Context: an optimization exercise on an open-source flow, tuned for small area and a short achievable clock period. The choices shown serve that exercise and are no tape-out recipe. RTL that was checked went through simulation tests only; none was proved equivalent to the original. Not every run is shown, and edits may drop behaviour that the tests do not exercise. No functional check of the RTL was part of runs 1, 2 and 5 to 7. No activity file was given, so power comes from the tool's default toggle rates.

==> run_1/class_map.png <==
The bar under the picture is 50 µm long. Fill, decap, tap and diode cells in gray.
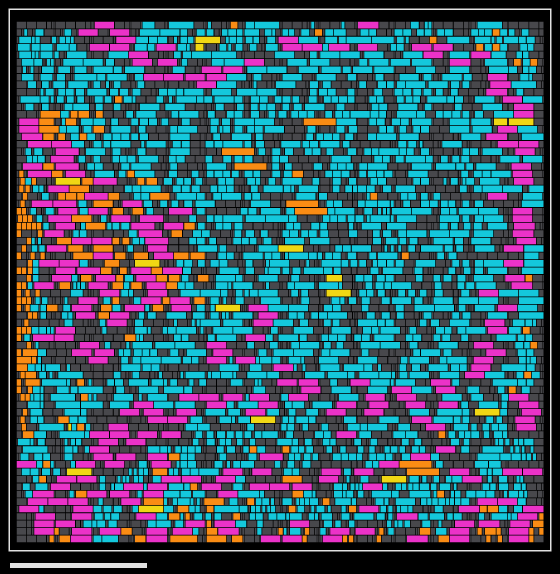
==> run_1/m2.png <==
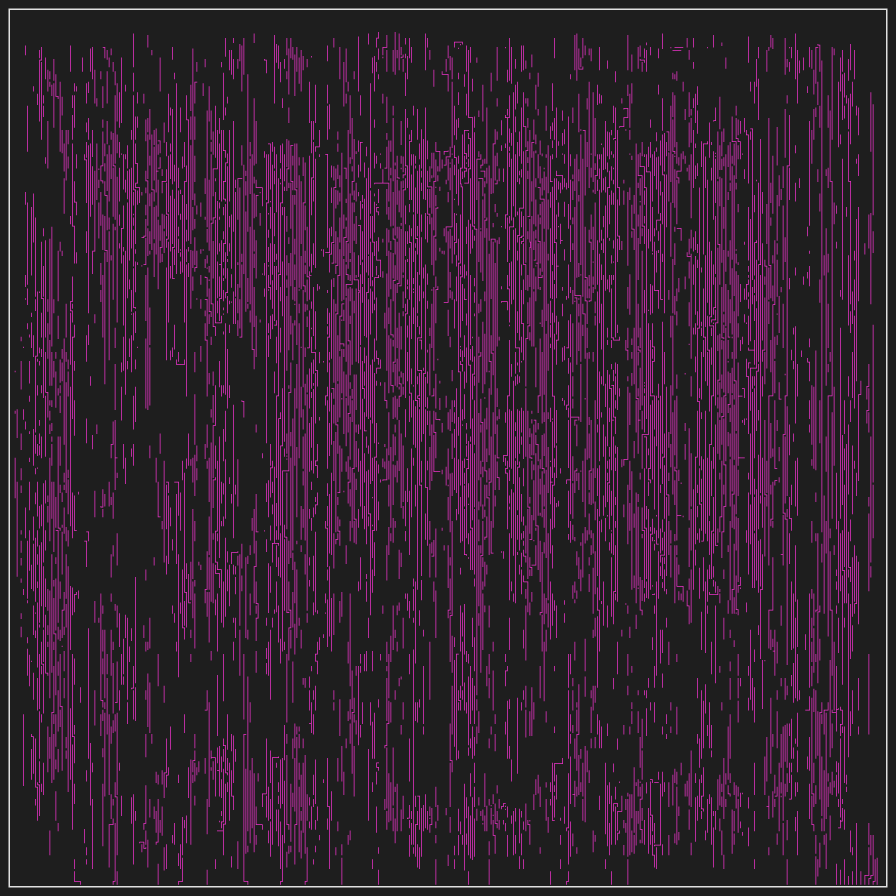
==> run_1/routed.png <==
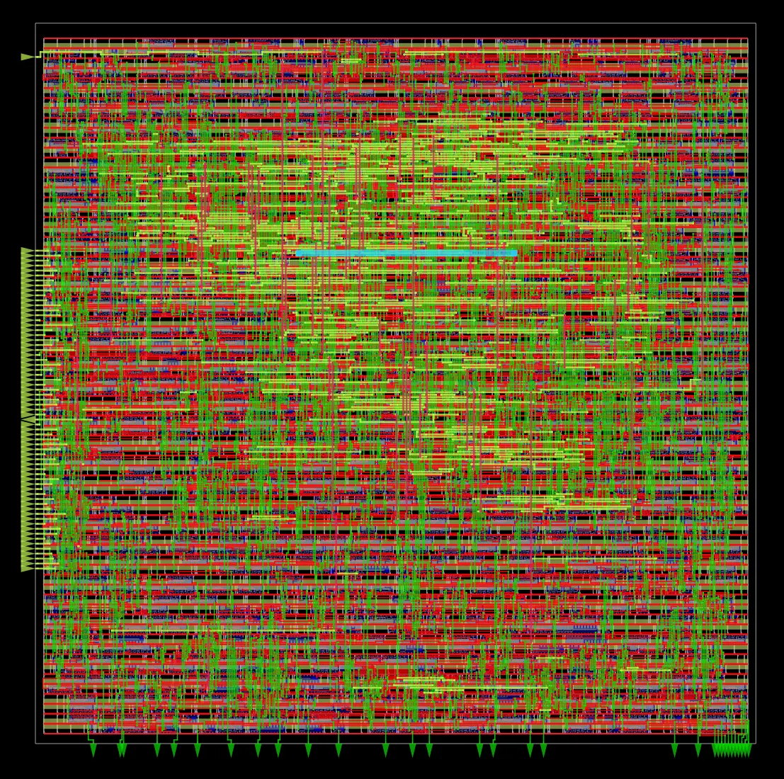
## flow/design.v in outline (module list and top-level ports)
// module Top_Module: 1324 lines
// module fa: 4 lines
// module ha: 4 lines
// module pgc: 4 lines
// module gc: 3 lines
module Top_Module(
    input clk,
    input wire [31:0] Num1,
    input wire [31:0] Num2,
    output reg [31:0] out
);
  // ...
==> flow/flow/run.sh <==
#!/bin/bash
# Standard layout (standard.sh) with two changes to how it is made:
# port buffers use buf_2 instead of the default delay-cell choice, and timing
# repair aims for a setup slack of 7.85 ns instead of 0. The clock period and
# all constraints are unchanged. Full tool output goes to standard.log.
bash standard.sh SETUP_SLACK_MARGIN=7.85 "BUFFER_PORTS_ARGS=-buffer_cell sky130_fd_sc_hd__buf_2" finish > standard.log 2>&1
==> flow/standard.sh <==
#!/bin/bash
# synth_recipe.tcl (not shown) runs the flow's synth.tcl, then flattens the netlist and writes it again
# the make line also repeats each setting of config.mk as NAME=value (left out here)
make -C /OpenROAD-flow-scripts/flow DESIGN_CONFIG=/design/flow/config.mk WORK_HOME=/design/flow/orfs CLKGATE_MAP_FILE= SYNTH_SCRIPT=/design/flow/synth_recipe.tcl "${@:-finish}"
==> flow/config.mk <==
export PLATFORM = sky130hd
export DESIGN_NAME = Top_Module
export DESIGN_NICKNAME = Top_Module
export VERILOG_FILES = /design/flow/design.v
export SDC_FILE = /design/flow/constraint.sdc
export NUM_CORES = 4
export LEC_CHECK = 0
export CAP_MARGIN = 20
export CORE_MARGIN = 2
export CORE_UTILIZATION = 55
export CTS_CLUSTER_DIAMETER = 120
export CTS_CLUSTER_SIZE = 30
export SLEW_MARGIN = 20
export SYNTH_HIERARCHICAL = 1
export SYNTH_MINIMUM_KEEP_SIZE = 0
==> flow/constraint.sdc <==
create_clock -name core_clock -period 11.0 [get_ports {clk}]
set_input_delay 2.2000 -clock core_clock [delete_from_list [all_inputs] [get_ports {clk}]]
set_output_delay 2.2000 -clock core_clock [all_outputs]
set_load 0.01 [all_outputs]
==> results.sh, run 1 <==
export IMPL_run_status="finished clean"
export IMPL_final_seq_area_mm2=0.00532
export IMPL_num_fill_cells=2940
export IMPL_seq_area_frac_synth_pct=25.4
export IMPL_layout_cells_non_filler=2485
export IMPL_power_per_cell_area_mw_per_mm2=336
export IMPL_worst_pin_slew_ns=0.906
export IMPL_critical_path_slowest_cell="sky130_fd_sc_hd__or4_1"
export IMPL_power_switching_fraction_pct=44.2
export IMPL_worst_path_dominant_cell_family="compound AO/OA/AOI/OAI gates"
export IMPL_power_share_combinational_pct=73.2
export IMPL_route_detailed_drc=0
export IMPL_slew_limit_headroom_pct=39.1
export IMPL_post_route_cells_drive_above_1_share_pct=18.7
export IMPL_finalHoldViolations=0
export IMPL_syn_area_per_cell_um2=10.7
export IMPL_r2r_worst_path_cells=14
export IMPL_cp_data_required_time_ns=11.41
export IMPL_number_of_flops_mapped_to_enable_cells_by_yosys=0
export IMPL_synth_warning_count=7
export IMPL_cts_root_buf="sky130_fd_sc_hd__clkbuf_16"
export IMPL_tritoncts="done"
export IMPL_asyncSetResetFlopFracSynth_pct=0
export IMPL_p_int_mw=4.45
export IMPL_design_final_nets=2436
export IMPL_top_level_ports=97
export IMPL_worst_ep_arrival_time_ns=3.82
export IMPL_synthesis_instances=1924
export IMPL_cts_made_buffers=12
export IMPL_maxCapViolCount=0
export IMPL_synth_area_mm2=0.0205
export IMPL_cts_max_path_buffers=3
export IMPL_die_y_um=197
export IMPL_final_setup_tns_ns=0
export IMPL_yosys_register_bits=261
export IMPL_grt_pass1_wl_um=92900
export IMPL_antenna_violations_before_repair=0
export IMPL_critical_path_n_buffers_inverters=1
export IMPL_power_leakage_nw=9.75
export IMPL_min_delay_path_depth=0
export IMPL_criticalPathCategory="in2reg"
export IMPL_dr_first_iter_drc_count=1577
export IMPL_clock_insertion_delay_worst_skew_ns=0.52
export IMPL_p_switching_mw=3.53
export IMPL_cpPeakStageDelay_ns=0.38
Notes on class_map.png above:
class	color	cells	share of their area
registers	magenta	261	23%
clock drivers and dummy loads	yellow	16	1.5%
remaining logic cells	cyan	1,532	67%
remaining buffers and delay cells	orange	207	8.6%
standard-cell row count: 70
area of all placed cells without fillers: 0.0237 mm²
utilization of the core after routing: 64.6%
core area: 0.0367 mm²

Notes on m2.png above:
share of all routed wire	45%
nets with wire on the layer	2,079
DR vias: 15.5k
aggregate routed wire length: 60,100 µm

Notes on routed.png above:
highest layer used for signal routing: met5
met3 routed wirelength: 6330 µm
routed length per placed instance: 24.2 µm

-- run 1: Yosys cell counts (2+ instances only) --
cell,n,area (µm²)
sky130_fd_sc_hd__o311ai_0,2,17.5
sky130_fd_sc_hd__o41ai_1,2,17.5
sky130_fd_sc_hd__nor3_1,9,45.0
sky130_fd_sc_hd__fa_1,267,5350
sky130_fd_sc_hd__nand2_1,40,150
sky130_fd_sc_hd__buf_2,3,15.0
sky130_fd_sc_hd__inv_1,72,270
sky130_fd_sc_hd__ha_1,90,1130
sky130_fd_sc_hd__conb_1,2,7.51
sky130_fd_sc_hd__o31ai_1,2,15.0
sky130_fd_sc_hd__mux2_2,6,67.6
sky130_fd_sc_hd__nor4_1,16,100
sky130_fd_sc_hd__xor2_1,66,578
sky130_fd_sc_hd__o21ai_0,40,200
sky130_fd_sc_hd__a31o_2,2,17.5
sky130_fd_sc_hd__and3_1,4,25.0
sky130_fd_sc_hd__a31oi_1,8,50.1
sky130_fd_sc_hd__a22oi_1,265,1990
sky130_fd_sc_hd__nand4_1,9,56.3
sky130_fd_sc_hd__nand2b_1,14,87.6
sky130_fd_sc_hd__nor2b_1,10,62.6
sky130_fd_sc_hd__nor4_4,2,42.5
sky130_fd_sc_hd__and2_1,62,388
sky130_fd_sc_hd__nand3b_1,10,75.1
sky130_fd_sc_hd__a21o_1,101,758
sky130_fd_sc_hd__clkbuf_1,124,465
sky130_fd_sc_hd__buf_1,24,90.1
sky130_fd_sc_hd__or4_1,7,52.6
sky130_fd_sc_hd__nand3_1,14,70.1
sky130_fd_sc_hd__a21oi_1,36,180
sky130_fd_sc_hd__xnor2_1,284,2490
sky130_fd_sc_hd__nor2_1,29,109
sky130_fd_sc_hd__o21bai_1,3,22.5
sky130_fd_sc_hd__mux2i_1,12,120
sky130_fd_sc_hd__or3_1,2,12.5
sky130_fd_sc_hd__o21ai_1,3,15.0
sky130_fd_sc_hd__dfxtp_1,261,5230
sky130_fd_sc_hd__o21a_1,5,37.5
-- run 1: cells in the final DEF (no fill, tap or decap), drive strengths merged, types with 9 or more instances in the layout --
cell type    n
nor3         9
nor4        18
xor2        66
dfxtp      261
nand3       15
o21ai       43
buf        200
ha          90
inv         72
a21o       101
clkbuf      14
fa         267
mux2i       13
conb        20
nor2        29
a21oi       36
nand4       10
xnor2      284
nand2b      14
nand3b      10
a22oi      265
and2        62
nand2       43
nor2b       10
-- run 1: layout make-up --
type	count	area share, %
sequential	261	22.4
clock inverter	2	0.106
multi-input combinational	1460	64.1
antenna	1	0.0106
inverter	72	1.15
timing repair buffer	207	8.40
clock buffer	14	1.34
tap	468	2.47
-- run 1: kinds of logic after synthesis --
logic type	Yosys count	synth area share [%]
buffers and inverters	224	4.15
AND/OR/NAND/NOR	236	6.56
XOR/XNOR	350	14.9
multiplexers	19	0.980
other	2	0.0366
flip-flops	261	25.4
AO/OA/AOI/OAI	475	16.4
adder cells (fa/ha/maj)	357	31.5
-- run 1: stage by stage --
stage	area (µm²)	util (%)
after floorplan	20800	-
after global placement	21600	58.8
after detailed placement	21600	58.8
after CTS	23200	63.1
after global routing	23700	64.6
final	23700	64.6
-- run 1: routing by layer --
metal	track usage (%)	vias to the layer above	wire length, µm
met2	48.5	839	26800
met1	43.9	7783	25400
met5	1.15	-	58
met4	7.27	2	1410
met3	7.91	127	6330
li1	-	6740	-
-- run 1: power by group through the flow --
| stage | sequential, mW | combinational, mW | clock [mW] |
|---|---|---|---|
| 2_1_floorplan | 1.59 | 3.61 | 0 |
| 3_3_place_gp | 1.62 | 4.90 | 0 |
| 3_5_place_dp | 1.62 | 4.98 | 0 |
| 4_1_cts | 1.61 | 5.71 | 0.535 |
| 5_1_grt | 1.66 | 6.50 | 0.565 |
| 6_report | 1.62 | 5.84 | 0.515 |
-- run 1: timing repair --
| item | 4_1_cts | 5_1_grt |
|---|---|---|
| endpoints found under the setup margin | 145 | 89 |
| gates cloned | 10 | 1 |
| pin swaps | 53 | 34 |
| gates resized for setup | 166 | 103 |
| setup buffers | 38 | 16 |
| hold buffers | 0 | 0 |
==> run_1/clock_wires.png <==
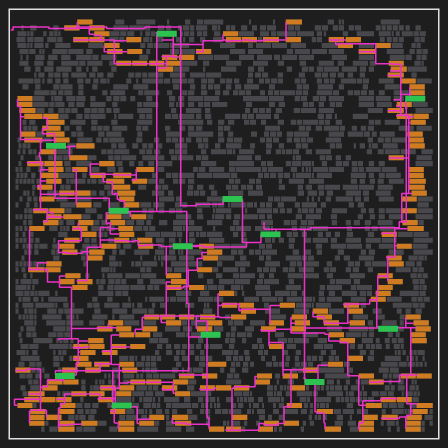

## Run 2: what changed since run 1
--- a/flow/config.mk
+++ b/flow/config.mk
@@ -8,8 +8,8 @@
 export CAP_MARGIN = 20
 export CORE_MARGIN = 2
 export CORE_UTILIZATION = 55
-export CTS_CLUSTER_DIAMETER = 120
-export CTS_CLUSTER_SIZE = 30
+export CTS_CLUSTER_DIAMETER = 100
+export CTS_CLUSTER_SIZE = 20
 export SLEW_MARGIN = 20
 export SYNTH_HIERARCHICAL = 1
 export SYNTH_MINIMUM_KEEP_SIZE = 0
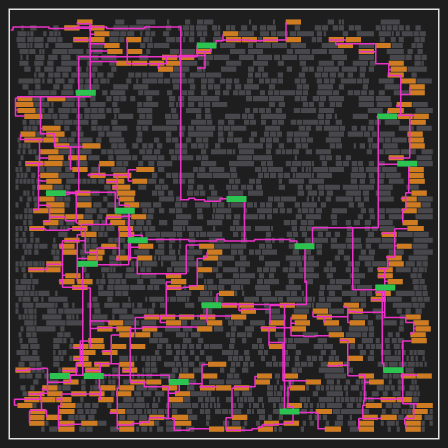
(run_2/clock_wires.png)
[flip-flops] orange | count: 261
[clock wires] magenta | length: 3,110 µm
[clock-net drivers] green | count: 17
routed clock nets	18
relative contribution of the clock network to total power: 7.6%
clock latency of the later-clocked register in the worst-skew pair: 0.52 ns

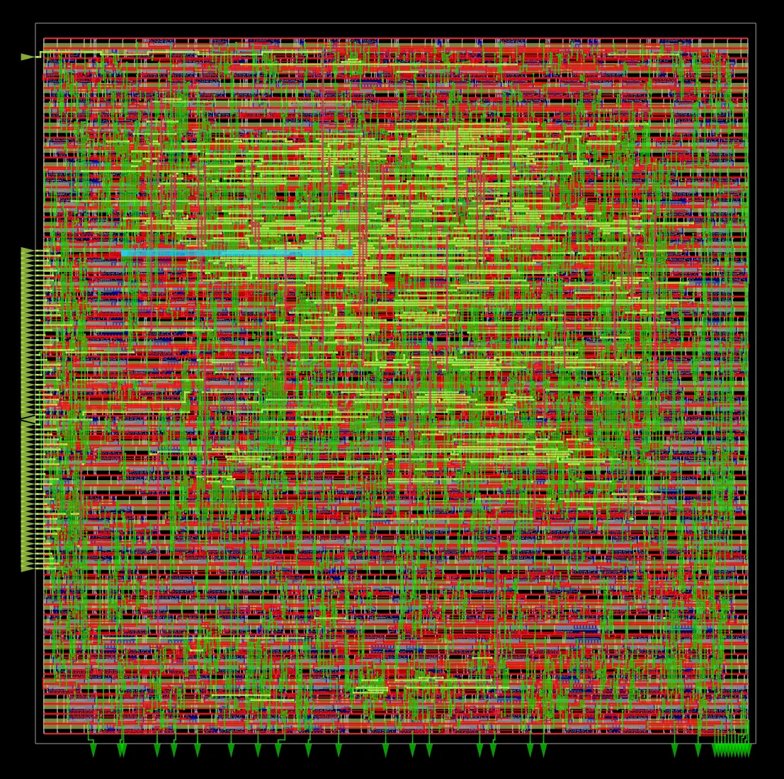
(run_2/routed.png)
global-route total usage across every layer: 31.2%
routed length per placed instance: 24.4 µm

==> run 2 against run 1 <==
Still clean. Clock skew shrank 0.011 ns. Die area is the same. First-iteration DRC count shrank 2.2%. Clock power grew 19%. Sequential power is essentially flat. Sequential share of layout area shrank 0.11 points. Maximum frequency shrank 1.0%. Setup slack lost 0.035 ns. Register-to-register slack gained 0.03 ns. Wire length grew 0.83%. Hold slack lost 0.017 ns.
==> results.sh, run 2 <==
export IMPL_number_of_flops_mapped_to_enable_cells_by_yosys=0
export IMPL_diodes=0
export IMPL_cts_root_buf="sky130_fd_sc_hd__clkbuf_16"
export IMPL_dr_first_iter_drc_count=1543
export IMPL_post_route_cells_drive_above_1_share_pct=18.8
export IMPL_initial_utilization_pct=56.0
export IMPL_synthTopCellsByCount="sky130_fd_sc_hd__xnor2_1 (284), sky130_fd_sc_hd__fa_1 (267), sky130_fd_sc_hd__a22oi_1 (265)"
export IMPL_worst_path_dominant_cell_family="compound AO/OA/AOI/OAI gates"
export IMPL_top_level_ports=97
export IMPL_cell_with_the_most_instances_after_synthesis="sky130_fd_sc_hd__xnor2_1"
export IMPL_finalHoldViolations=0
export IMPL_critical_path_slowest_cell="sky130_fd_sc_hd__or4_1"
export IMPL_cts_max_path_buffers=3
export IMPL_syn_area_per_cell_um2=10.7
export IMPL_maxCapViolCount=0
export IMPL_mostFrequentLayoutCell="sky130_fd_sc_hd__xnor2_1"
export IMPL_tritoncts="done"
export IMPL_run_status="finished clean"
export IMPL_design_final_nets=2436
export IMPL_worst_pin_slew_ns=0.826
export IMPL_yosys_register_bits=261
export IMPL_post_layout_total_power_mw=8.05
export IMPL_io_buffers=96
export IMPL_post_synth_top_area_fraction_pct=26.0
export IMPL_criticalPathCategory="in2reg"
export IMPL_num_fill_cells=2937
export IMPL_cpMostUsedCell="sky130_fd_sc_hd__ha_4"
export IMPL_cp_data_required_time_ns=11.39
export IMPL_power_leakage_nw=9.82
export IMPL_asyncSetResetFlopFracSynth_pct=0
export IMPL_slew_limit_headroom_pct=44.5
export IMPL_critical_path_n_buffers_inverters=1
export IMPL_cts_made_buffers=17
export IMPL_dpl_cell_area_mm2=0.0216
export IMPL_r2r_worst_path_cells=14
export IMPL_antenna_violations_before_repair=0
export IMPL_synth_area_mm2=0.0205
export IMPL_cpPeakStageDelay_ns=0.39
export IMPL_grt_pass1_wl_um=92700
export IMPL_synth_area_leader_cell="sky130_fd_sc_hd__fa_1"
export IMPL_synthesis_instances=1924
export IMPL_drt_wl_total_um=60600
export IMPL_rows=70
export IMPL_most_common_layout_cells="sky130_fd_sc_hd__xnor2_1 (280), sky130_fd_sc_hd__a22oi_1 (258), sky130_fd_sc_hd__fa_1 (256), sky130_fd_sc_hd__dfxtp_1 (224), sky130_fd_sc_hd__a21o_1 (97)"
export IMPL_detailroute_via_count=15500
export IMPL_synth_warning_count=7
export IMPL_post_cts_hold_buffer_count=0
export IMPL_min_delay_path_depth=0
export IMPL_route_detailed_drc=0
export IMPL_power_per_cell_area_mw_per_mm2=337
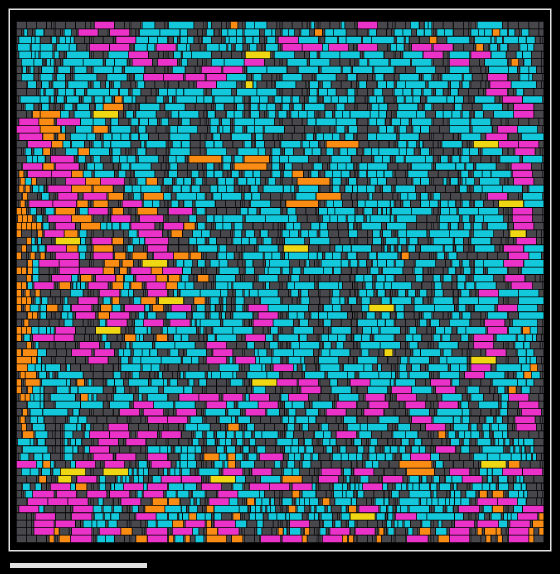
(run_2/class_map.png)
The bar under the picture is 50 µm long. Fill, decap, tap and diode cells in gray.
class	color	cells	share of their area
clock drivers and dummy loads	yellow	21	2.0%
remaining buffers and delay cells	orange	202	8.6%
remaining logic cells	cyan	1,532	66%
registers	magenta	261	23%
area of all placed cells without fillers: 0.0239 mm²
utilization of the core after routing: 65.0%

==> run 2: cell type report <==
| class | count | area [µm²] | share of cell area [%] |
|---|---|---|---|
| inverter | 72 | 273 | 1.14 |
| tap | 468 | 586 | 2.45 |
| clock buffer | 18 | 439 | 1.84 |
| multi-input combinational | 1460 | 15200 | 63.7 |
| clock inverter | 3 | 32.5 | 0.136 |
| sequential | 261 | 5320 | 22.3 |
| timing repair buffer | 202 | 2010 | 8.42 |
==> run 2: where the power goes <==
group,internal (mW),total (mW),leakage [nW],switching [mW]
sequential,1.39,1.62,2.21,0.229
combinational,2.84,5.82,7.39,2.98
clock,0.289,0.615,0.228,0.326
==> run 2: repair_timing <==
action,CTS,global route
setup endpoints to repair,141,97
pin swaps,38,40
gates resized for setup,151,127
cloned,11,2
buffers inserted,30,17
==> run 2: logic make-up (layout without fill, tap and decap cells) <==
group           after synthesis  in the layout  synth area share (%)
simple gates                236            239                  6.56
xor+xnor                    350            350                  14.9
buf+inv                     224            295                  4.15
other cells                   2             20                0.0366
flops                       261            261                  25.4
compound gates              475            475                  16.4
mux                          19             19                 0.980
fa+ha+maj                   357            357                  31.5
==> run 2: through the flow <==
stage                     hold slack (ns)  instances
after detailed placement            0.312       2403
after global placement              0.311       2403
after floorplan                     0.310       1942
after CTS                           0.320       2465
final                               0.318       2484
after global routing                0.333       2484
==> run 2: routing by layer <==
| metal | wire length [µm] | track usage [%] |
|---|---|---|
| met5 | 61 | 0 |
| met4 | 1240 | 6.32 |
| met3 | 6480 | 8.33 |
| met2 | 27100 | 48.5 |
| met1 | 25600 | 43.9 |
==> run_2/m2.png <==
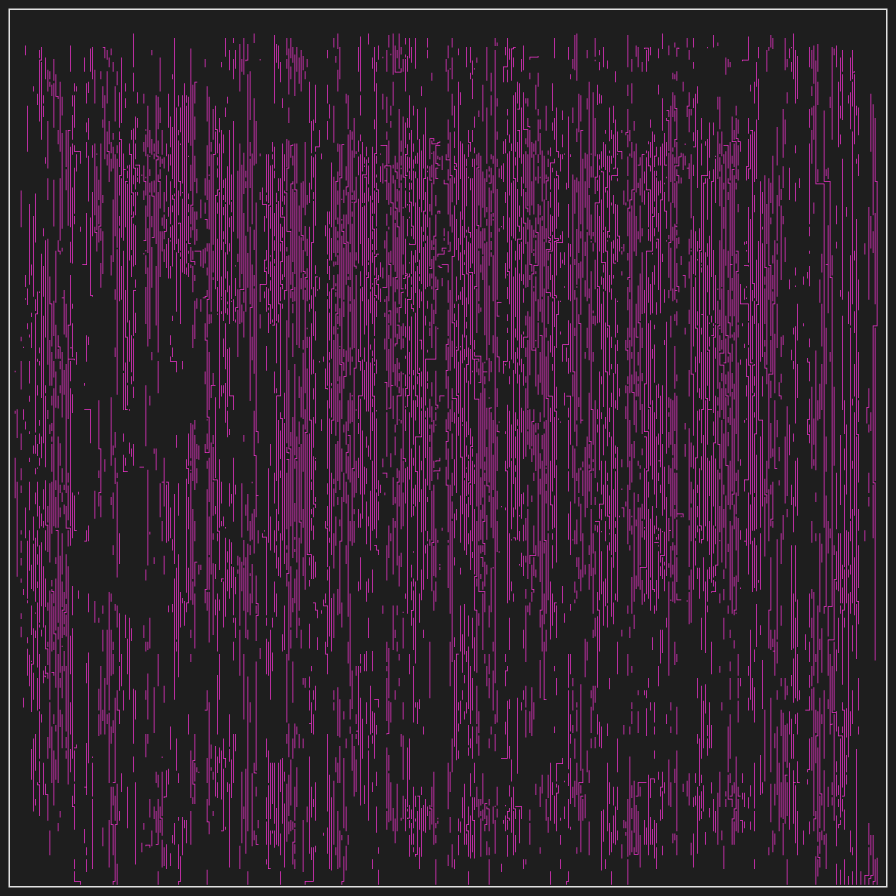

## Run 3: what changed since run 2
--- a/flow/design.v
+++ b/flow/design.v
@@ -7,23 +7,8 @@
     wire [24:0] be = {1'b1, Num2[22:0], 1'b0};
     reg [11:0] bo, bt, bn;         
     reg [22:0] ma;
-    reg [9:0]  x1;
-    reg        s1, n1;
-    wire [7:0] ea = Num1[30:23];
-    wire [7:0] eb = Num2[30:23];
-    wire zero1 = (ea == 8'h00);
-    wire zero2 = (eb == 8'h00);
-    wire max1  = (ea == 8'hFF);
-    wire max2  = (eb == 8'hFF);
-    wire fz1   = (Num1[22:0] == 23'd0);
-    wire fz2   = (Num2[22:0] == 23'd0);
-    wire inf1  = max1 & fz1;
-    wire inf2  = max2 & fz2;
-    wire is_nan = (max1 & ~fz1) | (max2 & ~fz2) | (inf1 & zero2) | (inf2 & zero1);
-    wire is_inf = inf1 | inf2;
-    wire is_zero = zero1 | zero2;
-    wire [9:0] esum = {2'b00, ea} + {2'b00, eb} - 10'd127;
-    wire [9:0] e1 = (is_nan | is_inf) ? 10'd383 : is_zero ? 10'h380 : esum;
+    reg [7:0]  ea1, eb1;
+    reg        s1;
     integer k;
     always @(posedge clk) begin
         for (k = 0; k < 12; k = k + 1) begin
@@ -31,11 +16,24 @@
             bt[k] <= (be[2*k+2] & ~be[2*k+1] & ~be[2*k]) | (~be[2*k+2] & be[2*k+1] & be[2*k]);
             bn[k] <= be[2*k+2];
         end
-        ma <= Num1[22:0];
-        x1 <= e1;
-        s1 <= (Num1[31] ^ Num2[31]) & ~is_nan;
-        n1 <= is_nan;
+        ma  <= Num1[22:0];
+        ea1 <= Num1[30:23];
+        eb1 <= Num2[30:23];
+        s1  <= Num1[31] ^ Num2[31];
     end
+    wire fa1 = (ma == 23'd0);
+    wire fb1 = ~(|bo) & ~(|bt[10:0]);
+    wire zero1 = (ea1 == 8'h00);
+    wire zero2 = (eb1 == 8'h00);
+    wire max1  = (ea1 == 8'hFF);
+    wire max2  = (eb1 == 8'hFF);
+    wire inf1  = max1 & fa1;
+    wire inf2  = max2 & fb1;
+    wire is_nan = (max1 & ~fa1) | (max2 & ~fb1) | (inf1 & zero2) | (inf2 & zero1);
+    wire is_inf = inf1 | inf2;
+    wire is_zero = zero1 | zero2;
+    wire [9:0] esum = {2'b00, ea1} + {2'b00, eb1} - 10'd127;
+    wire [9:0] e2 = (is_nan | is_inf) ? 10'd383 : is_zero ? 10'h380 : esum;
     wire pp_0_0 = bn[0] ^ ((bo[0] & ma[0]));
     wire pp_0_1 = bn[0] ^ ((bo[0] & ma[1]) | (bt[0] & ma[0]));
     wire pp_0_2 = bn[0] ^ ((bo[0] & ma[2]) | (bt[0] & ma[1]));
@@ -959,9 +957,9 @@
         q47_1 <= f243_c;
         lc2 <= lsum[8];
         ls2 <= lsz;
-        s2 <= s1;
-        n2 <= n1;
-        x2 <= x1;
+        s2 <= s1 & ~is_nan;
+        n2 <= is_nan;
+        x2 <= e2;
     end
     wire mf245_s, mf245_c;
     fa u_mf245 (.a(q8_0), .b(q8_1), .c(q8_2), .s(mf245_s), .co(mf245_c));
==> flow/flow/run.sh (replaced) <==
#!/bin/bash
# Standard layout (standard.sh) with changes to how it is made only:
# port buffers are inserted by flow/ports.tcl (buf_1 on inputs, buf_2 on
# outputs) instead of the default cell choice, and timing repair aims for a
# setup slack of 7.85 ns instead of 0. The clock period and all constraints are
# unchanged. Full tool output goes to standard.log.
bash standard.sh SETUP_SLACK_MARGIN=7.85 DONT_BUFFER_PORTS=1 "PRE_GLOBAL_PLACE_TCL=$(pwd)/flow/ports.tcl" finish > standard.log 2>&1
==> flow/flow/ports.tcl (new file) <==
# Port buffers: every input and every output port gets a buffer, as in the
# standard flow; inputs a buf_1, outputs a buf_2.
buffer_ports -inputs -buffer_cell sky130_fd_sc_hd__buf_1
buffer_ports -outputs -buffer_cell sky130_fd_sc_hd__buf_2
--- a/flow/config.mk
+++ b/flow/config.mk
@@ -7,9 +7,10 @@
 export LEC_CHECK = 0
 export CAP_MARGIN = 20
 export CORE_MARGIN = 2
-export CORE_UTILIZATION = 55
+export CORE_UTILIZATION = 62
 export CTS_CLUSTER_DIAMETER = 100
 export CTS_CLUSTER_SIZE = 20
+export PLACE_DENSITY = 0.72
 export SLEW_MARGIN = 20
 export SYNTH_HIERARCHICAL = 1
 export SYNTH_MINIMUM_KEEP_SIZE = 0
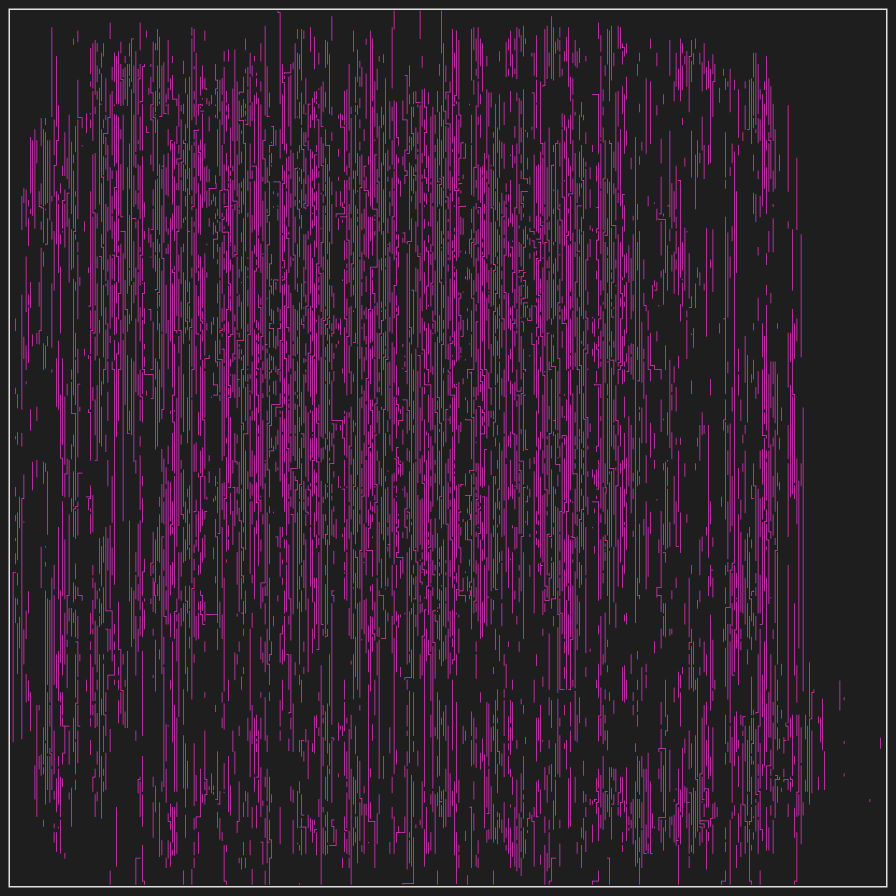
(run_3/m2.png)
longest straight run	104 µm
share of all routed wire	44%
nets with wire on the layer	2,035
wire length on this layer	26.1 mm
main direction	vertical

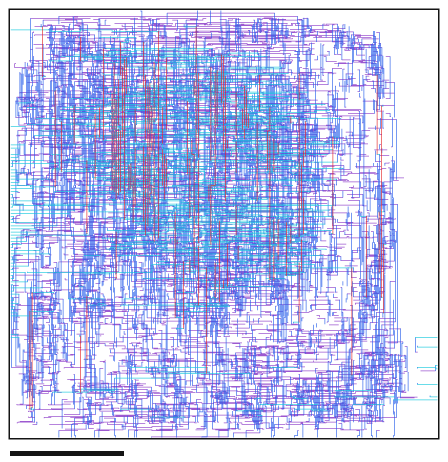
(run_3/layers.png)
The bar under the picture is 50 µm long.
layer	color	wire length
M3	cyan	7,940 µm
M1	purple	22.4 mm
M2	blue	26.1 mm
M4	red	2,870 µm

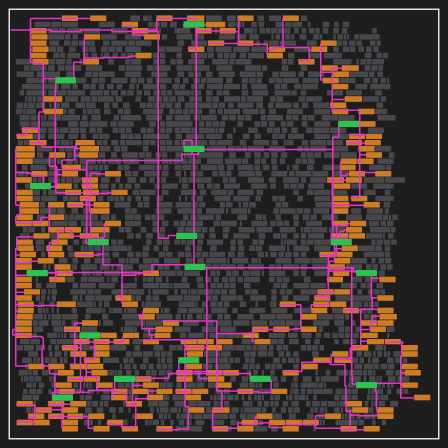
(run_3/clock_wires.png)
[clock wires] magenta | length: 3,090 µm
[flip-flops] orange | count: 266
[clock-net drivers] green | count: 17
routed clock nets	18
Clock net power: 0.616 mW
Worst Clk Skew: 0.0161 ns
relative contribution of the clock network to total power: 7.7%

==> run 3 against run 2 <==
First-iteration DRC count is 44% higher. Sequential power is 3% higher. Combinational power decreased by 1%. Highest routed layer is now met4. Critical endpoint is now q18_1. Count of clock-buffer cells in the layout shrank 1. Maximum frequency grew 9.6%. Non-clock buffer count shrank 98. Register-to-register slack improved by 0.098 ns. Final cell count down 4.8%. Clock power about the same.
==> results.sh, run 3 <==
export IMPL_cp_data_required_time_ns=11.40
export IMPL_dr_first_iter_drc_count=2224
export IMPL_cts_root_buf="sky130_fd_sc_hd__clkbuf_16"
export IMPL_initial_utilization_pct=62.5
export IMPL_final_setup_tns_ns=0
export IMPL_slew_limit_headroom_pct=60.5
export IMPL_post_synthesis_compound_gate_area_fraction_pct=16.3
export IMPL_synthMuxAreaShare_pct=0.992
export IMPL_maxCapViolCount=0
export IMPL_cts_max_path_buffers=3
export IMPL_power_per_cell_area_mw_per_mm2=348
export IMPL_num_fill_cells=2397
export IMPL_critical_path_n_buffers_inverters=1
export IMPL_io_buffers=96
export IMPL_cell_with_the_most_instances_after_synthesis="sky130_fd_sc_hd__xnor2_1"
export IMPL_synth_warning_count=7
export IMPL_design_core_area_mm2=0.0333
export IMPL_rows=67
export IMPL_xor_xnor_share_of_the_synthesized_area_pct=14.6
export IMPL_worst_ep_arrival_time_ns=3.54
export IMPL_synth_area_leader_cell="sky130_fd_sc_hd__fa_1"
export IMPL_finalHoldViolations=0
export IMPL_synthesis_instances=1960
export IMPL_drt_wl_total_um=59300
export IMPL_cpPeakStageDelay_ns=0.60
export IMPL_cts_made_buffers=17
export IMPL_synthTopCellsByCount="sky130_fd_sc_hd__xnor2_1 (282), sky130_fd_sc_hd__fa_1 (267), sky130_fd_sc_hd__dfxtp_1 (266)"
export IMPL_most_common_layout_cells="sky130_fd_sc_hd__xnor2_1 (278), sky130_fd_sc_hd__a22oi_1 (255), sky130_fd_sc_hd__fa_1 (255), sky130_fd_sc_hd__dfxtp_1 (235), sky130_fd_sc_hd__a21o_1 (95)"
export IMPL_run_status="finished clean"
export IMPL_area_growth_syn_to_layout_pct=10.9
export IMPL_synth_area_mm2=0.0208
export IMPL_clock_insertion_delay_worst_skew_ns=0.53
export IMPL_power_leakage_nw=9.28
export IMPL_post_route_cells_drive_above_1_share_pct=13.0
export IMPL_worst_path_dominant_cell_family="adder cells"
export IMPL_synthAdderAreaFrac_pct=31.0
export IMPL_tritoncts="done"
export IMPL_grt_pass1_wl_um=89900
export IMPL_die_y_um=187
export IMPL_main_combinational_cell_family_by_area_after_synthesis="adder cells"
export IMPL_syn_area_per_cell_um2=10.6
export IMPL_netlist_top_cells_area="sky130_fd_sc_hd__fa_1 (26%), sky130_fd_sc_hd__dfxtp_1 (26%), sky130_fd_sc_hd__xnor2_1 (12%)"
export IMPL_layout_cells_non_filler=2365
export IMPL_seq_area_frac_synth_pct=25.6
export IMPL_post_synth_top_area_fraction_pct=25.7
export IMPL_yosys_register_bits=266
export IMPL_criticalPathCategory="reg2reg"
export IMPL_detailroute_via_count=15600
export IMPL_route_detailed_drc=0
export IMPL_antenna_violations_before_repair=1
export IMPL_numPlacedInstances=2287
export IMPL_asyncSetResetFlopFracSynth_pct=0
export IMPL_area_fraction_in_and_or_nand_and_nor_cells_after_synthesis_pct=6.75
export IMPL_top_level_ports=97
export IMPL_dpl_cell_area_mm2=0.0211
export IMPL_number_of_flops_mapped_to_enable_cells_by_yosys=0
export IMPL_r2r_worst_path_cells=7
[run 3: cell count changes after synthesis, sizes merged, moves of 5 or more]
cell	before	now
and3	4	9
buf	28	35
clkbuf	124	151
dfxtp	261	266
nand2	40	49
o21ai	43	35
[run 3: worst register-to-register path, delay by kind of cell, from the launching register on]
| family | cells | cell delay (ns) |
|---|---|---|
| xor+xnor | 1 | 0.23 |
| flops | 1 | 0.33 |
| compound gates | 1 | 0.16 |
| fa+ha+maj | 4 | 2.01 |
| buf+inv | 1 | 0.30 |
[run 3: area by class of cell]
class | instances | area (µm²) | area share [%]
Multi-Input combinational cell | 1457 | 15000 | 65.2
Antenna cell | 1 | 2.50 | 0.0108
Tap cell | 448 | 561 | 2.43
Inverter | 69 | 263 | 1.14
Sequential cell | 266 | 5410 | 23.4
Clock inverter | 3 | 30.0 | 0.130
Timing Repair Buffer | 104 | 1340 | 5.80
Clock buffer | 17 | 425 | 1.84
[run 3: cells by family (layout without fill, tap and decap cells)]
group	count (synthesis)	after routing
DFF	266	266
other	2	21
and+or+nand+nor	245	245
buffers and inverters	255	193
AOI/OAI and AO/OA	471	471
xor gates and xnor gates	347	347
muxes	19	19
adders and majority gates	355	355
[run 3: stage by stage]
stage,power [mW],worst slack (ns),hold slack [ns]
floorplan,5.24,7.78,0.310
global placement,6.40,6.92,0.312
detailed placement,6.57,6.70,0.312
CTS,7.69,7.81,0.331
global route,8.66,7.74,0.339
finish,8.02,7.86,0.332
[run 3: power breakdown]
group	switching (mW)	internal, mW
Combinational	2.99	2.75
Sequential	0.263	1.40
Clock	0.335	0.281
Total	3.58	4.44
[run 3: what timing repair did]
action | 4_1_cts | 5_1_grt
gates resized for setup | 113 | 101
hold buffers | 0 | 0
buffers inserted | 34 | 15
pin swaps | 36 | 45
endpoints found under the setup margin | 98 | 59
gates cloned | 5 | 3
[run 3: per-layer routing]
layer / global-route usage [%] / part of all wire [%] / wire length (µm) / vias up
met3: 10.2 / 13 / 7940 / 268
met4: 13.9 / 4.8 / 2870 / 0
li1: - / - / - / 6552
met5: 0 / 0 / 0 / -
met2: 50.3 / 44 / 26100 / 1114
met1: 43.1 / 38 / 22400 / 7707
==> run_3/class_map.png <==
The bar under the picture is 50 µm long. Fill, decap, tap and diode cells in gray.
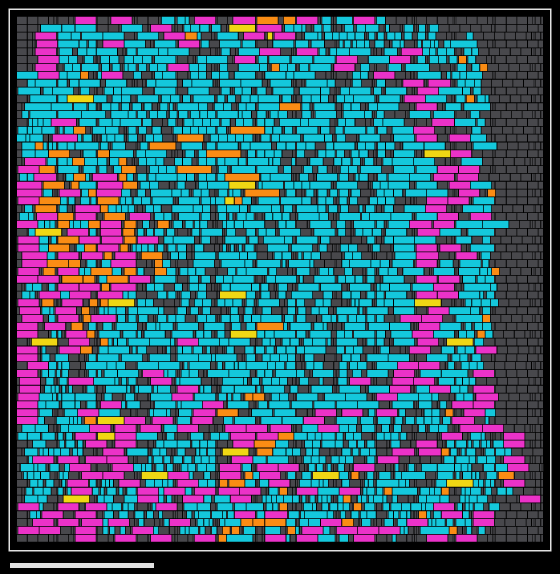

## Run 4: what changed since run 3
--- a/flow/config.mk
+++ b/flow/config.mk
@@ -7,10 +7,9 @@
 export LEC_CHECK = 0
 export CAP_MARGIN = 20
 export CORE_MARGIN = 2
-export CORE_UTILIZATION = 62
+export CORE_UTILIZATION = 55
 export CTS_CLUSTER_DIAMETER = 100
 export CTS_CLUSTER_SIZE = 20
-export PLACE_DENSITY = 0.72
 export SLEW_MARGIN = 20
 export SYNTH_HIERARCHICAL = 1
 export SYNTH_MINIMUM_KEEP_SIZE = 0
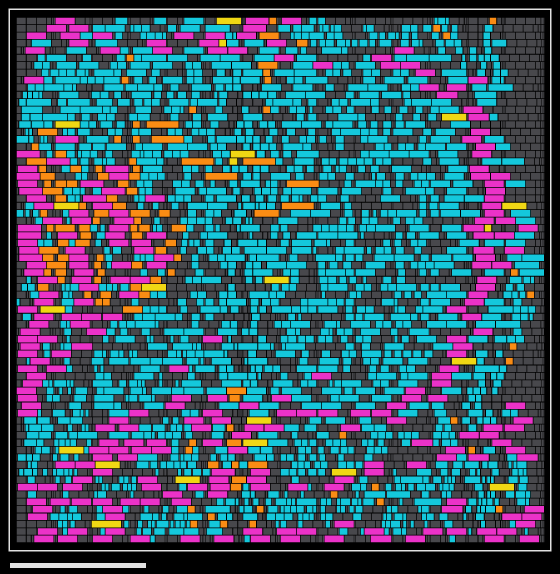
(run_4/class_map.png)
The bar under the picture is 50 µm long. Fill, decap, tap and diode cells in gray.
class	color	cells	share of their area
registers	magenta	266	24%
remaining logic cells	cyan	1,526	68%
remaining buffers and delay cells	orange	115	6.1%
clock drivers and dummy loads	yellow	21	2.1%

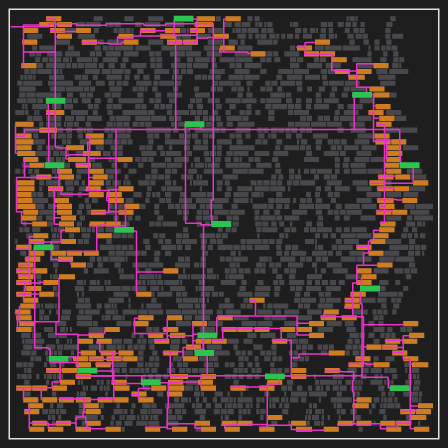
(run_4/clock_wires.png)
[flip-flops] orange | count: 266
[clock-net drivers] green | count: 17
[clock wires] magenta | length: 3,190 µm
routed clock nets	18
flops lie	all over the die
Worst Clk Skew: 0.0269 ns
Clock net power: 0.635 mW
relative contribution of the clock network to total power: 8.0%
clock latency of the later-clocked register in the worst-skew pair: 0.54 ns

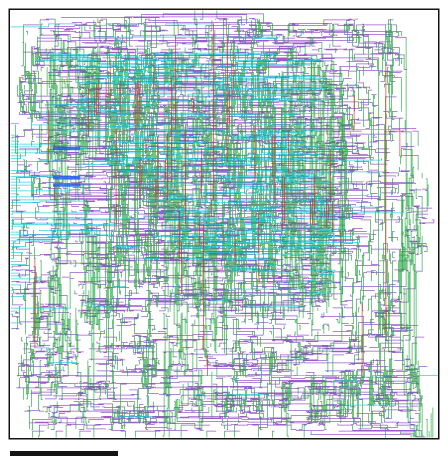
(run_4/layers.png)
The bar under the picture is 50 µm long.
layer	color	wire length
M2	green	26.1 mm
M4	red	1,400 µm
M5	blue	33.1 µm
M1	purple	25.4 mm
M3	cyan	7,510 µm
global-route total usage across every layer: 31.1%
DR vias: 15.2k
aggregate routed wire length: 60,500 µm
routed length per placed instance: 24.8 µm

==> run 4 against run 3 <==
Wire length increased by 1.9%. Count of clock-buffer cells in the layout is the same. Final cell count up 3.3%. Non-clock buffer count rose by 11. Largest power group unchanged. Via count decreased by 2.7%. Still clean. Synthesized area did not move. Critical path depth up 5. Setup slack worse by 0.050 ns.
==> results.sh, run 4 <==
export IMPL_run_status="finished clean"
export IMPL_maxCapViolCount=0
export IMPL_power_switching_fraction_pct=44.4
export IMPL_grt_pass1_wl_um=92700
export IMPL_synth_area_mm2=0.0208
export IMPL_p_int_mw=4.43
export IMPL_critical_path_n_buffers_inverters=2
export IMPL_post_route_util_pct=61.7
export IMPL_sequential_power_share_pct=20.7
export IMPL_worst_pin_slew_ns=0.612
export IMPL_die_y_um=199
export IMPL_synthTopCellsByCount="sky130_fd_sc_hd__xnor2_1 (282), sky130_fd_sc_hd__fa_1 (267), sky130_fd_sc_hd__dfxtp_1 (266)"
export IMPL_power_per_cell_area_mw_per_mm2=344
export IMPL_r2r_worst_path_cells=12
export IMPL_power_leakage_nw=9.32
export IMPL_cts_max_path_buffers=3
export IMPL_initial_utilization_pct=55.5
export IMPL_design_final_nets=2346
export IMPL_io_buffers=96
export IMPL_combined_area_of_the_multi_input_logic_cells_mm2=0.0150
export IMPL_rows=71
export IMPL_synth_warning_count=7
export IMPL_top_level_ports=97
export IMPL_syn_area_per_cell_um2=10.6
export IMPL_most_common_layout_cells="sky130_fd_sc_hd__xnor2_1 (278), sky130_fd_sc_hd__a22oi_1 (257), sky130_fd_sc_hd__fa_1 (253), sky130_fd_sc_hd__dfxtp_1 (240), sky130_fd_sc_hd__a21o_1 (95)"
export IMPL_cts_root_buf="sky130_fd_sc_hd__clkbuf_16"
export IMPL_critical_path_slowest_cell="sky130_fd_sc_hd__or3_4"
export IMPL_post_route_cells_drive_above_1_share_pct=12.9
export IMPL_cp_start_kind="flop"
export IMPL_slew_limit_headroom_pct=59.2
export IMPL_worst_path_dominant_cell_family="simple AND/OR/NAND/NOR gates"
export IMPL_synth_area_leader_cell="sky130_fd_sc_hd__fa_1"
export IMPL_post_synth_top_area_fraction_pct=25.7
export IMPL_final_setup_tns_ns=0
export IMPL_final_seq_area_mm2=0.00540
export IMPL_p_switching_mw=3.53
export IMPL_cpPeakStageDelay_ns=0.40
export IMPL_tritoncts="done"
export IMPL_final_setup_worst_slack_ns=7.81
export IMPL_dr_first_iter_drc_count=1717
export IMPL_route_detailed_drc=0
export IMPL_cts_made_buffers=17
export IMPL_netlist_top_cells_area="sky130_fd_sc_hd__fa_1 (26%), sky130_fd_sc_hd__dfxtp_1 (26%), sky130_fd_sc_hd__xnor2_1 (12%)"
export IMPL_design_core_area_mm2=0.0375
export IMPL_mostFrequentLayoutCell="sky130_fd_sc_hd__xnor2_1"
export IMPL_yosys_register_bits=266
export IMPL_min_delay_path_depth=0
export IMPL_finalHoldViolations=0
export IMPL_cp_data_required_time_ns=11.42
export IMPL_asyncSetResetFlopFracSynth_pct=0
export IMPL_antenna_violations_before_repair=6
export IMPL_num_fill_cells=3107
export IMPL_detailedPlace_worstSlack_ns=6.78
export IMPL_criticalPathCategory="reg2reg"
export IMPL_synthesis_instances=1960
export IMPL_area_growth_syn_to_layout_pct=11.2
export IMPL_seq_area_frac_synth_pct=25.6
[run 4: per-layer routing]
layer / part of all wire [%] / routed length, µm / track usage, % / vias up
li1: - / - / - / 6570
met1: 42 / 25400 / 44.2 / 7560
met2: 43 / 26100 / 45.9 / 953
met3: 12 / 7510 / 10.0 / 132
met4: 2.3 / 1400 / 8.40 / 6
met5: 0.055 / 33 / 0 / -
[run 4: worst reg2reg max path, stage by stage, from the launching register on]
cell and delay (ns):
sky130_fd_sc_hd__dfxtp_4 0.39, sky130_fd_sc_hd__buf_8 0.15, sky130_fd_sc_hd__mux2i_4 0.20, sky130_fd_sc_hd__nor4b_4 0.28
sky130_fd_sc_hd__and4_4 0.28, sky130_fd_sc_hd__nand4_1 0.14, sky130_fd_sc_hd__nor2_2 0.15, sky130_fd_sc_hd__ha_4 0.22
sky130_fd_sc_hd__mux2_4 0.30, sky130_fd_sc_hd__o21a_4 0.24, sky130_fd_sc_hd__or3_4 0.40, sky130_fd_sc_hd__buf_12 0.16
sky130_fd_sc_hd__a2111oi_4 0.19
[run 4: logic make-up after synthesis]
kind of cell,count (synthesis),synth area share [%]
AOI/OAI and AO/OA,471,16.3
adders and majority gates,355,31.0
xor gates and xnor gates,347,14.6
DFF,266,25.6
buffers and inverters,255,4.74
and+or+nand+nor,245,6.75
muxes,19,0.992
other,2,0.0361
[run 4: stage by stage]
stage                     cell area, µm²  total power, mW  hold slack [ns]  cells
after floorplan                    21000             5.24            0.310   1978
after global placement             21200             6.55            0.314   2355
after detailed placement           21200             6.60            0.312   2355
after CTS                          22600             7.72            0.319   2414
after global routing               23100             8.69            0.333   2440
final                              23100             7.96            0.304   2442
[run 4: area by class of cell]
cell class / instances / share of cell area (%)
inverters: 69 / 1.14
repair buffers: 115 / 5.94
well taps: 511 / 2.76
multi-input cells: 1457 / 64.8
clock inverters: 4 / 0.232
diodes: 3 / 0.0324
flip-flops and latches: 266 / 23.3
clock buffers: 17 / 1.84
[run 4: power by group through the flow]
stage	Clock [mW]	Sequential, mW	Combinational (mW)
after floorplan	0	1.60	3.64
after global placement	0	1.69	4.86
after detailed placement	0	1.70	4.90
after CTS	0.657	1.65	5.41
after global routing	0.689	1.69	6.30
final	0.635	1.65	5.67
[run 4: repair_timing]
item / in CTS / in global routing
buffers inserted: 31 / 24
gates resized for setup: 100 / 87
pin swaps: 28 / 55
cloned: 7 / 1
setup endpoints to repair: 85 / 62
endpoints found under the hold margin: 0 / 0
==> run_4/routed.png <==
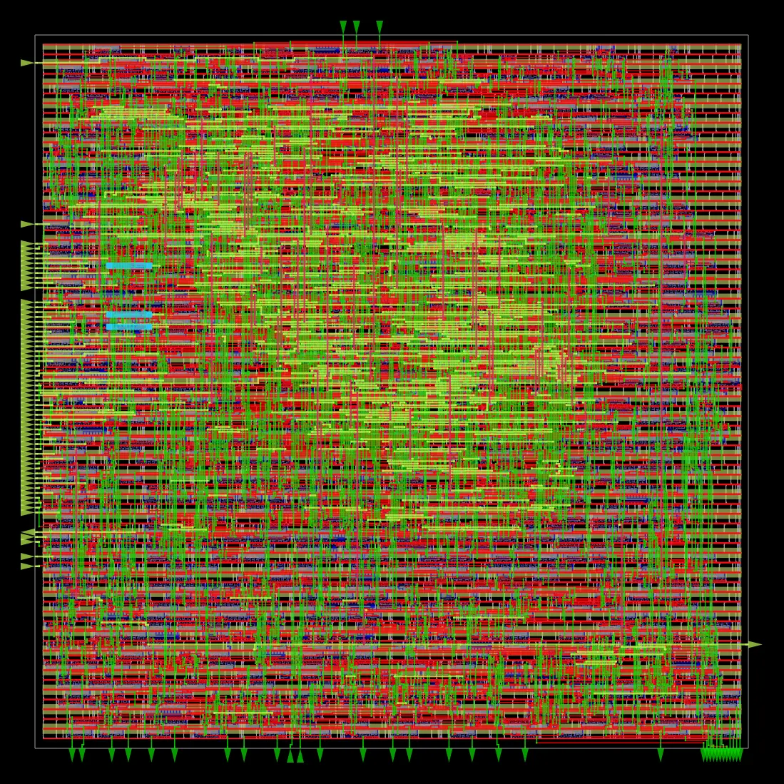

==> run 5: too many edits to list; what changed since run 4 <==
flow/design.v: 1337 -> 1329 lines; modules unchanged: 4
  Top_Module: edited, 1322 -> 1314 lines
==> flow/flow/run.sh (replaced) <==
#!/bin/bash
# Standard layout (standard.sh) with two changes to how it is made:
# port buffers use buf_2 instead of the default delay-cell choice, and timing
# repair aims for a setup slack of 7.85 ns instead of 0. The clock period and
# all constraints are unchanged. Full tool output goes to standard.log.
bash standard.sh SETUP_SLACK_MARGIN=7.85 "BUFFER_PORTS_ARGS=-buffer_cell sky130_fd_sc_hd__buf_2" finish > standard.log 2>&1
--- a/flow/config.mk
+++ b/flow/config.mk
@@ -9,6 +9,6 @@
 export CORE_MARGIN = 2
 export CORE_UTILIZATION = 55
-export CTS_CLUSTER_DIAMETER = 100
-export CTS_CLUSTER_SIZE = 20
+export CTS_CLUSTER_DIAMETER = 120
+export CTS_CLUSTER_SIZE = 30
 export SLEW_MARGIN = 20
 export SYNTH_HIERARCHICAL = 1
removed: flow/flow/ports.tcl
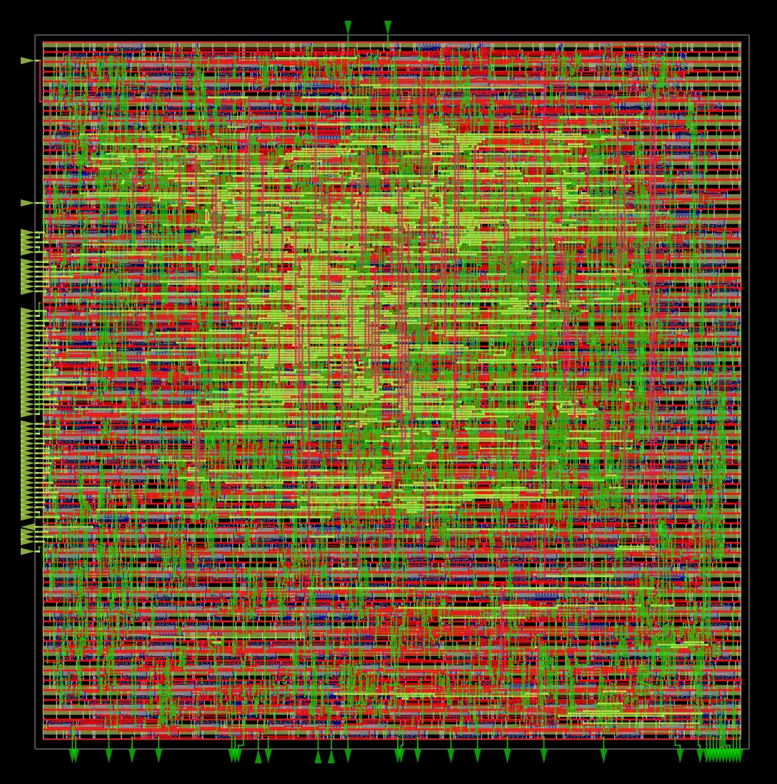
(run_5/routed.png)
global-route total usage across every layer: 32.2%
metal2 WL: 27,700 µm
aggregate routed wire length: 64,300 µm
highest layer used for signal routing: met4

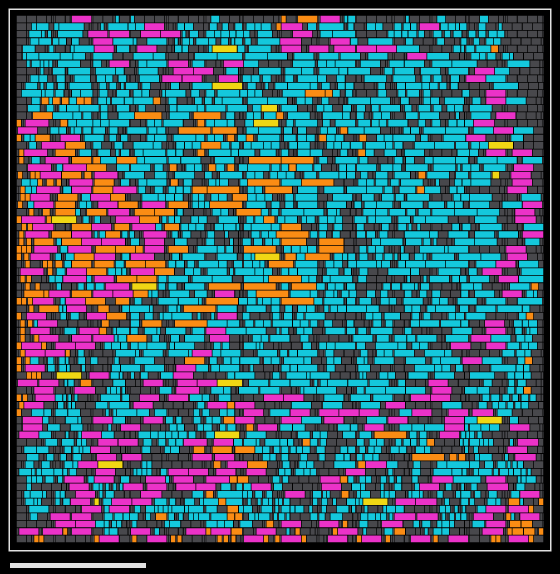
(run_5/class_map.png)
The bar under the picture is 50 µm long. Fill, decap, tap and diode cells in gray.
class	color	cells	share of their area
remaining logic cells	cyan	1,536	65%
registers	magenta	258	22%
remaining buffers and delay cells	orange	246	12%
clock drivers and dummy loads	yellow	16	1.5%

==> run 5 against run 4 <==
Still clean. First-iteration DRC count increased by 7.9%. Power decreased by 3.6%. Synthesized area decreased by 0.69%. Die area decreased by 0.67%. Global-route usage increased by 1.1 points. Count of clock-buffer cells in the layout decreased by 5. Critical path type unchanged. Largest power group unchanged. Highest routed layer is now met4.
==> results.sh, run 5 <==
export IMPL_area_fraction_in_and_or_nand_and_nor_cells_after_synthesis_pct=6.84
export IMPL_post_synth_top_area_fraction_pct=25.8
export IMPL_design_final_nets=2477
export IMPL_synth_area_leader_cell="sky130_fd_sc_hd__fa_1"
export IMPL_run_status="finished clean"
export IMPL_finClkSkew_ns=0.0160
export IMPL_diodes=0
export IMPL_r2r_worst_path_cells=13
export IMPL_design_core_area_mm2=0.0373
export IMPL_post_cts_hold_buffer_count=0
export IMPL_asyncSetResetFlopFracSynth_pct=0
export IMPL_xor_xnor_share_of_the_synthesized_area_pct=14.7
export IMPL_layout_cells_non_filler=2530
export IMPL_critical_path_slowest_cell="sky130_fd_sc_hd__or3_4"
export IMPL_clock_insertion_delay_worst_skew_ns=0.53
export IMPL_sequential_power_share_pct=20.4
export IMPL_worst_ep_arrival_time_ns=3.80
export IMPL_numPlacedInstances=2422
export IMPL_worst_pin_slew_ns=0.657
export IMPL_wire_per_inst_um=25.4
export IMPL_p_switching_mw=3.42
export IMPL_synth_warning_count=7
export IMPL_cell_with_the_most_instances_after_synthesis="sky130_fd_sc_hd__xnor2_1"
export IMPL_main_combinational_cell_family_by_area_after_synthesis="adder cells"
export IMPL_io_buffers=96
export IMPL_power_switching_fraction_pct=44.5
export IMPL_dr_first_iter_drc_count=1852
export IMPL_cts_max_path_buffers=3
export IMPL_tritoncts="done"
export IMPL_top_level_ports=97
export IMPL_power_leakage_nw=10.2
export IMPL_grt_pass1_wl_um=95700
export IMPL_p_clk_share_pct=7.0
export IMPL_slew_limit_headroom_pct=56.0
export IMPL_synthTopCellsByCount="sky130_fd_sc_hd__xnor2_1 (291), sky130_fd_sc_hd__fa_1 (266), sky130_fd_sc_hd__a22oi_1 (265)"
export IMPL_power_share_combinational_pct=72.6
export IMPL_synthMuxAreaShare_pct=0.678
export IMPL_power_per_cell_area_mw_per_mm2=305
export IMPL_netlist_top_cells_area="sky130_fd_sc_hd__fa_1 (26%), sky130_fd_sc_hd__dfxtp_1 (25%), sky130_fd_sc_hd__xnor2_1 (12%)"
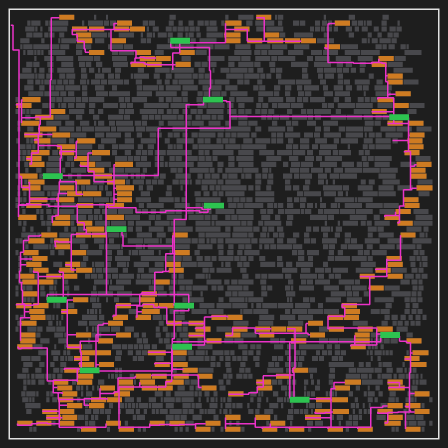
(run_5/clock_wires.png)
[clock-net drivers] green | count: 12
[flip-flops] orange | count: 258
[clock wires] magenta | length: 3,050 µm
flops lie	all over the die
routed clock nets	13

[run 5: layout make-up]
cell class / count / area, µm²
multi-input cells: 1463 / 15600
repair buffers: 246 / 3040
fillers: 2817 / 12200
clock buffers: 12 / 300
well taps: 474 / 593
flip-flops and latches: 258 / 5300
inverters: 73 / 274
clock inverters: 4 / 58.8
[run 5: cell families after synthesis]
group | Yosys count
AO/OA/AOI/OAI | 476
adder cells (fa/ha/maj) | 358
XOR/XNOR | 348
buffers and inverters | 261
flip-flops | 258
AND/OR/NAND/NOR | 252
multiplexers | 13
other | 2
[run 5: metrics by stage]
step | cell area, µm² | utilization [%] | setup WS, ns
2_1_floorplan | 21400 | - | 7.55
3_3_place_gp | 21700 | 58.1 | 6.57
3_5_place_dp | 21700 | 58.1 | 6.47
4_1_cts | 24000 | 64.4 | 7.68
5_1_grt | 25100 | 67.4 | 7.56
6_report | 25100 | 67.4 | 7.67
[run 5: worst max-delay path: cells and delay by family (launching register included)]
family | cells | cell delay [ns]
compound gates | 2 | 0.41
fa+ha+maj | 1 | 0.23
buf+inv | 3 | 0.46
flops | 1 | 0.37
mux | 2 | 0.55
simple gates | 5 | 1.24
[run 5: repair_timing]
| action | CTS | global route |
|---|---|---|
| cloned | 23 | 8 |
| pin swaps | 42 | 100 |
| buffers inserted | 36 | 25 |
| resized for setup | 255 | 178 |
| hold endpoints to repair | 0 | 0 |
| endpoints found under the setup margin | 136 | 92 |
[run 5: power groups by stage]
| stage | clock [mW] | sequential (mW) | combinational, mW |
|---|---|---|---|
| 4_1_cts | 0.557 | 1.56 | 5.27 |
| 3_3_place_gp | 0 | 1.56 | 4.70 |
| 6_report | 0.539 | 1.56 | 5.57 |
| 5_1_grt | 0.585 | 1.60 | 6.14 |
| 3_5_place_dp | 0 | 1.57 | 4.74 |
| 2_1_floorplan | 0 | 1.54 | 3.44 |
[run 5: routing by layer]
metal | track usage, % | vias up | part of all wire, %
li1 | - | 6859 | -
met1 | 44.8 | 7880 | 41
met2 | 47.9 | 1002 | 43
met3 | 9.42 | 196 | 13
met4 | 11.3 | 0 | 3.7
met5 | 0 | - | 0
==> run_5/layers.png <==
The bar under the picture is 50 µm long.
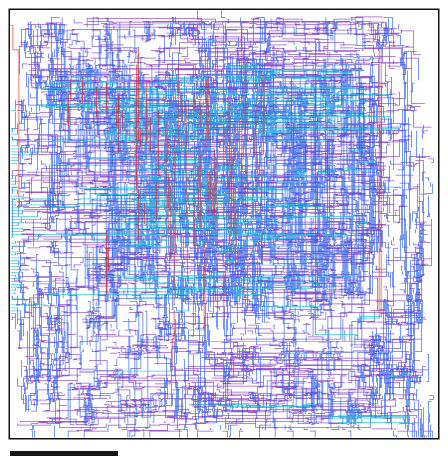

--- run 6: outline of the changes from run 5 ---
flow/design.v: 1329 -> 1318 lines; modules unchanged: 4
  Top_Module: edited, 1314 -> 1303 lines
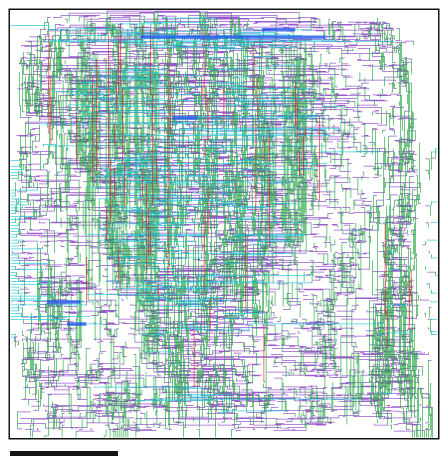
(run_6/layers.png)
The bar under the picture is 50 µm long.
layer	color	wire length
M4	red	1,460 µm
M1	purple	24.6 mm
M3	cyan	6,110 µm
M2	green	25.5 mm
M5	blue	129 µm
routed length per placed instance: 23.3 µm
DR vias: 15.1k
global-route total usage across every layer: 29.7%
aggregate routed wire length: 57,800 µm

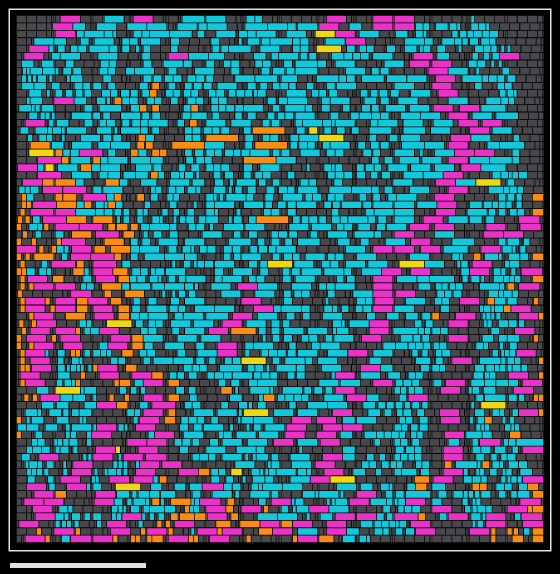
(run_6/class_map.png)
The bar under the picture is 50 µm long. Fill, decap, tap and diode cells in gray.
class	color	cells	share of their area
registers	magenta	261	23%
remaining logic cells	cyan	1,524	67%
clock drivers and dummy loads	yellow	18	1.7%
remaining buffers and delay cells	orange	200	8.1%

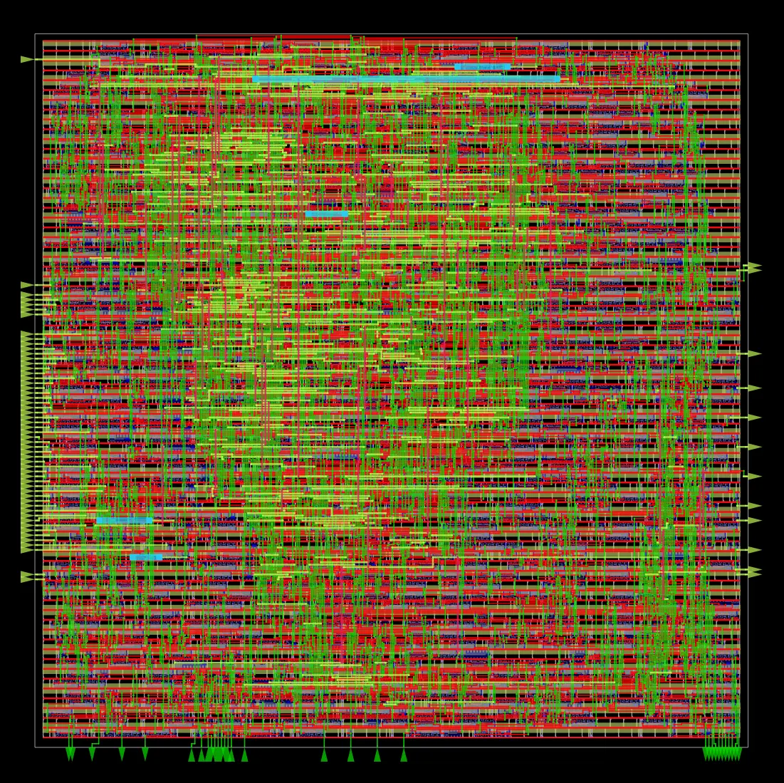
(run_6/routed.png)
wl on met1: 24,600 µm
highest layer used for signal routing: met5
metal2 WL: 25,500 µm
met3 routed wirelength: 6110 µm

==> run 6 against run 5 <==
Clock skew grew 0.0083 ns. Clock power grew 3%. Synthesized cell count shrank 0.76%. Critical endpoint is now ls2. Wire length shrank 10%. Sequential power is essentially flat. Die area is essentially flat. Final area shrank 6.9%. First-iteration DRC count shrank 33%. Sequential share of layout area grew 1.6 points. Global-route usage shrank 2.5 points.
==> results.sh, run 6 <==
export IMPL_synth_area_mm2=0.0207
export IMPL_number_of_flops_mapped_to_enable_cells_by_yosys=0
export IMPL_mostFrequentLayoutCell="sky130_fd_sc_hd__xnor2_1"
export IMPL_final_setup_tns_ns=0
export IMPL_power_leakage_nw=9.57
export IMPL_initial_utilization_pct=55.4
export IMPL_cts_max_path_buffers=3
export IMPL_run_status="finished clean"
export IMPL_asyncSetResetFlopFracSynth_pct=0
export IMPL_finalHoldViolations=0
export IMPL_worstSetupPathDepth=10
export IMPL_num_fill_cells=3100
export IMPL_globalRouteMet1Util_pct=40.1
export IMPL_post_cts_hold_buffer_count=0
export IMPL_cp_data_required_time_ns=11.40
export IMPL_worst_ep_arrival_time_ns=4.02
export IMPL_power_per_cell_area_mw_per_mm2=318
export IMPL_route_detailed_drc=0
export IMPL_cpPeakStageDelay_ns=0.51
export IMPL_clock_insertion_delay_worst_skew_ns=0.53
export IMPL_r2r_worst_path_cells=10
export IMPL_die_y_um=198
export IMPL_min_delay_path_depth=0
export IMPL_stdcell_area_mm2=0.0234
export IMPL_gr_usage_met2_pct=45.5
export IMPL_worst_pin_slew_ns=1.19
export IMPL_slew_limit_headroom_pct=20.3
export IMPL_most_common_layout_cells="sky130_fd_sc_hd__xnor2_1 (279), sky130_fd_sc_hd__a22oi_1 (253), sky130_fd_sc_hd__fa_1 (246), sky130_fd_sc_hd__dfxtp_1 (229), sky130_fd_sc_hd__a21o_1 (92)"
export IMPL_globalRoute_busiestLayer="met2"
export IMPL_cts_root_buf="sky130_fd_sc_hd__clkbuf_16"
export IMPL_grt_met3_usage_pct=9.59
export IMPL_layout_cells_non_filler=2477
export IMPL_dpl_cell_area_mm2=0.0215
export IMPL_finClkSkew_ns=0.0243
export IMPL_worst_path_dominant_cell_family="adder cells"
export IMPL_netlist_top_cells_area="sky130_fd_sc_hd__fa_1 (26%), sky130_fd_sc_hd__dfxtp_1 (25%), sky130_fd_sc_hd__xnor2_1 (12%)"
export IMPL_diodes=0
export IMPL_area_growth_syn_to_layout_pct=13.2
export IMPL_synth_area_leader_cell="sky130_fd_sc_hd__fa_1"
export IMPL_seq_area_frac_synth_pct=25.3
export IMPL_cpMostUsedCell="sky130_fd_sc_hd__fa_1"
export IMPL_post_synth_top_area_fraction_pct=26.0
export IMPL_tritoncts="done"
export IMPL_post_route_cells_drive_above_1_share_pct=17.7
export IMPL_cp_start_kind="flop"
export IMPL_cell_with_the_most_instances_after_synthesis="sky130_fd_sc_hd__xnor2_1"
export IMPL_worstHoldPathType="reg2reg"
export IMPL_synthesis_instances=1953
export IMPL_design_core_area_mm2=0.0373
export IMPL_cts_made_buffers=13
export IMPL_grt_setup_unrepaired="true"
export IMPL_final_seq_area_mm2=0.00531
export IMPL_dr_first_iter_drc_count=1248
export IMPL_antenna_violations_before_repair=5
export IMPL_maxCapViolCount=0
export IMPL_combined_area_of_the_multi_input_logic_cells_mm2=0.0150
## run 6: cell count changes after synthesis, moves of 4 or more
cell	change
sky130_fd_sc_hd__and2_1	-6
sky130_fd_sc_hd__a21oi_1	-7
sky130_fd_sc_hd__xnor2_1	-6
sky130_fd_sc_hd__nand2_1	-7
sky130_fd_sc_hd__a21o_1	-5
sky130_fd_sc_hd__a21boi_0	+5
sky130_fd_sc_hd__xor2_1	+9
sky130_fd_sc_hd__nor3b_1	-4
sky130_fd_sc_hd__a31oi_1	+5
## run 6: timing repair
item                       in CTS  in global routing
pin swaps                      19                 34
buffers inserted               35                 13
setup endpoints to repair     129                 95
gates resized for setup       115                110
cloned                          8                  2
## run 6: kinds of logic after synthesis
group                    count (synthesis)  synth area share, %
AO/OA/AOI/OAI                          469                 16.3
adder cells (fa/ha/maj)                358                 31.4
XOR/XNOR                               351                 14.9
flip-flops                             261                 25.3
buffers and inverters                  260                 4.78
AND/OR/NAND/NOR                        237                 6.58
multiplexers                            15                0.763
other                                    2               0.0363
## run 6: metal layers
layer  up-vias  wire length, µm  part of all wire [%]
li1       6710                -                     -
met3       138             6110                    11
met4        10             1460                   2.5
met1      7464            24600                    43
met2       740            25500                    44
met5         -              128                  0.22
## run 6: layout make-up
| class | count | share of cell area [%] |
|---|---|---|
| Clock buffer | 13 | 1.39 |
| Clock inverter | 5 | 0.230 |
| Inverter | 73 | 1.17 |
| Multi-Input combinational cell | 1451 | 64.1 |
| Sequential cell | 261 | 22.7 |
| Tap cell | 474 | 2.54 |
| Timing Repair Buffer | 200 | 7.90 |
## run 6: metrics by stage
stage          hold WS (ns)  power (mW)  setup slack (ns)  utilization [%]
2_1_floorplan         0.310        5.19              7.53                -
3_3_place_gp          0.313        6.31              6.53             57.7
3_5_place_dp          0.316        6.39              6.42             57.7
4_1_cts               0.341        7.36              7.40             61.2
5_1_grt               0.348        8.20              7.25             62.7
6_report              0.336        7.43              7.38             62.7
## run 6: power by group
group | total (mW) | internal, mW | switching, mW
logic | 5.28 | 2.56 | 2.72
clock network | 0.554 | 0.227 | 0.327
registers | 1.59 | 1.37 | 0.220
total | 7.43 | 4.16 | 3.27
==> run_6/m2.png <==
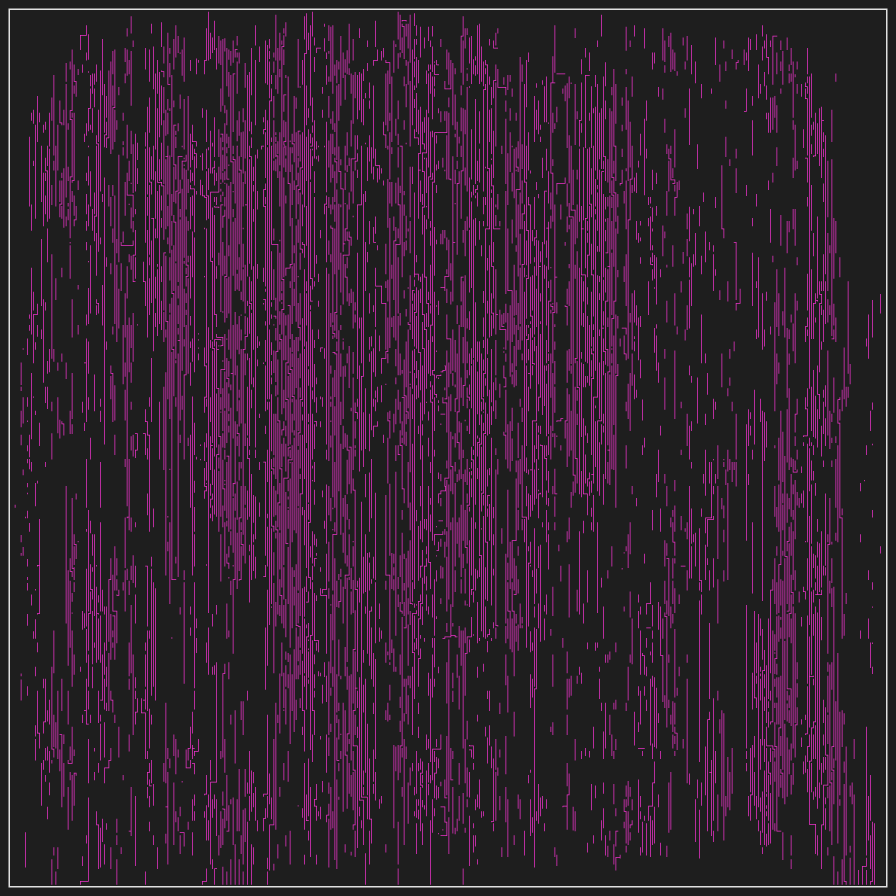

## Run 7: large edit since run 6, in outline
flow/design.v: 1318 -> 1665 lines; modules unchanged: 0
  Top_Module: edited, 1303 -> 1665 lines
  removed: fa, ha, pgc, gc
==> flow/run.sh (new file) <==
#!/bin/bash
# synth_recipe.tcl (not shown) runs the flow's synth.tcl, then flattens the netlist and writes it again
# the make line also repeats each setting of config.mk as NAME=value (left out here)
make -C /OpenROAD-flow-scripts/flow DESIGN_CONFIG=/design/flow/config.mk WORK_HOME=/design/flow/orfs CLKGATE_MAP_FILE= SYNTH_SCRIPT=/design/flow/synth_recipe.tcl finish
--- a/flow/config.mk
+++ b/flow/config.mk
@@ -8,8 +8,4 @@
 export CAP_MARGIN = 20
 export CORE_MARGIN = 2
-export CORE_UTILIZATION = 55
-export CTS_CLUSTER_DIAMETER = 120
-export CTS_CLUSTER_SIZE = 30
+export CORE_UTILIZATION = 40
 export SLEW_MARGIN = 20
-export SYNTH_HIERARCHICAL = 1
-export SYNTH_MINIMUM_KEEP_SIZE = 0
removed: flow/flow/run.sh
removed: flow/standard.sh
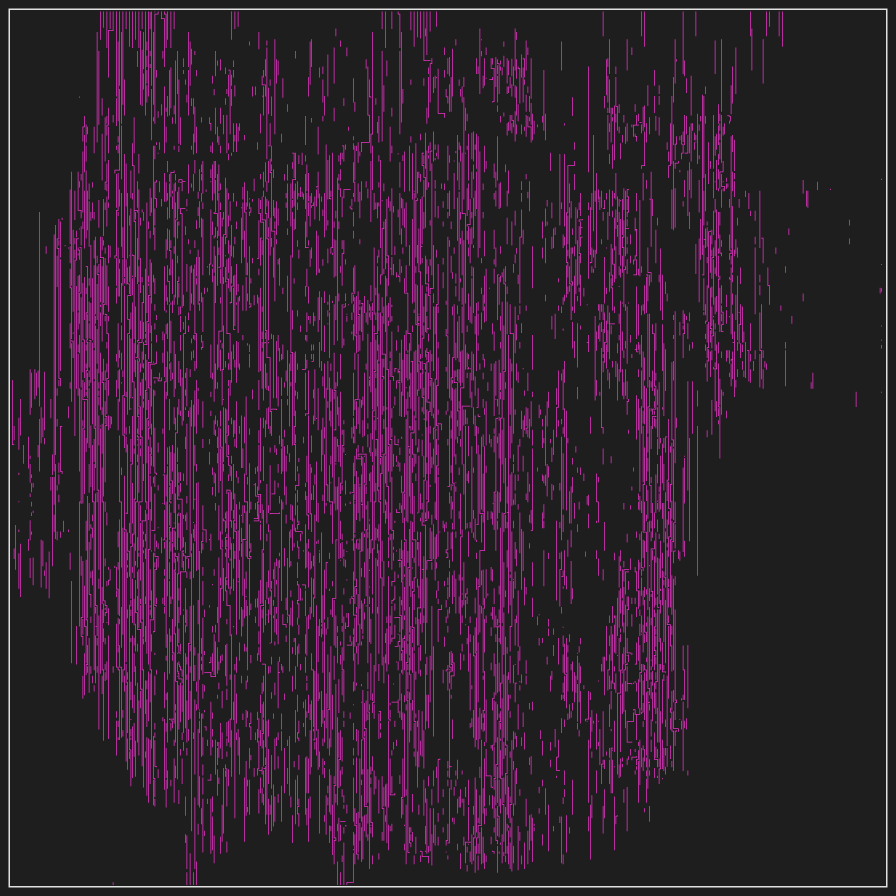
(run_7/m2.png)
longest straight run	79.9 µm
wire length on this layer	30.9 mm
share of all routed wire	46%

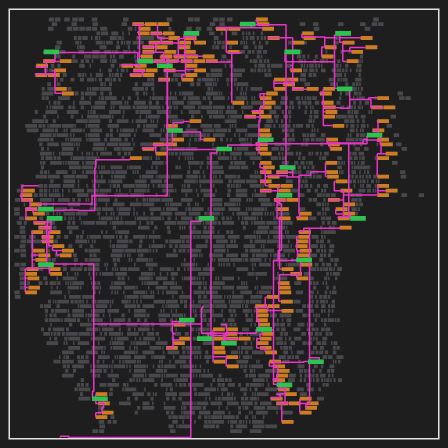
(run_7/clock_wires.png)
[flip-flops] orange | count: 233
[clock wires] magenta | length: 3,370 µm
[clock-net drivers] green | count: 27
routed clock nets	28
flops lie	all over the die
Clock net power: 0.913 mW
Worst Clk Skew: 0.0353 ns

==> run 7 against run 6 <==
Still clean. Global-route usage down 7.6 points. Final area increased by 16%. Final cell count up 37%. Highest routed layer is now met4.
==> results.sh, run 7 <==
export IMPL_antenna_violations_before_repair=4
export IMPL_finalHoldViolations=0
export IMPL_post_cts_hold_buffer_count=0
export IMPL_seq_area_frac_synth_pct=19.0
export IMPL_track_usage_pct=22.1
export IMPL_cp_start_kind="flop"
export IMPL_power_leakage_nw=12.6
export IMPL_layout_cells_non_filler=3400
export IMPL_cp_data_required_time_ns=11.46
export IMPL_r2r_worst_path_cells=20
export IMPL_io_buffers=96
export IMPL_worst_pin_slew_ns=0.975
export IMPL_design_core_area_mm2=0.0605
export IMPL_criticalPathCategory="reg2reg"
export IMPL_globalRouteMet1Util_pct=29.8
export IMPL_gr_usage_met2_pct=35.6
export IMPL_final_setup_tns_ns=0
export IMPL_asyncSetResetFlopFracSynth_pct=0
export IMPL_most_common_layout_cells="sky130_fd_sc_hd__inv_1 (508), sky130_fd_sc_hd__fa_1 (486), sky130_fd_sc_hd__and2_1 (337), sky130_fd_sc_hd__dfxtp_1 (233), sky130_fd_sc_hd__nand2_1 (228)"
export IMPL_design_final_nets=3253
export IMPL_die_y_um=252
export IMPL_final_setup_worst_slack_ns=5.04
export IMPL_synth_area_mm2=0.0245
export IMPL_run_status="finished clean"
export IMPL_mostFrequentLayoutCell="sky130_fd_sc_hd__inv_1"
export IMPL_top_level_ports=97
export IMPL_syn_area_per_cell_um2=9.64
export IMPL_synth_area_leader_cell="sky130_fd_sc_hd__fa_1"
export IMPL_cts_root_buf="sky130_fd_sc_hd__clkbuf_16"
export IMPL_drt_wl_total_um=67800
export IMPL_slew_limit_headroom_pct=34.9
export IMPL_synthesis_instances=2546
export IMPL_netlist_top_cells_area="sky130_fd_sc_hd__fa_1 (40%), sky130_fd_sc_hd__dfxtp_1 (19%), sky130_fd_sc_hd__and2_1 (8.6%)"
export IMPL_number_of_flops_mapped_to_enable_cells_by_yosys=0
export IMPL_area_growth_syn_to_layout_pct=10.9
export IMPL_globalRoute_busiestLayer="met2"
export IMPL_clock_insertion_delay_worst_skew_ns=0.60
export IMPL_rows=90
export IMPL_synthTopCellsByCount="sky130_fd_sc_hd__inv_1 (508), sky130_fd_sc_hd__fa_1 (486), sky130_fd_sc_hd__and2_1 (337)"
export IMPL_routability_congestion_estimate=0.873
export IMPL_detailedPlace_worstSlack_ns=5.08
export IMPL_wire_per_inst_um=19.9
export IMPL_post_synth_top_area_fraction_pct=39.6
export IMPL_grt_met3_usage_pct=3.98
export IMPL_route_detailed_drc=0
export IMPL_cts_made_buffers=27
export IMPL_synth_warning_count=1
export IMPL_max_freq_ghz=0.168
export IMPL_detailroute_via_count=17400
export IMPL_grt_setup_unrepaired="false"
export IMPL_cts_max_path_buffers=3
export IMPL_ctsResizeCount=0
export IMPL_post_cts_repair_setup_buffers=0
export IMPL_numPlacedInstances=3348
export IMPL_yosys_register_bits=233
export IMPL_grt_pass1_wl_um=108000
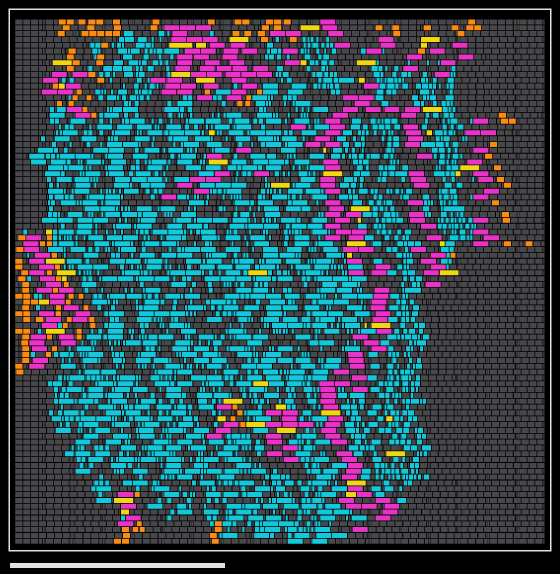
(run_7/class_map.png)
The bar under the picture is 100 µm long. Fill, decap, tap and diode cells in gray.
class	color	cells	share of their area
remaining buffers and delay cells	orange	142	5.0%
clock drivers and dummy loads	yellow	50	3.5%
registers	magenta	233	18%
remaining logic cells	cyan	2,191	74%

run 7: cell count changes after synthesis, moves of 30 or more:
cell | previous run | this run
sky130_fd_sc_hd__a21o_1 | 96 | 28
sky130_fd_sc_hd__clkbuf_1 | 152 | 104
sky130_fd_sc_hd__inv_1 | 73 | 508
sky130_fd_sc_hd__a22oi_1 | 266 | 1
sky130_fd_sc_hd__xnor2_1 | 285 | 38
sky130_fd_sc_hd__fa_1 | 268 | 486
sky130_fd_sc_hd__nand2_1 | 39 | 228
sky130_fd_sc_hd__buf_1 | 31 | 1
sky130_fd_sc_hd__and2_1 | 57 | 337
sky130_fd_sc_hd__a21oi_1 | 29 | 70
sky130_fd_sc_hd__nor2_1 | 28 | 68
sky130_fd_sc_hd__xor2_1 | 66 | 21
run 7: critical path: stages, from the launching register on:
cell	delay (ns)
sky130_fd_sc_hd__dfxtp_1	0.38
sky130_fd_sc_hd__buf_4	0.42
sky130_fd_sc_hd__nand2_1	0.20
sky130_fd_sc_hd__a2111oi_4	0.53
sky130_fd_sc_hd__nand4b_2	0.20
sky130_fd_sc_hd__or3b_4	0.44
sky130_fd_sc_hd__nor3b_4	0.26
sky130_fd_sc_hd__and2_4	0.22
sky130_fd_sc_hd__nand3_1	0.09
sky130_fd_sc_hd__fa_1	0.44
sky130_fd_sc_hd__inv_1	0.08
sky130_fd_sc_hd__ha_1	0.21
sky130_fd_sc_hd__and3_1	0.22
sky130_fd_sc_hd__nand3_1	0.19
sky130_fd_sc_hd__xor2_1	0.21
sky130_fd_sc_hd__nand4_1	0.16
sky130_fd_sc_hd__nor3b_1	0.07
sky130_fd_sc_hd__a21oi_1	0.13
sky130_fd_sc_hd__o221ai_1	0.19
sky130_fd_sc_hd__or3_1	0.70
sky130_fd_sc_hd__a2111oi_0	0.45
run 7: final cells by class:
cell class              count  area [µm²]
inverters                 509        1910
multi-input cells        1682       17400
repair buffers            142        1310
fillers                  5751       33300
flip-flops and latches    233        4660
diodes                      2        5.00
well taps                 782         978
clock inverters            18         181
clock buffers              32         734
run 7: metrics by stage:
step | power [mW] | hold slack (ns) | cell area, µm² | util, %
2_1_floorplan | 4.29 | 0.310 | 24500 | -
3_3_place_gp | 5.70 | 0.310 | 26300 | 43.5
3_5_place_dp | 5.79 | 0.312 | 26300 | 43.5
4_1_cts | 6.73 | 0.327 | 27200 | 45.0
5_1_grt | 7.39 | 0.333 | 27200 | 45.0
6_report | 6.72 | 0.326 | 27200 | 45.0
run 7: layer usage:
| layer | vias to the layer above | wire length (µm) |
|---|---|---|
| met4 | 0 | 2540 |
| met5 | - | 0 |
| met2 | 679 | 30900 |
| li1 | 7753 | - |
| met1 | 8784 | 28900 |
| met3 | 169 | 5460 |
run 7: cells by family after synthesis:
logic type | count (synthesis) | synth area share (%)
compound gates | 235 | 6.26
simple gates | 782 | 17.0
xor+xnor | 59 | 2.11
mux | 13 | 0.550
fa+ha+maj | 593 | 45.1
flops | 233 | 19.0
buf+inv | 631 | 9.97
run 7: where the power goes:
group	total [mW]	leakage (nW)	internal [mW]	switching (mW)
clock	0.913	0.437	0.513	0.401
sequential	1.39	1.96	1.22	0.179
combinational	4.42	10.2	1.84	2.58

==> notes/layouts.md <==
Pictures saved along the way, in no particular order.

Wiring by layer.
panel A
The bar under the picture is 50 µm long.
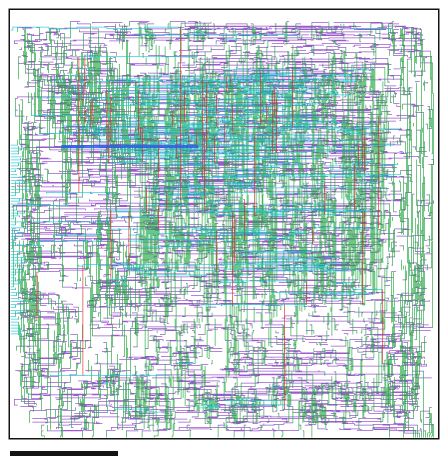
panel B
The bar under the picture is 100 µm long.
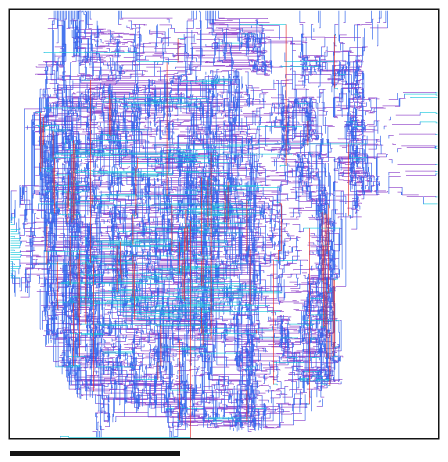
Run 7 is panel B.
Run 2 is panel A.

Key to panel A:
layer	color	wire length
M5	blue	61.6 µm
M4	red	1,240 µm
M2	green	27.1 mm
M3	cyan	6,480 µm
M1	purple	25.6 mm

==> port drivers added, routing unchanged <==
How much do the figures lean on ideal ports? The routed layouts below were timed once more, with nothing changed but the port constraints. Step 1 sets driving cells, clkbuf_16 on the clock port and buf_2 on the other inputs (assumed; they add their load-dependent delay and slew). Step 2 moves the port delays by t, midway between the first and last clock arrival at a register: inputs arrive t later, outputs are due t later. That takes back most of the time a late clock gives input paths. a / b / c = no drivers / after step 1 / after step 2; a / b = the first two.
run | shift t [ns] | setup slack, ns | clock arrival spread, ns | worst register clock-pin slew, ns | pins driven straight from the clock port
run 1 | 0.561 | 7.590 / 7.603 / 7.042 | 0.037 / 0.036 | 0.12 / 0.12 | 1
run 2 | 0.566 | 7.555 / 7.569 / 7.003 | 0.023 / 0.023 | 0.09 / 0.09 | 1
run 3 | 0.574 | 7.858 / 7.833 / 7.858 | 0.021 / 0.022 | 0.09 / 0.09 | 1
run 4 | 0.578 | 7.808 / 7.808 / 7.808 | 0.029 / 0.030 | 0.09 / 0.09 | 1
run 5 | 0.578 | 7.667 / 7.667 / 7.667 | 0.016 / 0.016 | 0.12 / 0.12 | 1
run 6 | 0.575 | 7.382 / 7.382 / 7.382 | 0.025 / 0.025 | 0.11 / 0.11 | 1
run 7 | 0.639 | 5.042 / 5.042 / 5.042 | 0.035 / 0.036 | 0.07 / 0.07 | 1
After both steps setup and hold are still met in every run listed. For run 2, which loses most, drivers alone change the setup slack by +0.014 ns; drivers and shift together by -0.552 ns.
